Background: an optimization exercise with open tools, aiming at small area. Do not read the settings as production practice.
The RTL was checked by simulation tests, not by an equivalence proof against the original design.
The series may have gaps, and a smaller design here may also do less where the tests do not look.
The clock port is modelled as an ideal driver; clocking choices that lean on that would not hold on a real chip.
Power and IR drop assume default switching activity.

<file path="flow/run.sh">
#!/bin/bash
# synth_recipe.tcl (not shown) runs the flow's synth.tcl, then flattens the netlist and writes it again
# the make line also repeats each setting of config.mk as NAME=value (left out here)
make -C /OpenROAD-flow-scripts/flow DESIGN_CONFIG=/design/flow/config.mk WORK_HOME=/design/flow/orfs CLKGATE_MAP_FILE= SYNTH_SCRIPT=/design/flow/synth_recipe.tcl finish
</file>
<file path="flow/config.mk">
export PLATFORM = sky130hd
export DESIGN_NAME = top
export DESIGN_NICKNAME = top
export VERILOG_FILES = /design/flow/design.v
export SDC_FILE = /design/flow/constraint.sdc
export NUM_CORES = 4
export LEC_CHECK = 0
export CAP_MARGIN = 20
export CORE_MARGIN = 2
export CORE_UTILIZATION = 50
export SLEW_MARGIN = 20
</file>
<file path="flow/constraint.sdc">
create_clock -name core_clock -period 10.0 [get_ports {clk}]
set_input_delay 2.0000 -clock core_clock [delete_from_list [all_inputs] [get_ports {clk}]]
set_output_delay 2.0000 -clock core_clock [all_outputs]
set_load 0.01 [all_outputs]
</file>
<file path="flow/design.v">
module ALU (
    input logic [31:0] SrcA,
    input logic [31:0] SrcB,
    input logic [2:0] ALUControl,
    output logic [31:0] ALUResult
);
always_comb begin
	case(ALUControl)
		3'b010: ALUResult = SrcA + SrcB;
		3'b110: ALUResult = SrcA - SrcB;
		default: ALUResult = 0;
	endcase
end
endmodule
module register_file (input logic clk, rst,
input logic [4:0] A1, A2, A3,
input logic [31:0] WD3,
input logic WE3,
output logic [31:0] RD1,
output logic [31:0] RD2,
output logic [31:0] prode
);
logic [31:0] rf_regs[31:0];
assign prode = rf_regs[1];
always_ff@(posedge clk or negedge rst)
begin
	if (!rst) begin 
		for (int i = 0; i<32; i++) begin
			rf_regs[i] <= i;
      end
   end
   else begin
	if (WE3) begin
			rf_regs[A3] <= WD3;
      end
   end
end
always_ff@(posedge clk)
begin
	if (rst) begin
    RD1 <= rf_regs[A1];
	RD2 <= rf_regs[A2];
   end
end
endmodule
module top (input logic clk, rst,
input logic [4:0] A1, A2, A3,
input logic [31:0] WD3,
input logic WE3,
input logic [31:0] SrcA,
input logic [31:0] SrcB,
input logic [2:0] ALUControl,
output logic [31:0] ALUResult,
output logic [31:0] RD1,
output logic [31:0] RD2,
output logic [31:0] prode
);
    register_file reg1 (clk, rst, A1, A2, A3, WD3, WE3, RD1, RD2, prode);
    ALU alu1 (SrcA, SrcB, ALUControl, ALUResult);
endmodule
</file>
**Run 1: signal wires on met1**

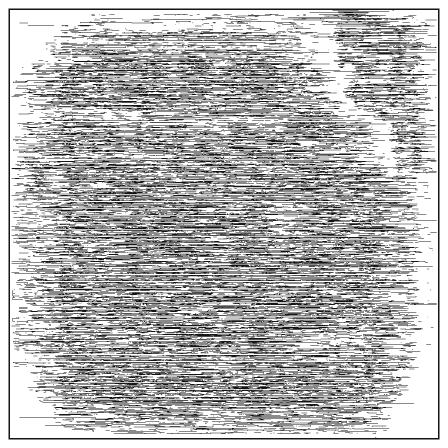
The layer carries 96.0 mm of wire. The longest straight run is 86.5 um. 4323 nets have wire on it.
met1 usage: 59.7%
Routed WL: 258000 um
Vias: 47332

**Run 1: met2 routing**

Cells faint in the background.
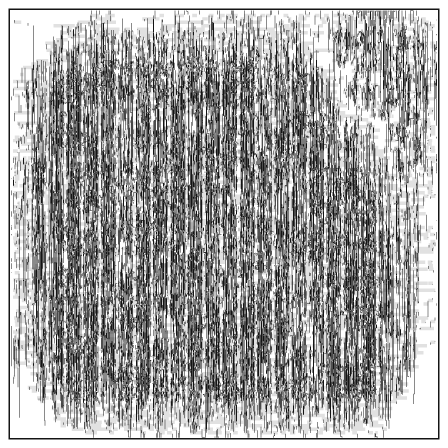
4182 nets have wire on it. The wires run mostly vertical.
met2 global-route usage: 61.5%

**Run 1: M3 wires**

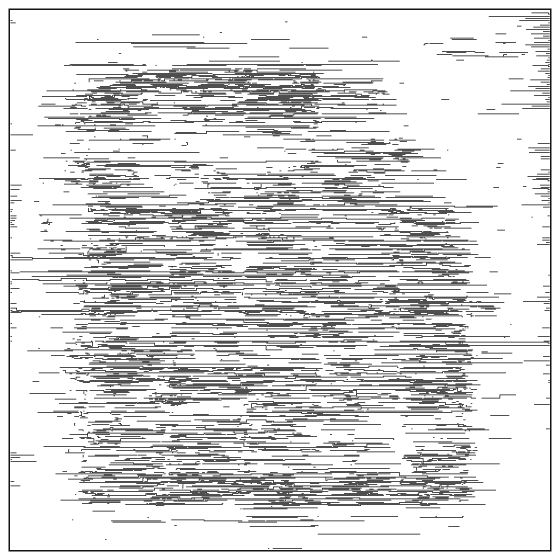
The layer holds 16% of the routed length. 879 nets have wire on it. The wires run mostly horizontal. The layer carries 40.2 mm of wire. The longest straight run is 147 um.
grt met3 use: 18.8%

==> results.toml, run 1 <==
[synthesis]
synth_area_leader_cell = "dfrtp_1"
yosys.area_share.simple_pct = 5.95
ys_seq_area_share_pct = 50.6
synthAdderAreaFrac_pct = 0.769
synth-compound-area-share_pct = 17.2
syn-num-nets = 4647
yosysWarnings = 3
synthTopCellsByCount = "mux2_2 (987), dfrtp_1 (944), a22oi_1 (486), clkbuf_1 (224)"
synth_mux_area_share_pct = 21.2

[routing]
antenna_left = 0
dr.pass1.iters = 6
met1_length_um = 96000

[cts]
cts_buffers = 113
cts_resized = 0
root_buffer = "clkbuf_16"
cts.path.max_buffers = 3
clock_latency_ps = 750

[power_and_ir_drop]
irDropWorstVdd_uv = 154
p_comb_mw = 1.89
leakage_nw = 26.2
switchingPower_mw = 3.62
pwr-share-clk_pct = 35.7
power_frac_comb_pct = 15.1
seqPwrFrac_pct = 49.2

[cells_and_area]
top_regs = "reg1.rf_regs (1024), reg1.RD1 (32), reg1.RD2 (32)"
n_all_buffers = 370
multi_input_area_share_pct = 41.1
area_delta_synth_final_pct = 14.3
layout.nonclk_buf_share_pct = 5.47
fillers = 9116
finalNonFillerCells = 6069
fin_nets = 4697
regMostFlops = "reg1.rf_regs"
seq_share_pct = 44.2
drive_gt1_share_pct = 32.1
regArea_um2 = 27600

[floorplan]
fp.dieH_um = 335
io_pins = 245
die_w_um = 335
coreArea_um2 = 109000

[timing]
drv_slew = 0
setup_tns_ps = 0
min_period_ps = 8740

[global_route]
grt_max_degree = 146
gr-usage-all-layers_pct = 45.2

[critical_path]
cp_cell_sequence = "clkdlybuf4s50_1 -> nor4_1 -> nand2_1 -> or2_1 -> nor2_1 -> nand3b_1 -> nand2_1 -> xor2_1 -> ha_1 -> a21oi_1 -> o21bai_1 -> a21oi_1 -> nor4b_1 -> and3_1 -> nor3_1 -> nor3b_1 -> clkdlybuf4s50_1"
r2r-start = "reg1.rf_regs[16][13]"
path_buf_inv = 2
crit_family = "simple AND/OR/NAND/NOR gates"
startpoint = "SrcB[10]"

[status]
status = "no timing/DRC/antenna violations"

[hold_path]
worstHoldEndpoint = "reg1.rf_regs[12][23]"
hp-class = "reg -> reg"
**Run 1: M4 wires**

The bar under the picture is 100 um long. Cells faint in the background.
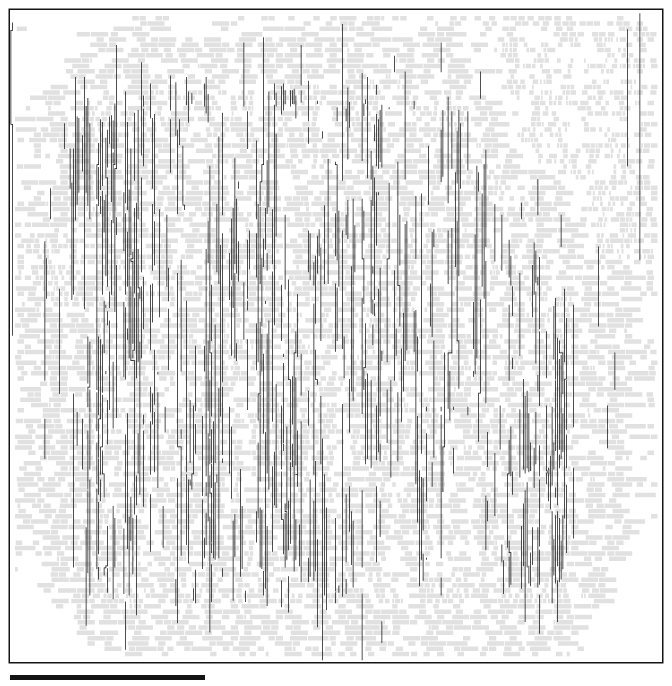

--- run 2 (changed files replaced; the others as in run 1) ---
removed: flow/run.sh
==> flow/design.v <==
module ALU (
    input logic [31:0] SrcA,
    input logic [31:0] SrcB,
    input logic [2:0] ALUControl,
    output logic [31:0] ALUResult
);
logic sub, en;
logic [31:0] b, p, g, c, s;
logic [8:0] bc;
assign sub = ALUControl[2];
assign en = (ALUControl[1:0] == 2'b10);
assign b = SrcB ^ {32{sub}};
assign p = SrcA ^ b;
assign g = SrcA & b;
assign bc[0] = sub;
genvar k;
generate for (k = 0; k < 8; k++) begin : blk
  logic [3:0] pp, gg;
  logic G, P;
  assign pp = p[4*k +: 4];
  assign gg = g[4*k +: 4];
  assign G = gg[3] | pp[3]&gg[2] | pp[3]&pp[2]&gg[1] | pp[3]&pp[2]&pp[1]&gg[0];
  assign P = &pp;
  assign bc[k+1] = G | P & bc[k];
  assign c[4*k]   = bc[k];
  assign c[4*k+1] = gg[0] | pp[0]&bc[k];
  assign c[4*k+2] = gg[1] | pp[1]&c[4*k+1];
  assign c[4*k+3] = gg[2] | pp[2]&c[4*k+2];
end endgenerate
assign s = p ^ c;
assign ALUResult = s & {32{en}};
endmodule
module rf_row (input logic clk,
input logic r, rn,
input logic [31:0] c,
output logic [31:0] q,
output logic [31:0] d
);
assign d = (q & {32{rn}}) | (c & {32{r}});
always_ff@(posedge clk)
	q <= d;
endmodule
module rf_aoi222 (input logic [2:0] a, b, output logic y);
assign y = ~|(a & b);
endmodule
module rf_aoi22 (input logic [1:0] a, b, output logic y);
assign y = ~|(a & b);
endmodule
module rf_rdbit #(parameter int N = 32) (input logic [N-1:0] s, d, output logic y);
localparam int G = N / 3;
localparam int R = N - 3 * G;
logic [G:0] n;
genvar g;
generate
	for (g = 0; g < G; g++) begin : grp
		rf_aoi222 u (.a(s[3*g +: 3]), .b(d[3*g +: 3]), .y(n[g]));
	end
	if (R == 2) begin : r2
		rf_aoi22 u (.a(s[N-1 -: 2]), .b(d[N-1 -: 2]), .y(n[G]));
	end else if (R == 1) begin : r1
		assign n[G] = ~(s[N-1] & d[N-1]);
	end else begin : r0
		assign n[G] = 1'b1;
	end
endgenerate
assign y = ~&n;
endmodule
module rf_rdport (input logic [31:0] sel,
input logic [1023:0] arr,
input logic [4:0] idx,
output logic [31:0] y
);
genvar b, i;
generate
	for (b = 0; b < 32; b++) begin : bit_
		logic [31:0] col;
		for (i = 0; i < 32; i++) begin : c
			assign col[i] = arr[32*i + b];
		end
		if (b < 5) begin : lo
			rf_rdbit #(.N(33)) u (.s({~|sel, sel}), .d({idx[b], col}), .y(y[b]));
		end else begin : hi
			rf_rdbit #(.N(32)) u (.s(sel), .d(col), .y(y[b]));
		end
	end
endgenerate
endmodule
module register_file (input logic clk, rst,
input logic [4:0] A1, A2, A3,
input logic [31:0] WD3,
input logic WE3,
output logic [31:0] RD1,
output logic [31:0] RD2,
output logic [31:0] prode
);
logic [1023:0] arr, nxt;
logic [31:0] wrow, V, Vn;
logic PV;
logic [4:0] PA;
logic [31:0] PD;
logic [4:0] A1r, A2r;
logic RV1, RV2;
logic [31:0] sel1, sel2;
always_ff@(posedge clk or negedge rst)
	if (!rst) PV <= 1'b0;
	else PV <= WE3;
always_ff@(posedge clk) begin
	PA <= A3;
	PD <= WD3;
end
always_comb
	for (int i = 0; i < 32; i++) wrow[i] = PV && (PA == i);
assign Vn = V | wrow;
always_ff@(posedge clk or negedge rst)
	if (!rst) V <= 32'b0;
	else V <= Vn;
genvar g;
generate
	for (g = 0; g < 32; g++) begin : row
		rf_row u (.clk(clk), .r(wrow[g]), .rn(~wrow[g]), .c(PD),
		          .q(arr[32*g +: 32]), .d(nxt[32*g +: 32]));
	end
endgenerate
always_ff@(posedge clk)
	if (rst) begin
		A1r <= A1;
		A2r <= A2;
		RV1 <= Vn[A1];
		RV2 <= Vn[A2];
	end
always_comb
	for (int i = 0; i < 32; i++) begin
		sel1[i] = RV1 && (A1r == i);
		sel2[i] = RV2 && (A2r == i);
	end
rf_rdport rp1 (.sel(sel1), .arr(arr), .idx(A1r), .y(RD1));
rf_rdport rp2 (.sel(sel2), .arr(arr), .idx(A2r), .y(RD2));
assign prode = Vn[1] ? nxt[63:32] : 32'd1;
endmodule
module top (input logic clk, rst,
input logic [4:0] A1, A2, A3,
input logic [31:0] WD3,
input logic WE3,
input logic [31:0] SrcA,
input logic [31:0] SrcB,
input logic [2:0] ALUControl,
output logic [31:0] ALUResult,
output logic [31:0] RD1,
output logic [31:0] RD2,
output logic [31:0] prode
);
    register_file reg1 (clk, rst, A1, A2, A3, WD3, WE3, RD1, RD2, prode);
    ALU alu1 (SrcA, SrcB, ALUControl, ALUResult);
endmodule
==> flow/flow/run.sh <==
#!/bin/bash
set -euo pipefail
export BUFFER_PORTS_ARGS="-buffer_cell sky130_fd_sc_hd__buf_1"
export CTS_ARGS="-sink_clustering_enable -repair_clock_nets -dont_use_dummy_load -buf_list sky130_fd_sc_hd__clkbuf_8 -sink_clustering_size 18 -sink_clustering_max_diameter 60"
bash standard.sh > standard.log 2>&1
==> flow/standard.sh <==
#!/bin/bash
# synth_recipe.tcl (not shown) runs the flow's synth.tcl, then flattens the netlist and writes it again
# the make line also repeats each setting of config.mk as NAME=value (left out here)
make -C /OpenROAD-flow-scripts/flow DESIGN_CONFIG=/design/flow/config.mk WORK_HOME=/design/flow/orfs CLKGATE_MAP_FILE= SYNTH_SCRIPT=/design/flow/synth_recipe.tcl "${@:-finish}"
==> flow/config.mk <==
export PLATFORM = sky130hd
export DESIGN_NAME = top
export DESIGN_NICKNAME = top
export VERILOG_FILES = /design/flow/design.v
export SDC_FILE = /design/flow/constraint.sdc
export NUM_CORES = 4
export LEC_CHECK = 0
export CAP_MARGIN = 20
export CORE_MARGIN = 2
export CORE_UTILIZATION = 65
export SLEW_MARGIN = 20
export SYNTH_HIERARCHICAL = 1
**Run 2: M4 wires**

The bar under the picture is 100 um long. Cells faint in the background.
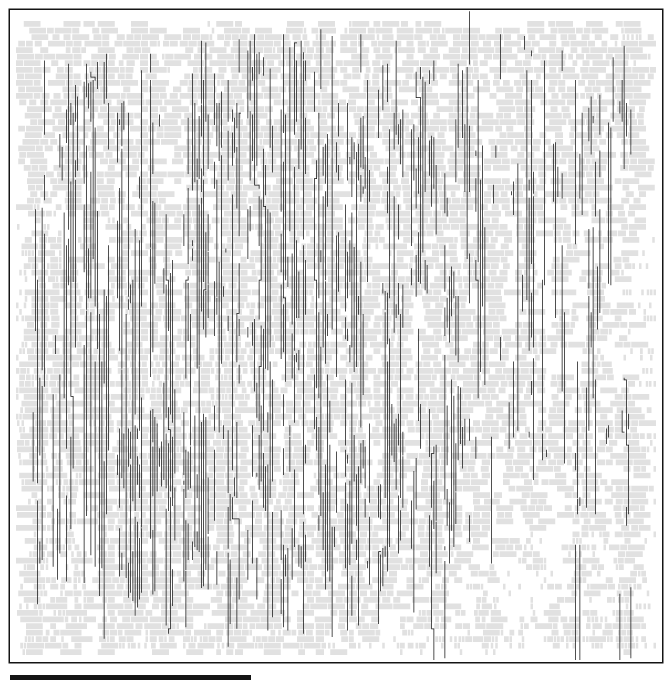
The layer carries 17400 um of wire. The wires run mostly vertical. The layer holds 9.0% of the routed length. The longest straight run is 122 um. 339 nets have wire on it.

==> run 2 against run 1 <==
  * Still clean
  * Synthesized cell count decreased by 14%
  * Setup slack improved by 350 ps
  * Sequential cell count increased by 18
  * Fmax increased by 4.1%
  * Synthesized area decreased by 15%
  * Hold slack got worse by 55 ps
  * Wire length decreased by 25%
  * Via count decreased by 5.2%
  * Register-to-register slack got worse by 1100 ps
  * Clock skew increased by 22 ps
  * Combinational power decreased by 9%
  * Critical endpoint unchanged
  * Largest power group unchanged
  * Highest routed layer unchanged
==> results.toml, run 2 <==
[cells_and_area]
n_all_buffers = 403
seq_share_pct = 45.8
layout.nonclk_buf_share_pct = 4.87
postLayoutCellArea_um2 = 49000
regArea_um2 = 22400
regMostFlops = "reg1.row.u.q"
area_delta_synth_final_pct = 5.67
drive_gt1_share_pct = 11.0
clkbuf_count = 77
finalNonFillerCells = 5071
fin_nets = 4292
multi_input_area_share_pct = 44.3

[routing]
num_vias = 44888
dr_wl_met3_um = 34000
finalWirelength_um = 194000
met1_length_um = 64500
dr.pass1.iters = 15
antenna_left = 0

[global_route]
grt_util_met3_pct = 18.2
grt_use_met2_pct = 69.6
gr-usage-all-layers_pct = 49.8

[cts]
cts_buffers = 77
clock_latency_ps = 750
cts.path.max_buffers = 3
cts_resized = 0

[critical_path]
startpoint = "ALUControl[2]"
reg2reg_slack_ps = 6590
crit_family = "adder cells"
cp_cell_sequence = "clkbuf_2 -> xor2_1 -> ha_1 -> and3_1 -> a221oi_2 -> o211ai_2 -> a21oi_2 -> o31ai_1 -> fa_1 -> fa_1 -> fa_1 -> xnor2_1 -> xnor2_1 -> nor2_1 -> buf_1"
path_buf_inv = 2

[status]
status = "no timing/DRC/antenna violations"

[floorplan]
io_pins = 245
die_w_um = 271
fp.dieH_um = 271
coreArea_um2 = 70300

[hold_path]
hp-class = "reg -> reg"
hold_depth = 2
worstHoldEndpoint = "reg1.V[26]"

[power_and_ir_drop]
internal-power_mw = 6.87
power_frac_comb_pct = 17.5
seqPwrFrac_pct = 61.0
switchingPower_mw = 2.92
pwr-share-clk_pct = 21.5
p_comb_mw = 1.72
leakage_nw = 18.4

[synthesis]
synthAdderAreaFrac_pct = 1.75
synth_area_leader_cell = "dfxtp_1"
yosys.area_share.simple_pct = 6.76
ys_seq_area_share_pct = 48.4
synthCells = 3872
synthTopCellsByCount = "dfxtp_1 (1061), a22o_1 (961), a222oi_1 (650), buf_6 (195), nand4_1 (139)"
synth_mux_area_share_pct = 0.386
synth-compound-area-share_pct = 36.3
syn-num-nets = 4040
yosysWarnings = 8

[timing]
drv_slew = 0
min_period_ps = 8400
setup_tns_ps = 0
**Run 2: clock tree after CTS**

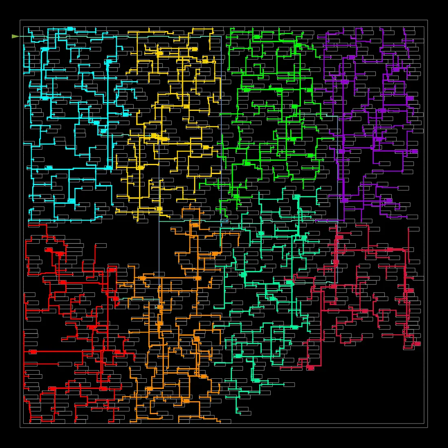
Clock Tree Root: clkbuf_8
H-tree depth: 3
final sequential cell count: 1106
CTS Sinks: 1106

**Run 2: M3 wires**

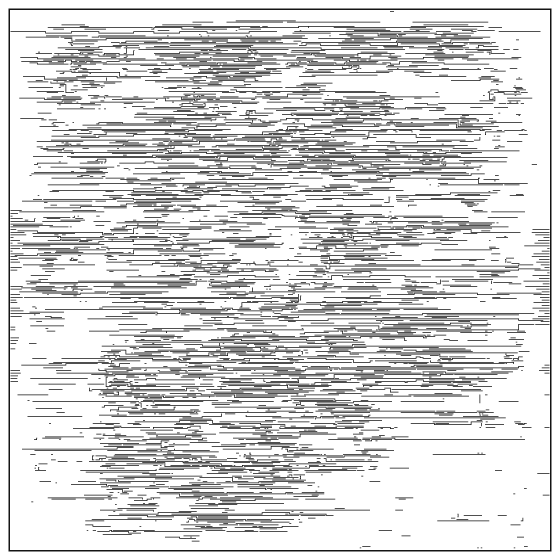

==> run 3: changes to the inputs <==
==> flow/flow/run.sh (replaced) <==
#!/bin/bash
set -euo pipefail
export BUFFER_PORTS_ARGS="-buffer_cell sky130_fd_sc_hd__buf_1"
export CTS_ARGS="-sink_clustering_enable -repair_clock_nets -dont_use_dummy_load -buf_list sky130_fd_sc_hd__clkbuf_8 -sink_clustering_size 18 -sink_clustering_max_diameter 60"
export RECOVER_POWER=100
bash standard.sh > standard.log 2>&1
--- a/flow/config.mk
+++ b/flow/config.mk
@@ -7,6 +7,6 @@
 export LEC_CHECK = 0
 export CAP_MARGIN = 20
 export CORE_MARGIN = 2
-export CORE_UTILIZATION = 65
+export CORE_UTILIZATION = 52
 export SLEW_MARGIN = 20
 export SYNTH_HIERARCHICAL = 1
**Run 3: M3 wires**

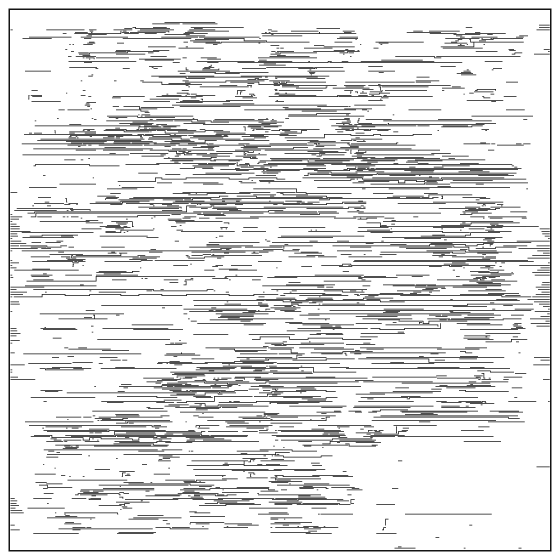
grt met3 use: 12.7%
Routed WL: 202000 um

**Run 3: signal wires on met1**

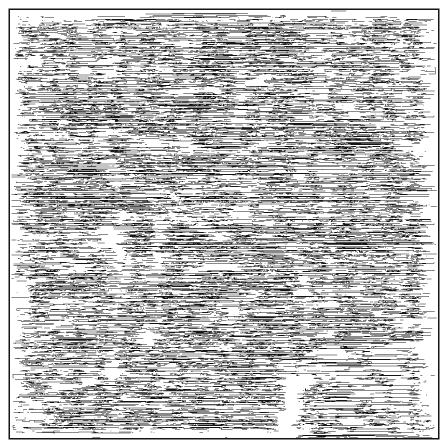
met1 usage: 54.7%
Vias: 43382

==> run 3 against run 2 <==
  * The layout now fails its checks (capacitance limit, slew limit)
  * Synthesized area is the same
  * Via count is 3.4% lower
  * Sequential cell count unchanged
  * Die area is 25% higher
  * Core utilization shrank 14 points
  * Non-clock buffer count unchanged
  * Sequential share of layout area is 0.090 points lower
  * Highest routed layer unchanged
  * Clock skew is 45 ps higher
  * Wire length increased by 4.2%
  * Fmax shrank 6.5%
  * Synthesized cell count stayed put
==> results.toml, run 3 <==
[floorplan]
coreArea_um2 = 88400
die_w_um = 303
io_pins = 245

[critical_path]
reg2reg_slack_ps = 4010
path_buf_inv = 2
cp_cell_sequence = "buf_2 -> xor2_1 -> ha_1 -> and3_1 -> a221oi_1 -> o211ai_1 -> a21oi_1 -> o31ai_1 -> fa_1 -> fa_1 -> fa_1 -> xnor2_1 -> xnor2_1 -> nor2_1 -> buf_1"
crit_family = "adder cells"
startpoint = "ALUControl[2]"

[synthesis]
synthAdderAreaFrac_pct = 1.75
synth_mux_area_share_pct = 0.386
synthCells = 3872
synthTopCellsByCount = "dfxtp_1 (1061), a22o_1 (961), a222oi_1 (650), buf_6 (195), nand4_1 (139)"
syn-num-nets = 4040
yosysWarnings = 8

[cells_and_area]
seq_cell_count = 1106
drive_gt1_share_pct = 9.38
finalNonFillerCells = 5304
layout.nonclk_buf_share_pct = 4.05
postLayoutCellArea_um2 = 49100
regMostFlops = "reg1.row.u.q"
n_all_buffers = 403
clkbuf_count = 91

[hold_path]
hp-class = "reg -> reg"
hold_depth = 2

[job]
maxCapViolations = 62

[power_and_ir_drop]
power_frac_comb_pct = 17.2
seqPwrFrac_pct = 59.9
p_comb_mw = 1.70
pwr-share-clk_pct = 23.0

[global_route]
gr-usage-all-layers_pct = 42.0
grt_use_met2_pct = 60.7

[cts]
clock_latency_ps = 790
h-tree-depth = 3

[status]
status = "finished with violations"
so_faults = "capacitance limit, slew limit"

[routing]
dr.pass1.iters = 13
dr_wl_met3_um = 29400

[timing]
drv_slew = 1916
**Run 3: clock tree after CTS**

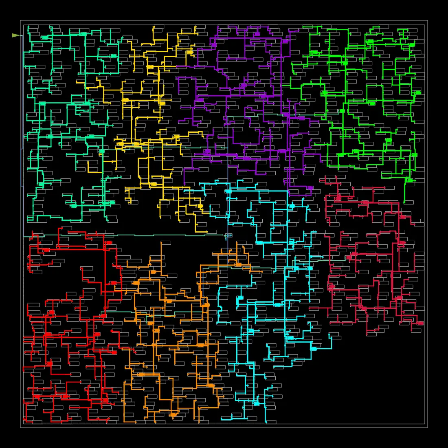

==> run 4: changes to the inputs <==
==> flow/flow/run.sh (replaced) <==
#!/bin/bash
set -euo pipefail
export BUFFER_PORTS_ARGS="-buffer_cell sky130_fd_sc_hd__buf_1"
export CTS_ARGS="-sink_clustering_enable -repair_clock_nets -dont_use_dummy_load -buf_list sky130_fd_sc_hd__clkbuf_8 -sink_clustering_size 16 -sink_clustering_max_diameter 50"
bash standard.sh > standard.log 2>&1
--- a/flow/config.mk
+++ b/flow/config.mk
@@ -7,6 +7,6 @@
 export LEC_CHECK = 0
 export CAP_MARGIN = 20
 export CORE_MARGIN = 2
-export CORE_UTILIZATION = 52
+export CORE_UTILIZATION = 55
 export SLEW_MARGIN = 20
 export SYNTH_HIERARCHICAL = 1
**Run 4: clock tree after CTS**

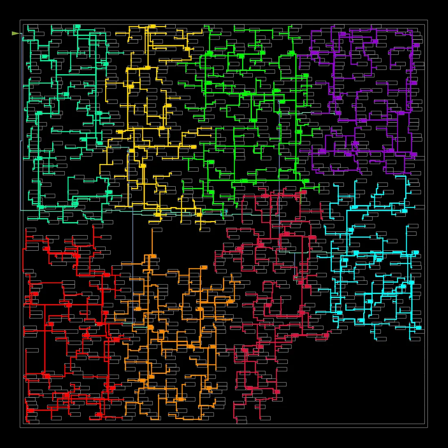
CTS Buf Count: 111

==> run 4 against run 3 <==
  * The run now finishes clean
  * Fmax grew 5.4%
  * Clock power grew 8.8%
  * First-iteration DRC count grew 9.4%
  * Combinational power is essentially flat
  * Synthesized cell count is the same
  * Register-to-register slack gained 2600 ps
  * Critical path type unchanged
  * Highest routed layer unchanged
==> results.toml, run 4 <==
[status]
status = "no timing/DRC/antenna violations"

[synthesis]
synthCells = 3872
syn-num-nets = 4040
synthAdderAreaFrac_pct = 1.75
yosys-top-cells-area = "dfxtp_1 (46%), a22o_1 (18%), a222oi_1 (14%)"
yosysWarnings = 8
synth_mux_area_share_pct = 0.386
synthTopCellsByCount = "dfxtp_1 (1061), a22o_1 (961), a222oi_1 (650), buf_6 (195), nand4_1 (139)"
synth.distinct_cells = 74

[global_route]
grt_use_met2_pct = 64.0
grt_overflow_total = 0
gr-usage-all-layers_pct = 44.0
met1_usage_pct = 56.8
grt_max_degree = 46

[routing]
viasPerCell = 8.36
dr.pass1.iters = 15
dr_wl_met3_um = 31000

[power_and_ir_drop]
power_frac_comb_pct = 16.9
leakage_nw = 18.6
switchingPower_mw = 3.00
seqPwrFrac_pct = 58.7
pwr-share-clk_pct = 24.5
p_comb_mw = 1.71

[critical_path]
cp_slowest_cell = "clkbuf_2"
reg2reg_slack_ps = 6620
cp_cell_sequence = "clkbuf_2 -> xor2_1 -> ha_1 -> and3_1 -> a221oi_2 -> o211ai_2 -> a21oi_2 -> o31ai_1 -> fa_1 -> fa_1 -> fa_1 -> xnor2_1 -> xnor2_1 -> nor2_1 -> buf_1"
crit_family = "adder cells"
path_buf_inv = 2
r2r-start = "reg1.PA[1]"
startpoint = "ALUControl[2]"

[cells_and_area]
postLayoutCellArea_um2 = 49500
n_all_buffers = 403
layout.nonclk_buf_share_pct = 4.50
multiInputGateArea_um2 = 21800
finalNonFillerCells = 5238
drive_gt1_share_pct = 11.8
clkbuf_count = 111
regMostFlops = "reg1.row.u.q"
seq_cell_count = 1106
area_delta_synth_final_pct = 6.83

[job]
maxCapViolations = 0

[floorplan]
io_pins = 245
coreArea_um2 = 83600
die_w_um = 294

[cts]
h-tree-depth = 3
clock_latency_ps = 800

[hold_path]
hold_depth = 2
hp-class = "reg -> reg"

[timing]
hold_viol_final = 0
**Run 4: M3 wires**

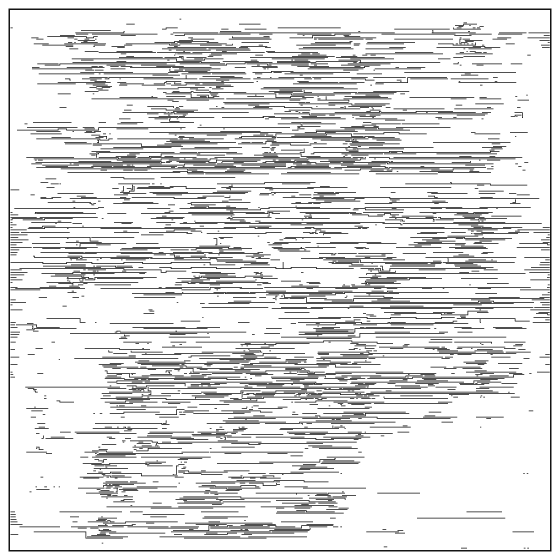
Routed WL: 201000 um
grt met3 use: 13.3%
Vias: 43799

**Run 4: M4 wires**

The bar under the picture is 100 um long. Cells faint in the background.
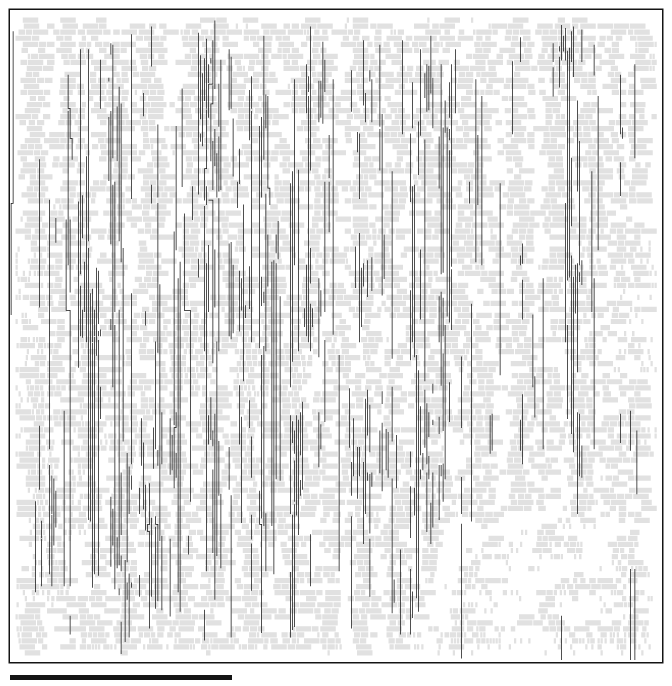

==> run 5: changes to the inputs <==
==> flow/flow/run.sh (replaced) <==
#!/bin/bash
set -euo pipefail
export BUFFER_PORTS_ARGS="-buffer_cell sky130_fd_sc_hd__buf_1"
export CTS_ARGS="-sink_clustering_enable -repair_clock_nets -dont_use_dummy_load -buf_list sky130_fd_sc_hd__clkbuf_8 -sink_clustering_size 16 -sink_clustering_max_diameter 80"
bash standard.sh floorplan > standard_floorplan.log 2>&1
R=orfs/results/sky130hd/top/base
cp $R/2_floorplan.odb $R/2_floorplan_presize.odb
ODB_IN=$R/2_floorplan_presize.odb ODB_OUT=$R/2_floorplan.odb \
  openroad -no_init -exit flow/downsize.tcl > downsize.log 2>&1
bash standard.sh > standard.log 2>&1
==> flow/flow/downsize.tcl (new file) <==
# Swap every combinational cell of the synthesized netlist to the smallest
# drive strength of the same cell family (e.g. a22oi_2 -> a22oi_1).  Yosys's
# mapping upsizes some gates; the placement-stage repair_design later sizes up
# again whatever its slew and capacitance limits need.  Flip-flops, buffers,
# clock cells and tie cells are left alone.
read_db $::env(ODB_IN)
read_liberty $::env(FLOW_HOME)/platforms/sky130hd/lib/sky130_fd_sc_hd__tt_025C_1v80.lib
set n 0
set saved 0.0
foreach inst [[ord::get_db_block] getInsts] {
  set m [$inst getMaster]
  set name [$m getName]
  if {![regexp {^(sky130_fd_sc_hd__([a-z0-9]+))_([0-9]+)$} $name -> fam base drive]} continue
  if {[regexp {^(df|edf|sdf|dl|buf|clk|conb|tap|fill|decap|diode|bufinv|probe|lpflow)} $base]} continue
  set best $name
  set best_area [expr {[$m getWidth] * [$m getHeight]}]
  foreach cand [[ord::get_db] getLibs] {
    foreach cm [$cand getMasters] {
      set cn [$cm getName]
      if {![regexp "^${fam}_\[0-9\]+\$" $cn]} continue
      set a [expr {[$cm getWidth] * [$cm getHeight]}]
      if {$a < $best_area} { set best $cn; set best_area $a }
    }
  }
  if {$best ne $name} {
    set saved [expr {$saved + ([$m getWidth] * [$m getHeight] - $best_area) / 1e6}]
    replace_cell [$inst getName] $best
    incr n
  }
}
puts "downsize: swapped $n cells, saved [format %.1f $saved] um2"
write_db $::env(ODB_OUT)
**Run 5: M4 wires**

The bar under the picture is 100 um long. Cells faint in the background.
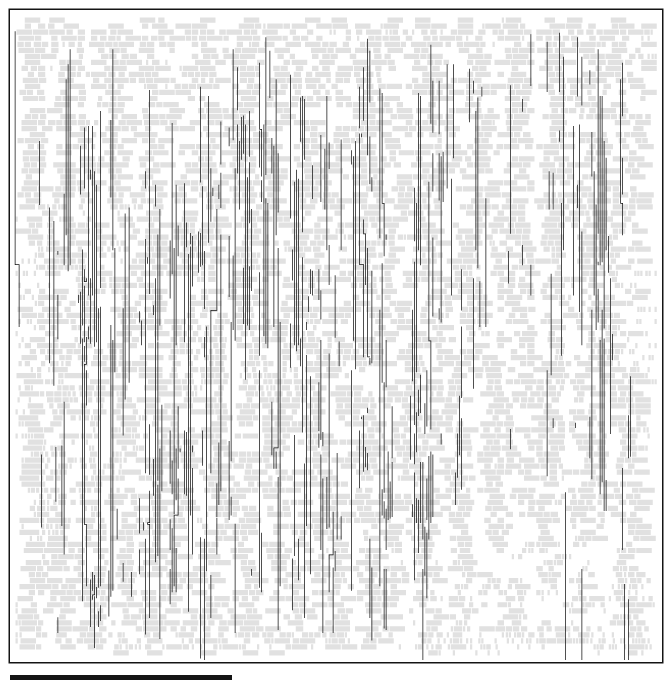
The layer holds 7.1% of the routed length. The layer carries 14000 um of wire. The longest straight run is 161 um. 251 nets have wire on it.

**Run 5: met2 routing**

Cells faint in the background.
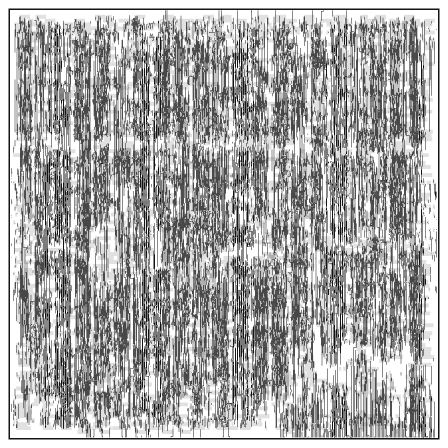
Vias: 43642
met2 global-route usage: 63.0%
Routed WL: 198000 um

==> run 5 against run 4 <==
  * Setup slack got worse by 280 ps
  * Global-route usage shrank 0.61 points
  * Sequential share of layout area increased by 0.88 points
  * Clock skew grew 9.0 ps
  * Design area is 1.9% lower
  * Die area unchanged
  * Highest routed layer unchanged
  * Clock-buffer cell count is 32 lower
  * Via count down 0.36%
  * Largest cell class unchanged
  * Total power decreased by 3.7%
  * Wire length is 1.2% lower
==> results.toml, run 5 <==
[floorplan]
die_w_um = 294
coreArea_um2 = 83600

[cells_and_area]
area_delta_synth_final_pct = 4.80
postLayoutCellArea_um2 = 48600
multiInputGateArea_um2 = 21300
seq_cell_count = 1106
antennaDiodeCount = 6
drive_gt1_share_pct = 8.00
layout.nonclk_buf_share_pct = 4.46
finalNonFillerCells = 5209
clkbuf_count = 79

[synthesis]
synthCells = 3872
synth_mux_area_share_pct = 0.386
syn-num-nets = 4040
yosys-top-cells-area = "dfxtp_1 (46%), a22o_1 (18%), a222oi_1 (14%)"
synth.distinct_cells = 74
synthTopCellsByCount = "dfxtp_1 (1061), a22o_1 (961), a222oi_1 (650), buf_6 (195), nand4_1 (139)"

[global_route]
grt_util_met3_pct = 12.1
met1_usage_pct = 56.8
grt_max_degree = 46
gr-usage-all-layers_pct = 43.4
grt_overflow_total = 0

[routing]
dr.pass1.iters = 17
viasPerCell = 8.38
dr_wl_met3_um = 29800

[job]
maxCapViolations = 0

[status]
status = "no timing/DRC/antenna violations"

[critical_path]
cp_slowest_cell = "clkbuf_2"
cp_cell_sequence = "clkbuf_2 -> buf_4 -> xor2_1 -> ha_1 -> and3_1 -> a221oi_1 -> o21ai_0 -> a21oi_1 -> o31ai_1 -> fa_1 -> fa_1 -> fa_1 -> xnor2_1 -> xnor2_1 -> nor2_1 -> buf_1"
r2r-start = "reg1.PA[0]"
startpoint = "ALUControl[2]"
crit_family = "adder cells"
reg2reg_slack_ps = 6310
path_buf_inv = 3

[power_and_ir_drop]
switchingPower_mw = 2.91
seqPwrFrac_pct = 60.7
power_frac_comb_pct = 17.3

[cts]
clock_latency_ps = 760
h-tree-depth = 3

[timing]
hold_viol_final = 0

[hold_path]
hp-class = "reg -> reg"
**Run 5: clock tree after CTS**

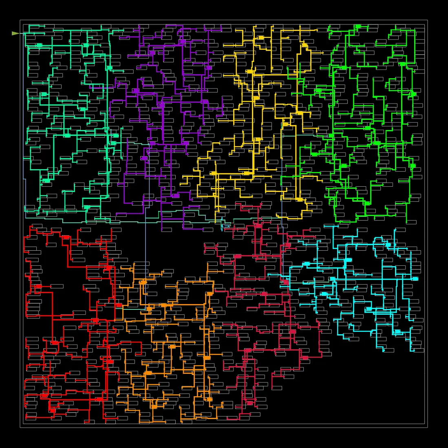

==> run 6: changes to the inputs <==
--- a/flow/config.mk
+++ b/flow/config.mk
@@ -7,6 +7,6 @@
 export LEC_CHECK = 0
 export CAP_MARGIN = 20
 export CORE_MARGIN = 2
-export CORE_UTILIZATION = 55
+export CORE_UTILIZATION = 65
 export SLEW_MARGIN = 20
 export SYNTH_HIERARCHICAL = 1
**Run 6: clock tree after CTS**

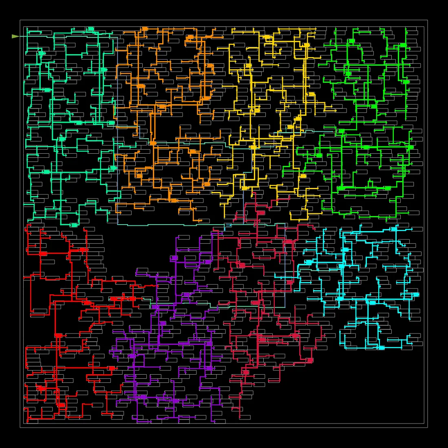
CTS Buf Count: 79

==> run 6 against run 5 <==
  * Combinational power is essentially flat
  * Critical path type unchanged
  * Clock-buffer cell count is the same
  * Final cell count shrank 2.5%
  * Highest routed layer unchanged
==> results.toml, run 6 <==
[status]
status = "no timing/DRC/antenna violations"

[timing]
hold_viol_final = 0

[hold_path]
hp-class = "reg -> reg"

[critical_path]
startpoint = "ALUControl[2]"
crit_family = "adder cells"
cp_slowest_cell = "clkbuf_2"
cp_cell_sequence = "clkbuf_2 -> buf_4 -> xor2_1 -> ha_1 -> and3_1 -> a221oi_1 -> o21ai_0 -> a21oi_1 -> o31ai_1 -> fa_1 -> fa_1 -> fa_1 -> xnor2_1 -> xnor2_1 -> nor2_1 -> buf_1"
path_buf_inv = 3
reg2reg_slack_ps = 6710

[synthesis]
synthTopCellsByCount = "dfxtp_1 (1061), a22o_1 (961), a222oi_1 (650), buf_6 (195), nand4_1 (139)"
yosys-top-cells-area = "dfxtp_1 (46%), a22o_1 (18%), a222oi_1 (14%)"
synth.distinct_cells = 74
synth_mux_area_share_pct = 0.386

[cells_and_area]
area_delta_synth_final_pct = 5.10
clkbuf_count = 79
layout.nonclk_buf_share_pct = 5.24

[power_and_ir_drop]
switchingPower_mw = 2.90
power_frac_comb_pct = 17.4

[routing]
dr.pass1.iters = 22
viasPerCell = 8.82
dr_wl_met3_um = 33900

[job]
maxCapViolations = 0

[global_route]
met1_usage_pct = 61.9
gr-usage-all-layers_pct = 48.9

[floorplan]
coreArea_um2 = 70300

[cts]
h-tree-depth = 3
**Run 6: met2 routing**

Cells faint in the background.
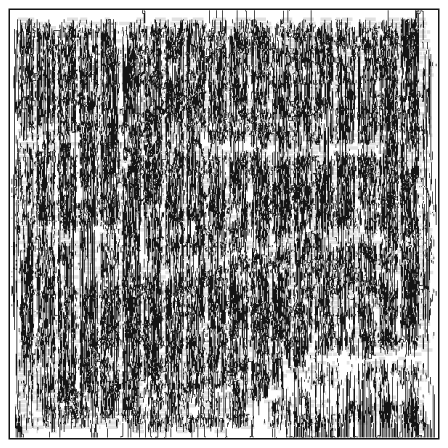
3971 nets have wire on it. The wires run mostly vertical.
met2 global-route usage: 68.4%
Routed WL: 191000 um
Vias: 44785

**Run 6: M4 wires**

The bar under the picture is 100 um long. Cells faint in the background.
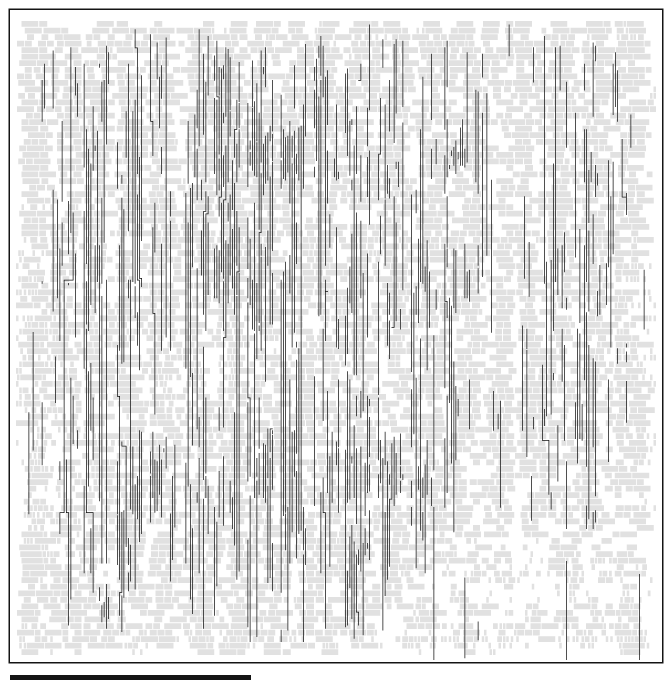

==> run 7: changes to the inputs <==
--- a/flow/config.mk
+++ b/flow/config.mk
@@ -7,6 +7,6 @@
 export LEC_CHECK = 0
 export CAP_MARGIN = 20
 export CORE_MARGIN = 2
-export CORE_UTILIZATION = 65
+export CORE_UTILIZATION = 48
 export SLEW_MARGIN = 20
 export SYNTH_HIERARCHICAL = 1
**Run 7: M4 wires**

The bar under the picture is 100 um long. Cells faint in the background.
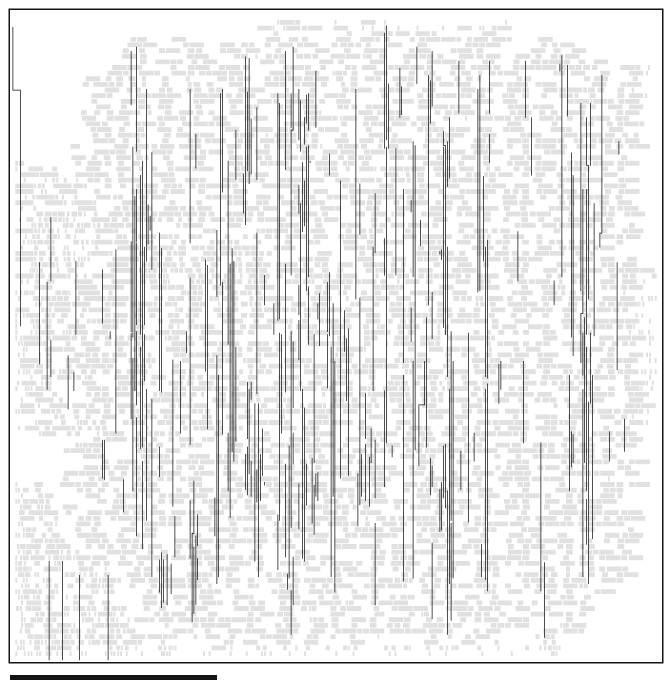
The layer carries 12200 um of wire. The wires run mostly vertical. The longest straight run is 147 um.
Vias: 42047
Routed WL: 195000 um

**Run 7: M3 wires**

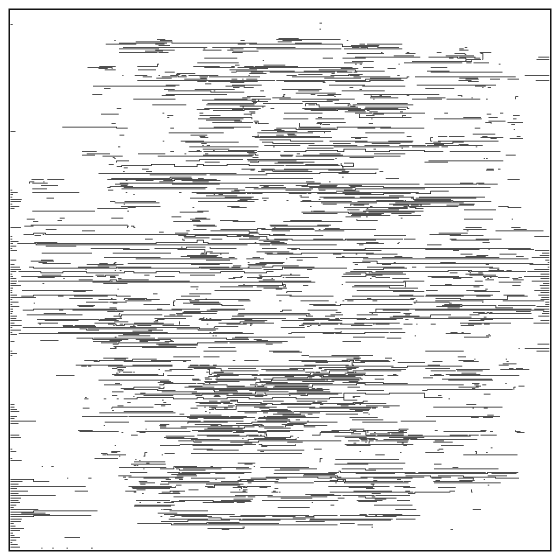
grt met3 use: 9.61%

==> run 7 against run 6 <==
  * Total power down 0.30%
  * Sequential share of layout area down 0.24 points
  * Core utilization down 18 points
  * First-iteration DRC count down 24%
  * Critical path depth unchanged
  * Largest power group unchanged
  * Via count down 6.1%
  * Critical endpoint unchanged
  * Register-to-register slack worse by 240 ps
  * Clock-buffer cell count unchanged
  * Sequential cell count unchanged
  * Final cell count up 6.4%
==> results.toml, run 7 <==
[status]
status = "no timing/DRC/antenna violations"

[critical_path]
ff2ff_path_depth = 6
startpoint = "ALUControl[2]"
reg2reg_slack_ps = 6470
cp_cell_sequence = "clkbuf_2 -> buf_4 -> xor2_1 -> ha_1 -> and3_1 -> a221oi_1 -> o21ai_0 -> a21oi_1 -> o31ai_1 -> fa_1 -> fa_1 -> fa_1 -> xnor2_1 -> xnor2_1 -> nor2_1 -> buf_1"
setup.worst_path.start_class = "input pin"
cp_slowest_cell = "fa_1"
crit_family = "adder cells"
r2r-start = "reg1.PA[3]"
cp.arrival_ps = 6350
path_buf_inv = 3

[cts]
clkSlewWorstSetupHoldPaths_ps = 80
cts_buffers = 79
h-tree-depth = 3

[global_route]
grt_use_met2_pct = 53.0
met1_usage_pct = 52.2
top_usage_layer = "met2"
gr-usage-all-layers_pct = 37.5

[cells_and_area]
seq_share_pct = 45.8
clkbuf_count = 79
final_util_pct = 51.4
layout.nonclk_buf_share_pct = 4.53
area_delta_synth_final_pct = 5.66
biggestCellCategory = "sequential cells"
multi_input_gates = 2480

[power_and_ir_drop]
switchingPower_mw = 2.88
seq_cell_power_mw = 5.91
pwr-share-clk_pct = 22.3
seqPwrFrac_pct = 60.6
total_power_mw = 9.74
power_frac_comb_pct = 17.1

[floorplan]
die_w_um = 315
coreArea_um2 = 95300

[synthesis]
synthAdderAreaFrac_pct = 1.75
ys_seq_area_share_pct = 48.4
syn-num-nets = 4040
synth_xor_area_share_pct = 0.832
synth.distinct_cells = 74
synth-seq-cells = 1106
yosys-top-cells-area = "dfxtp_1 (46%), a22o_1 (18%), a222oi_1 (14%)"
async_flop_share_pct = 2.98
synthTopCellsByCount = "dfxtp_1 (1061), a22o_1 (961), a222oi_1 (650), buf_6 (195), nand4_1 (139)"
synth_top_family_by_area = "compound AO/OA/AOI/OAI gates"
synth_mux_area_share_pct = 0.386

[timing]
worst_slack_ps = 1650
hold_viol_final = 0
min_period_ps = 8350
skew_ps = 68.2

[job]
maxCapViolations = 0

[routing]
dr_wl_met3_um = 27300
drc = 0
viasPerCell = 7.78
dr.pass1.iters = 15

[hold_path]
hp-class = "reg -> reg"

[placement]
gp_congestion = 0.934
**Run 7: signal wires on met1**

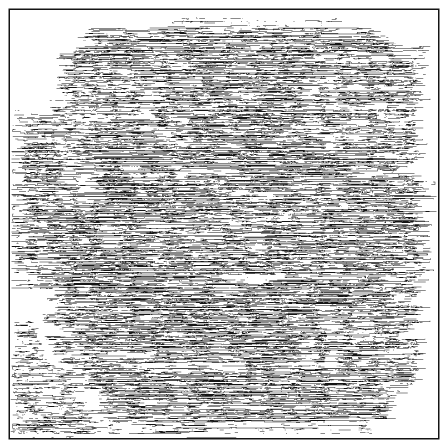

==> run 8: changes to the inputs <==
==> flow/flow/run.sh (replaced) <==
#!/bin/bash
set -euo pipefail
export BUFFER_PORTS_ARGS="-buffer_cell sky130_fd_sc_hd__buf_1"
export CTS_ARGS="-sink_clustering_enable -repair_clock_nets -dont_use_dummy_load -buf_list sky130_fd_sc_hd__clkbuf_8 -sink_clustering_size 16 -sink_clustering_max_diameter 60"
bash standard.sh floorplan > standard_floorplan.log 2>&1
R=orfs/results/sky130hd/top/base
cp $R/2_floorplan.odb $R/2_floorplan_presize.odb
ODB_IN=$R/2_floorplan_presize.odb ODB_OUT=$R/2_floorplan.odb \
  openroad -no_init -exit flow/downsize.tcl > downsize.log 2>&1
bash standard.sh > standard.log 2>&1
--- a/flow/config.mk
+++ b/flow/config.mk
@@ -7,6 +7,6 @@
 export LEC_CHECK = 0
 export CAP_MARGIN = 20
 export CORE_MARGIN = 2
-export CORE_UTILIZATION = 48
+export CORE_UTILIZATION = 55
 export SLEW_MARGIN = 20
 export SYNTH_HIERARCHICAL = 1
**Run 8: signal wires on met1**

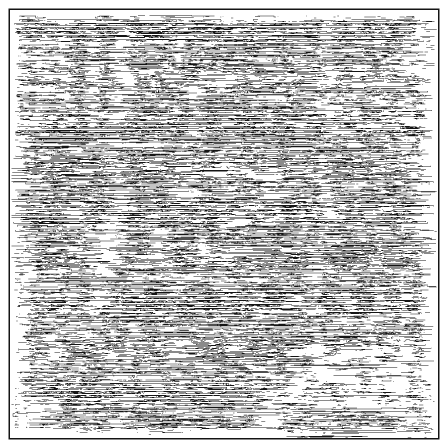
met1 usage: 56.7%
Vias: 43843
Routed WL: 199000 um

**Run 8: M4 wires**

The bar under the picture is 100 um long. Cells faint in the background.
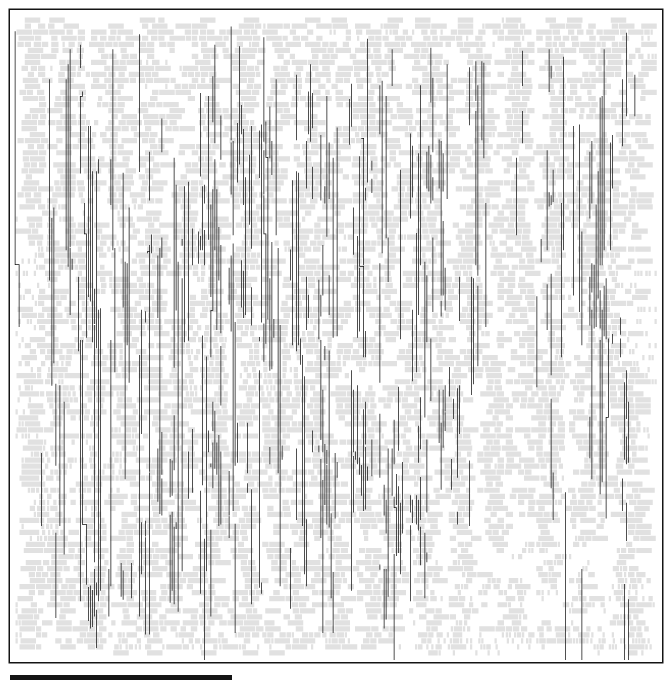
239 nets have wire on it. The layer holds 6.9% of the routed length.

==> run 8 against run 7 <==
  * Still clean on timing, DRC and antenna
  * Fmax fell by 4.5%
  * Synthesized area is the same
  * Die area is 13% lower
  * Clock skew is 31 ps higher
  * Core utilization increased by 6.9 points
  * Critical path type unchanged
  * Critical endpoint unchanged
  * Largest cell class unchanged
  * Highest routed layer is now met5
==> results.toml, run 8 <==
[critical_path]
cp_cell_sequence = "clkbuf_2 -> buf_4 -> xor2_1 -> ha_1 -> and3_1 -> a221oi_1 -> o21ai_0 -> a21oi_1 -> o31ai_1 -> fa_1 -> fa_1 -> fa_1 -> xnor2_1 -> xnor2_1 -> nor2_1 -> buf_1"
cp.arrival_ps = 6750
reg2reg_slack_ps = 6300
cp_slowest_cell = "clkbuf_2"
path_buf_inv = 3
setup.worst_path.start_class = "input pin"

[cts]
cts_buffers = 91
h-tree-depth = 3
clkSlewWorstSetupHoldPaths_ps = 90

[synthesis]
async_flop_share_pct = 2.98
synth_xor_area_share_pct = 0.832
synth_top_family_by_area = "compound AO/OA/AOI/OAI gates"
synth.distinct_cells = 74
syn-num-nets = 4040
synth_mux_area_share_pct = 0.386
yosys-top-cells-area = "dfxtp_1 (46%), a22o_1 (18%), a222oi_1 (14%)"
synthAdderAreaFrac_pct = 1.75
synth-seq-cells = 1106

[global_route]
grt_util_met3_pct = 12.1
gr-usage-all-layers_pct = 43.5
grt_use_met2_pct = 63.6
top_usage_layer = "met2"

[power_and_ir_drop]
pwr-share-clk_pct = 23.0
power_frac_comb_pct = 17.1
seqPwrFrac_pct = 59.9
seq_cell_power_mw = 5.94
total_power_mw = 9.91

[timing]
min_period_ps = 8750
skew_ps = 99.4
hold_viol_final = 0

[cells_and_area]
biggestCellCategory = "sequential cells"
layout.nonclk_buf_share_pct = 4.44
final_util_pct = 58.3
seq_share_pct = 46.0
area_delta_synth_final_pct = 5.15
clkbuf_count = 91

[hold_path]
hp-class = "reg -> reg"

[floorplan]
die_w_um = 294
coreArea_um2 = 83600

[status]
status = "no timing/DRC/antenna violations"

[routing]
viasPerCell = 8.40
dr_wl_met3_um = 30000
dr.pass1.iters = 13
drc = 0

[placement]
gp_congestion = 0.985

[job]
maxCapViolations = 0
**Run 8: M3 wires**

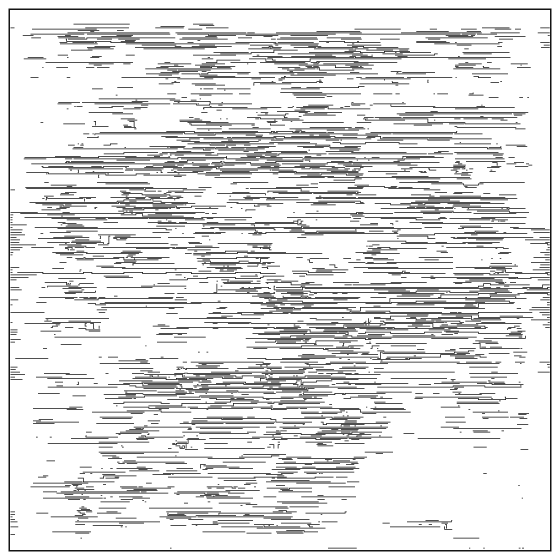

==> run 9: changes to the inputs <==
==> flow/flow/run.sh (replaced) <==
#!/bin/bash
set -euo pipefail
export BUFFER_PORTS_ARGS="-buffer_cell sky130_fd_sc_hd__buf_1"
export CTS_ARGS="-sink_clustering_enable -repair_clock_nets -dont_use_dummy_load -buf_list sky130_fd_sc_hd__clkbuf_8 -sink_clustering_size 16 -sink_clustering_max_diameter 60"
R=orfs/results/sky130hd/top/base
bash standard.sh floorplan > standard_floorplan.log 2>&1
cp $R/2_floorplan.odb $R/2_floorplan_presize.odb
ODB_IN=$R/2_floorplan_presize.odb ODB_OUT=$R/2_floorplan.odb \
  openroad -no_init -exit flow/downsize.tcl > downsize.log 2>&1
bash standard.sh cts > standard_cts.log 2>&1
cp $R/4_cts.odb $R/4_cts_presize.odb
ODB_IN=$R/4_cts_presize.odb SDC_IN=$R/4_cts.sdc ODB_OUT=$R/4_cts.odb \
  openroad -no_init -exit flow/resize_cts.tcl > resize_cts.log 2>&1
bash standard.sh > standard.log 2>&1
==> flow/flow/resize_cts.tcl (new file) <==
# After clock tree synthesis: gates that placement sized up but that now
# drive at most two pins (typically one of the buffers repair_design added
# later on the same net) go back to the smallest drive strength of their
# family.  Each swap is kept only if it leaves no max-slew or
# max-capacitance violation and the worst setup slack stays above 0.3 ns.
# The smaller cell keeps its origin, so the placement stays legal.
read_db $::env(ODB_IN)
read_liberty $::env(FLOW_HOME)/platforms/sky130hd/lib/sky130_fd_sc_hd__tt_025C_1v80.lib
read_sdc $::env(SDC_IN)
source $::env(FLOW_HOME)/platforms/sky130hd/setRC.tcl
set_propagated_clock [all_clocks]
estimate_parasitics -placement
puts "before: area [rsz::design_area] wns [sta::worst_slack_cmd max]"
proc nviol {} {
  set s [sta::max_slew_violation_count]
  set c [sta::max_capacitance_violation_count]
  return [expr {$s + $c}]
}
set base_viol [nviol]
puts "violations before: $base_viol"
set n 0
foreach inst [[ord::get_db_block] getInsts] {
  set m [$inst getMaster]
  set name [$m getName]
  if {![regexp {^(sky130_fd_sc_hd__([a-z0-9]+))_([0-9]+)$} $name -> fam base drive]} continue
  if {[regexp {^(df|edf|sdf|dl|buf|clk|conb|tap|fill|decap|diode|bufinv|probe|lpflow)} $base]} continue
  set fo 0
  foreach it [$inst getITerms] {
    if {[$it isOutputSignal] && [$it getNet] ne "NULL"} {
      set net [$it getNet]
      set fo [expr {[llength [$net getITerms]] - 1 + [llength [$net getBTerms]]}]
    }
  }
  if {$fo < 1 || $fo > 2} continue
  set best $name
  set best_area [expr {[$m getWidth] * [$m getHeight]}]
  foreach lib [[ord::get_db] getLibs] {
    foreach cm [$lib getMasters] {
      set cn [$cm getName]
      if {![regexp "^${fam}_\[0-9\]+\$" $cn]} continue
      set a [expr {[$cm getWidth] * [$cm getHeight]}]
      if {$a < $best_area} { set best $cn; set best_area $a }
    }
  }
  if {$best eq $name} continue
  replace_cell [$inst getName] $best
  estimate_parasitics -placement
  if {[nviol] > $base_viol || [sta::worst_slack_cmd max] < 0.3e-9} {
    replace_cell [$inst getName] $name
    estimate_parasitics -placement
  } else {
    incr n
  }
}
puts "resize_cts: $n cells set to their smallest size"
puts "after: area [rsz::design_area] wns [sta::worst_slack_cmd max] violations [nviol]"
write_db $::env(ODB_OUT)
**Run 9: M3 wires**

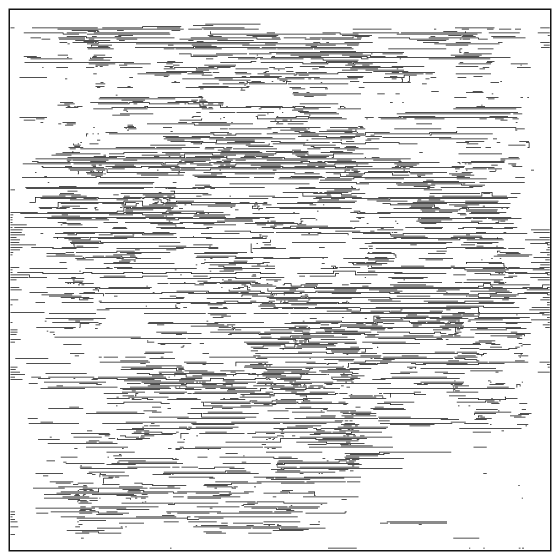
The wires run mostly horizontal. The longest straight run is 138 um.

==> run 9 against run 8 <==
  * Still clean
  * Design area decreased by 0.80%
  * Synthesized area unchanged
  * First-iteration DRC count is 0.89% lower
  * Sequential share of layout area up 0.37 points
  * Clock power is essentially flat
  * Die area unchanged
  * Core utilization is 0.47 points lower
  * Sequential cell count is the same
  * Clock-buffer cell count is the same
  * Clock skew fell by 6.4 ps
  * Final cell count hardly changed
  * Largest power group unchanged
  * Highest routed layer unchanged
==> results.toml, run 9 <==
[critical_path]
cp_cell_sequence = "clkbuf_2 -> buf_4 -> xor2_1 -> ha_1 -> and3_1 -> a221oi_1 -> o21ai_0 -> a21oi_1 -> o31ai_1 -> fa_1 -> fa_1 -> fa_1 -> xnor2_1 -> xnor2_1 -> nor2_1 -> buf_1"
setup.worst_path.start_class = "input pin"
reg2reg_slack_ps = 6330
cp.arrival_ps = 6770
cp_slowest_cell = "clkbuf_2"
path_buf_inv = 3

[power_and_ir_drop]
total_power_mw = 9.89
seqPwrFrac_pct = 60.0
power_frac_comb_pct = 17.0
pwr-share-clk_pct = 23.0

[hold_path]
hp-class = "reg -> reg"
hold_start = "reg1.V[9]"

[floorplan]
die_w_um = 294
coreArea_um2 = 83600

[routing]
finalWirelength_um = 199000
dr_wl_met3_um = 31000
dr.pass1.iters = 14
num_vias = 43864
viasPerCell = 8.40
drc = 0

[synthesis]
synth_xor_area_share_pct = 0.832
synth_most_common_cell = "dfxtp_1"
synth.distinct_cells = 74
synth-seq-cells = 1106
synth_top_family_by_area = "compound AO/OA/AOI/OAI gates"
yosys-top-cells-area = "dfxtp_1 (46%), a22o_1 (18%), a222oi_1 (14%)"
syn-num-nets = 4040

[cells_and_area]
seq_share_pct = 46.4
area_delta_synth_final_pct = 4.30
clkbuf_count = 91
fillers = 7033
biggestCellCategory = "sequential cells"
layout.nonclk_buf_share_pct = 4.48

[global_route]
grt_use_met2_pct = 63.4
met1_usage_pct = 56.7
top_usage_layer = "met2"

[cts]
h-tree-depth = 3
clkSlewWorstSetupHoldPaths_ps = 90
clock_latency_ps = 800
cts_buffers = 91

[job]
maxCapViolations = 0

[timing]
min_period_ps = 8770
skew_ps = 93.0
hold_viol_final = 0

[status]
status = "no timing/DRC/antenna violations"

[placement]
gp_congestion = 0.985
**Run 9: met2 routing**

Cells faint in the background.
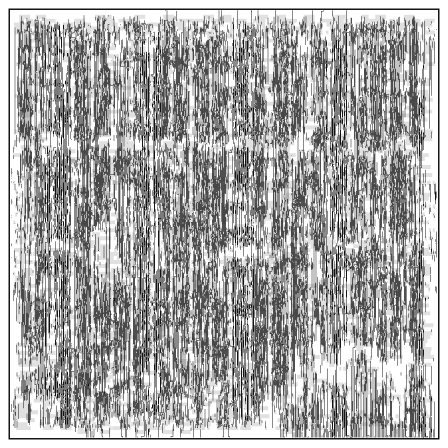
The longest straight run is 102 um. The layer carries 83.1 mm of wire. The wires run mostly vertical. 3918 nets have wire on it.

**Run 9: M4 wires**

The bar under the picture is 100 um long. Cells faint in the background.
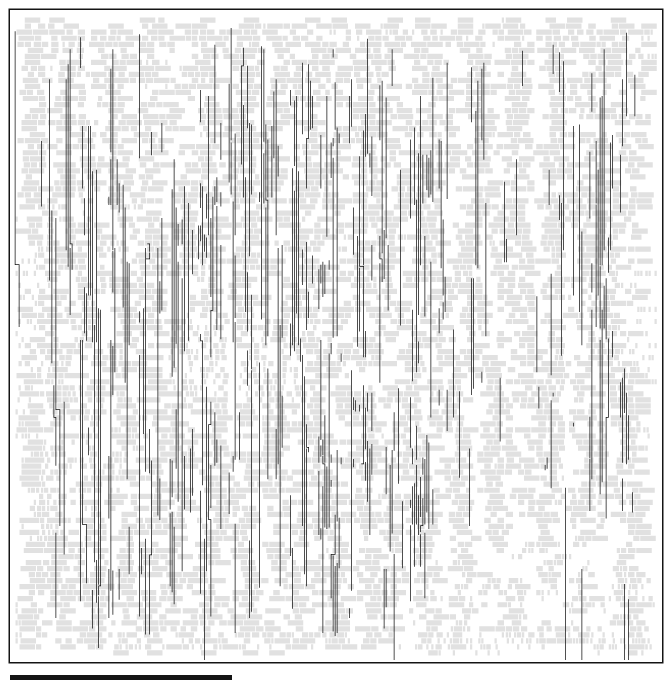

==> run 10: changes to the inputs <==
==> flow/flow/resize_cts.tcl (replaced) <==
# After clock tree synthesis: each gate and (non-clock) buffer that
# placement sized up is tried at the smaller drive strengths of its family,
# smallest first.  A swap is kept only if it leaves no max-slew or
# max-capacitance violation and the worst setup slack stays above 0.3 ns.
# The smaller cell keeps its origin, so the placement stays legal.
read_db $::env(ODB_IN)
read_liberty $::env(FLOW_HOME)/platforms/sky130hd/lib/sky130_fd_sc_hd__tt_025C_1v80.lib
read_sdc $::env(SDC_IN)
source $::env(FLOW_HOME)/platforms/sky130hd/setRC.tcl
set_propagated_clock [all_clocks]
# keep 20% below the library slew limit, as the flow's repair does
set_max_transition 1.2 [current_design]
estimate_parasitics -placement
puts "before: area [rsz::design_area] wns [sta::worst_slack_cmd max]"
proc nviol {} {
  set s [sta::max_slew_violation_count]
  set c [sta::max_capacitance_violation_count]
  return [expr {$s + $c}]
}
set base_viol [nviol]
puts "violations before: $base_viol"
set n 0
foreach inst [[ord::get_db_block] getInsts] {
  set m [$inst getMaster]
  set name [$m getName]
  if {![regexp {^(sky130_fd_sc_hd__([a-z0-9]+))_([0-9]+)$} $name -> fam base drive]} continue
  if {[regexp {^(df|edf|sdf|dl|clk|conb|tap|fill|decap|diode|bufinv|probe|lpflow)} $base]} continue
  set fo 0
  foreach it [$inst getITerms] {
    if {[$it isOutputSignal] && [$it getNet] ne "NULL"} {
      set net [$it getNet]
      set fo [expr {[llength [$net getITerms]] - 1 + [llength [$net getBTerms]]}]
    }
  }
  if {$fo < 1} continue
  set area [expr {[$m getWidth] * [$m getHeight]}]
  set cands {}
  foreach lib [[ord::get_db] getLibs] {
    foreach cm [$lib getMasters] {
      set cn [$cm getName]
      if {![regexp "^${fam}_\[0-9\]+\$" $cn]} continue
      set a [expr {[$cm getWidth] * [$cm getHeight]}]
      if {$a < $area} { lappend cands [list $cn $a] }
    }
  }
  foreach c [lsort -integer -index 1 $cands] {
    replace_cell [$inst getName] [lindex $c 0]
    estimate_parasitics -placement
    if {[nviol] > $base_viol || [sta::worst_slack_cmd max] < 0.3e-9} {
      replace_cell [$inst getName] $name
      estimate_parasitics -placement
    } else {
      incr n
      break
    }
  }
}
puts "resize_cts: $n cells set to their smallest size"
puts "after: area [rsz::design_area] wns [sta::worst_slack_cmd max] violations [nviol]"
write_db $::env(ODB_OUT)
**Run 10: M4 wires**

The bar under the picture is 100 um long. Cells faint in the background.
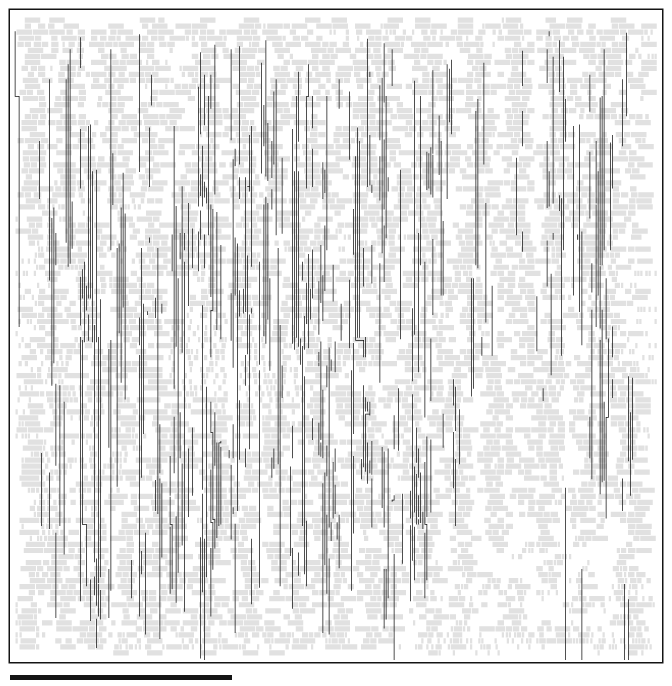
The wires run mostly vertical. 240 nets have wire on it. The layer holds 7.1% of the routed length.
Vias: 43987
Routed WL: 200000 um

**Run 10: M3 wires**

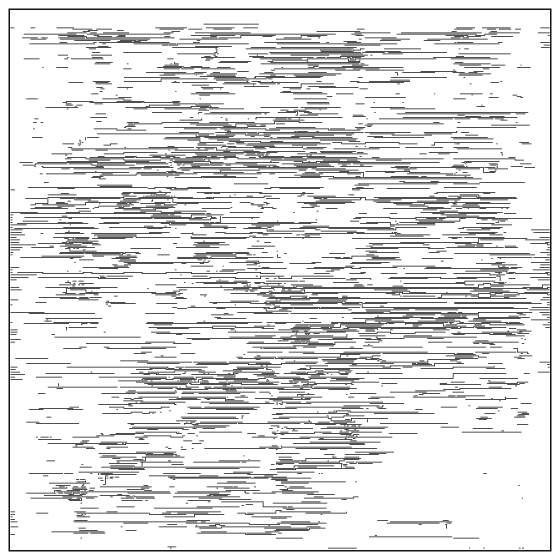
The layer carries 29.9 mm of wire. The layer holds 15% of the routed length. 885 nets have wire on it. The wires run mostly horizontal.
grt met3 use: 12.1%

==> run 10 against run 9 <==
  * Still clean
  * Clock power is essentially flat
  * Combinational power is essentially flat
  * Core utilization shrank 0.50 points
==> results.toml, run 10 <==
[cts]
clock_latency_ps = 800
h-tree-depth = 3

[status]
status = "no timing/DRC/antenna violations"

[routing]
dr.pass1.iters = 13
dr_wl_met3_um = 29900
drc = 0
viasPerCell = 8.43

[cells_and_area]
fillers = 7140
area_delta_synth_final_pct = 3.40
seq_share_pct = 46.8
clkbuf_count = 91
layout.nonclk_buf_share_pct = 3.64
biggestCellCategory = "sequential cells"

[synthesis]
synth.distinct_cells = 74
yosys-top-cells-area = "dfxtp_1 (46%), a22o_1 (18%), a222oi_1 (14%)"
synth_most_common_cell = "dfxtp_1"
synth-seq-cells = 1106
syn-num-nets = 4040

[job]
maxCapViolations = 0

[power_and_ir_drop]
power_frac_comb_pct = 16.9
seqPwrFrac_pct = 60.1
total_power_mw = 9.88
pwr-share-clk_pct = 23.0

[global_route]
top_usage_layer = "met2"
met1_usage_pct = 56.9

[critical_path]
cp_slowest_cell = "buf_1"
setup.worst_path.start_class = "input pin"

[floorplan]
coreArea_um2 = 83600
die_w_um = 294

[placement]
gp_congestion = 0.985

[hold_path]
hold_start = "reg1.V[9]"

==> layout pictures side by side <==
Met2 routing.
Cells faint in the background.
(a)
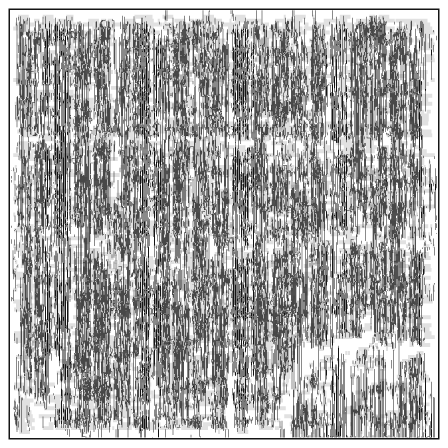
(b)
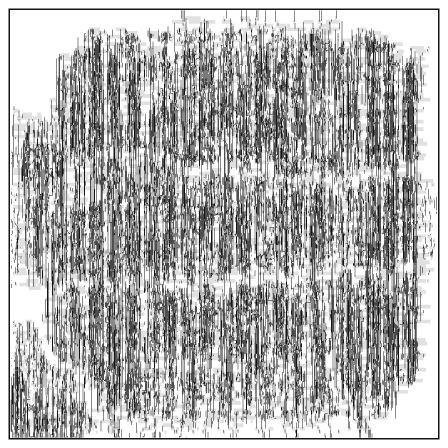
(b) -> run 7
(a) -> run 4

[port drivers added, routing unchanged]
The results above use ideal ports. As a check the final layouts listed here were re-extracted and re-timed, cells and wires unchanged.
Step 1 (the two cells are an assumption about what drives the block):
set clk [get_ports {clk}]
set_driving_cell -lib_cell sky130_fd_sc_hd__clkbuf_16 $clk
set_driving_cell -lib_cell sky130_fd_sc_hd__buf_2 [delete_from_list [all_inputs] $clk]
Step 2, shift: input delay + t, output delay - t, t = (earliest + latest rising clock arrival at the registers) / 2. This alone moves slack from input paths to output paths.
a / b / c = no drivers / after step 1 / after step 2; a / b = the first two.
run	t, ns	setup slack, ns	hold slack, ns
run 1	0.803	1.255 / 1.228 / 1.228	0.526 / 0.526 / 0.526
run 2	0.791	1.602 / 1.579 / 1.579	0.471 / 0.471 / 0.471
run 3	0.805	1.017 / 0.986 / 0.986	0.468 / 0.468 / 0.468
run 4	0.829	1.478 / 1.456 / 1.456	0.460 / 0.460 / 0.460
run 5	0.810	1.202 / 1.179 / 1.179	0.464 / 0.464 / 0.464
run 6	0.810	1.634 / 1.607 / 1.607	0.465 / 0.465 / 0.465
run 7	0.809	1.648 / 1.625 / 1.625	0.460 / 0.460 / 0.460
run 8	0.823	1.251 / 1.227 / 1.227	0.458 / 0.458 / 0.458
run 9	0.820	1.227 / 1.204 / 1.204	0.458 / 0.458 / 0.458
run 10	0.820	0.712 / 0.688 / 0.688	0.458 / 0.458 / 0.458
The setup slack of run 3, which loses most, moves by -0.031 ns with the drivers and by -0.031 ns with both steps.
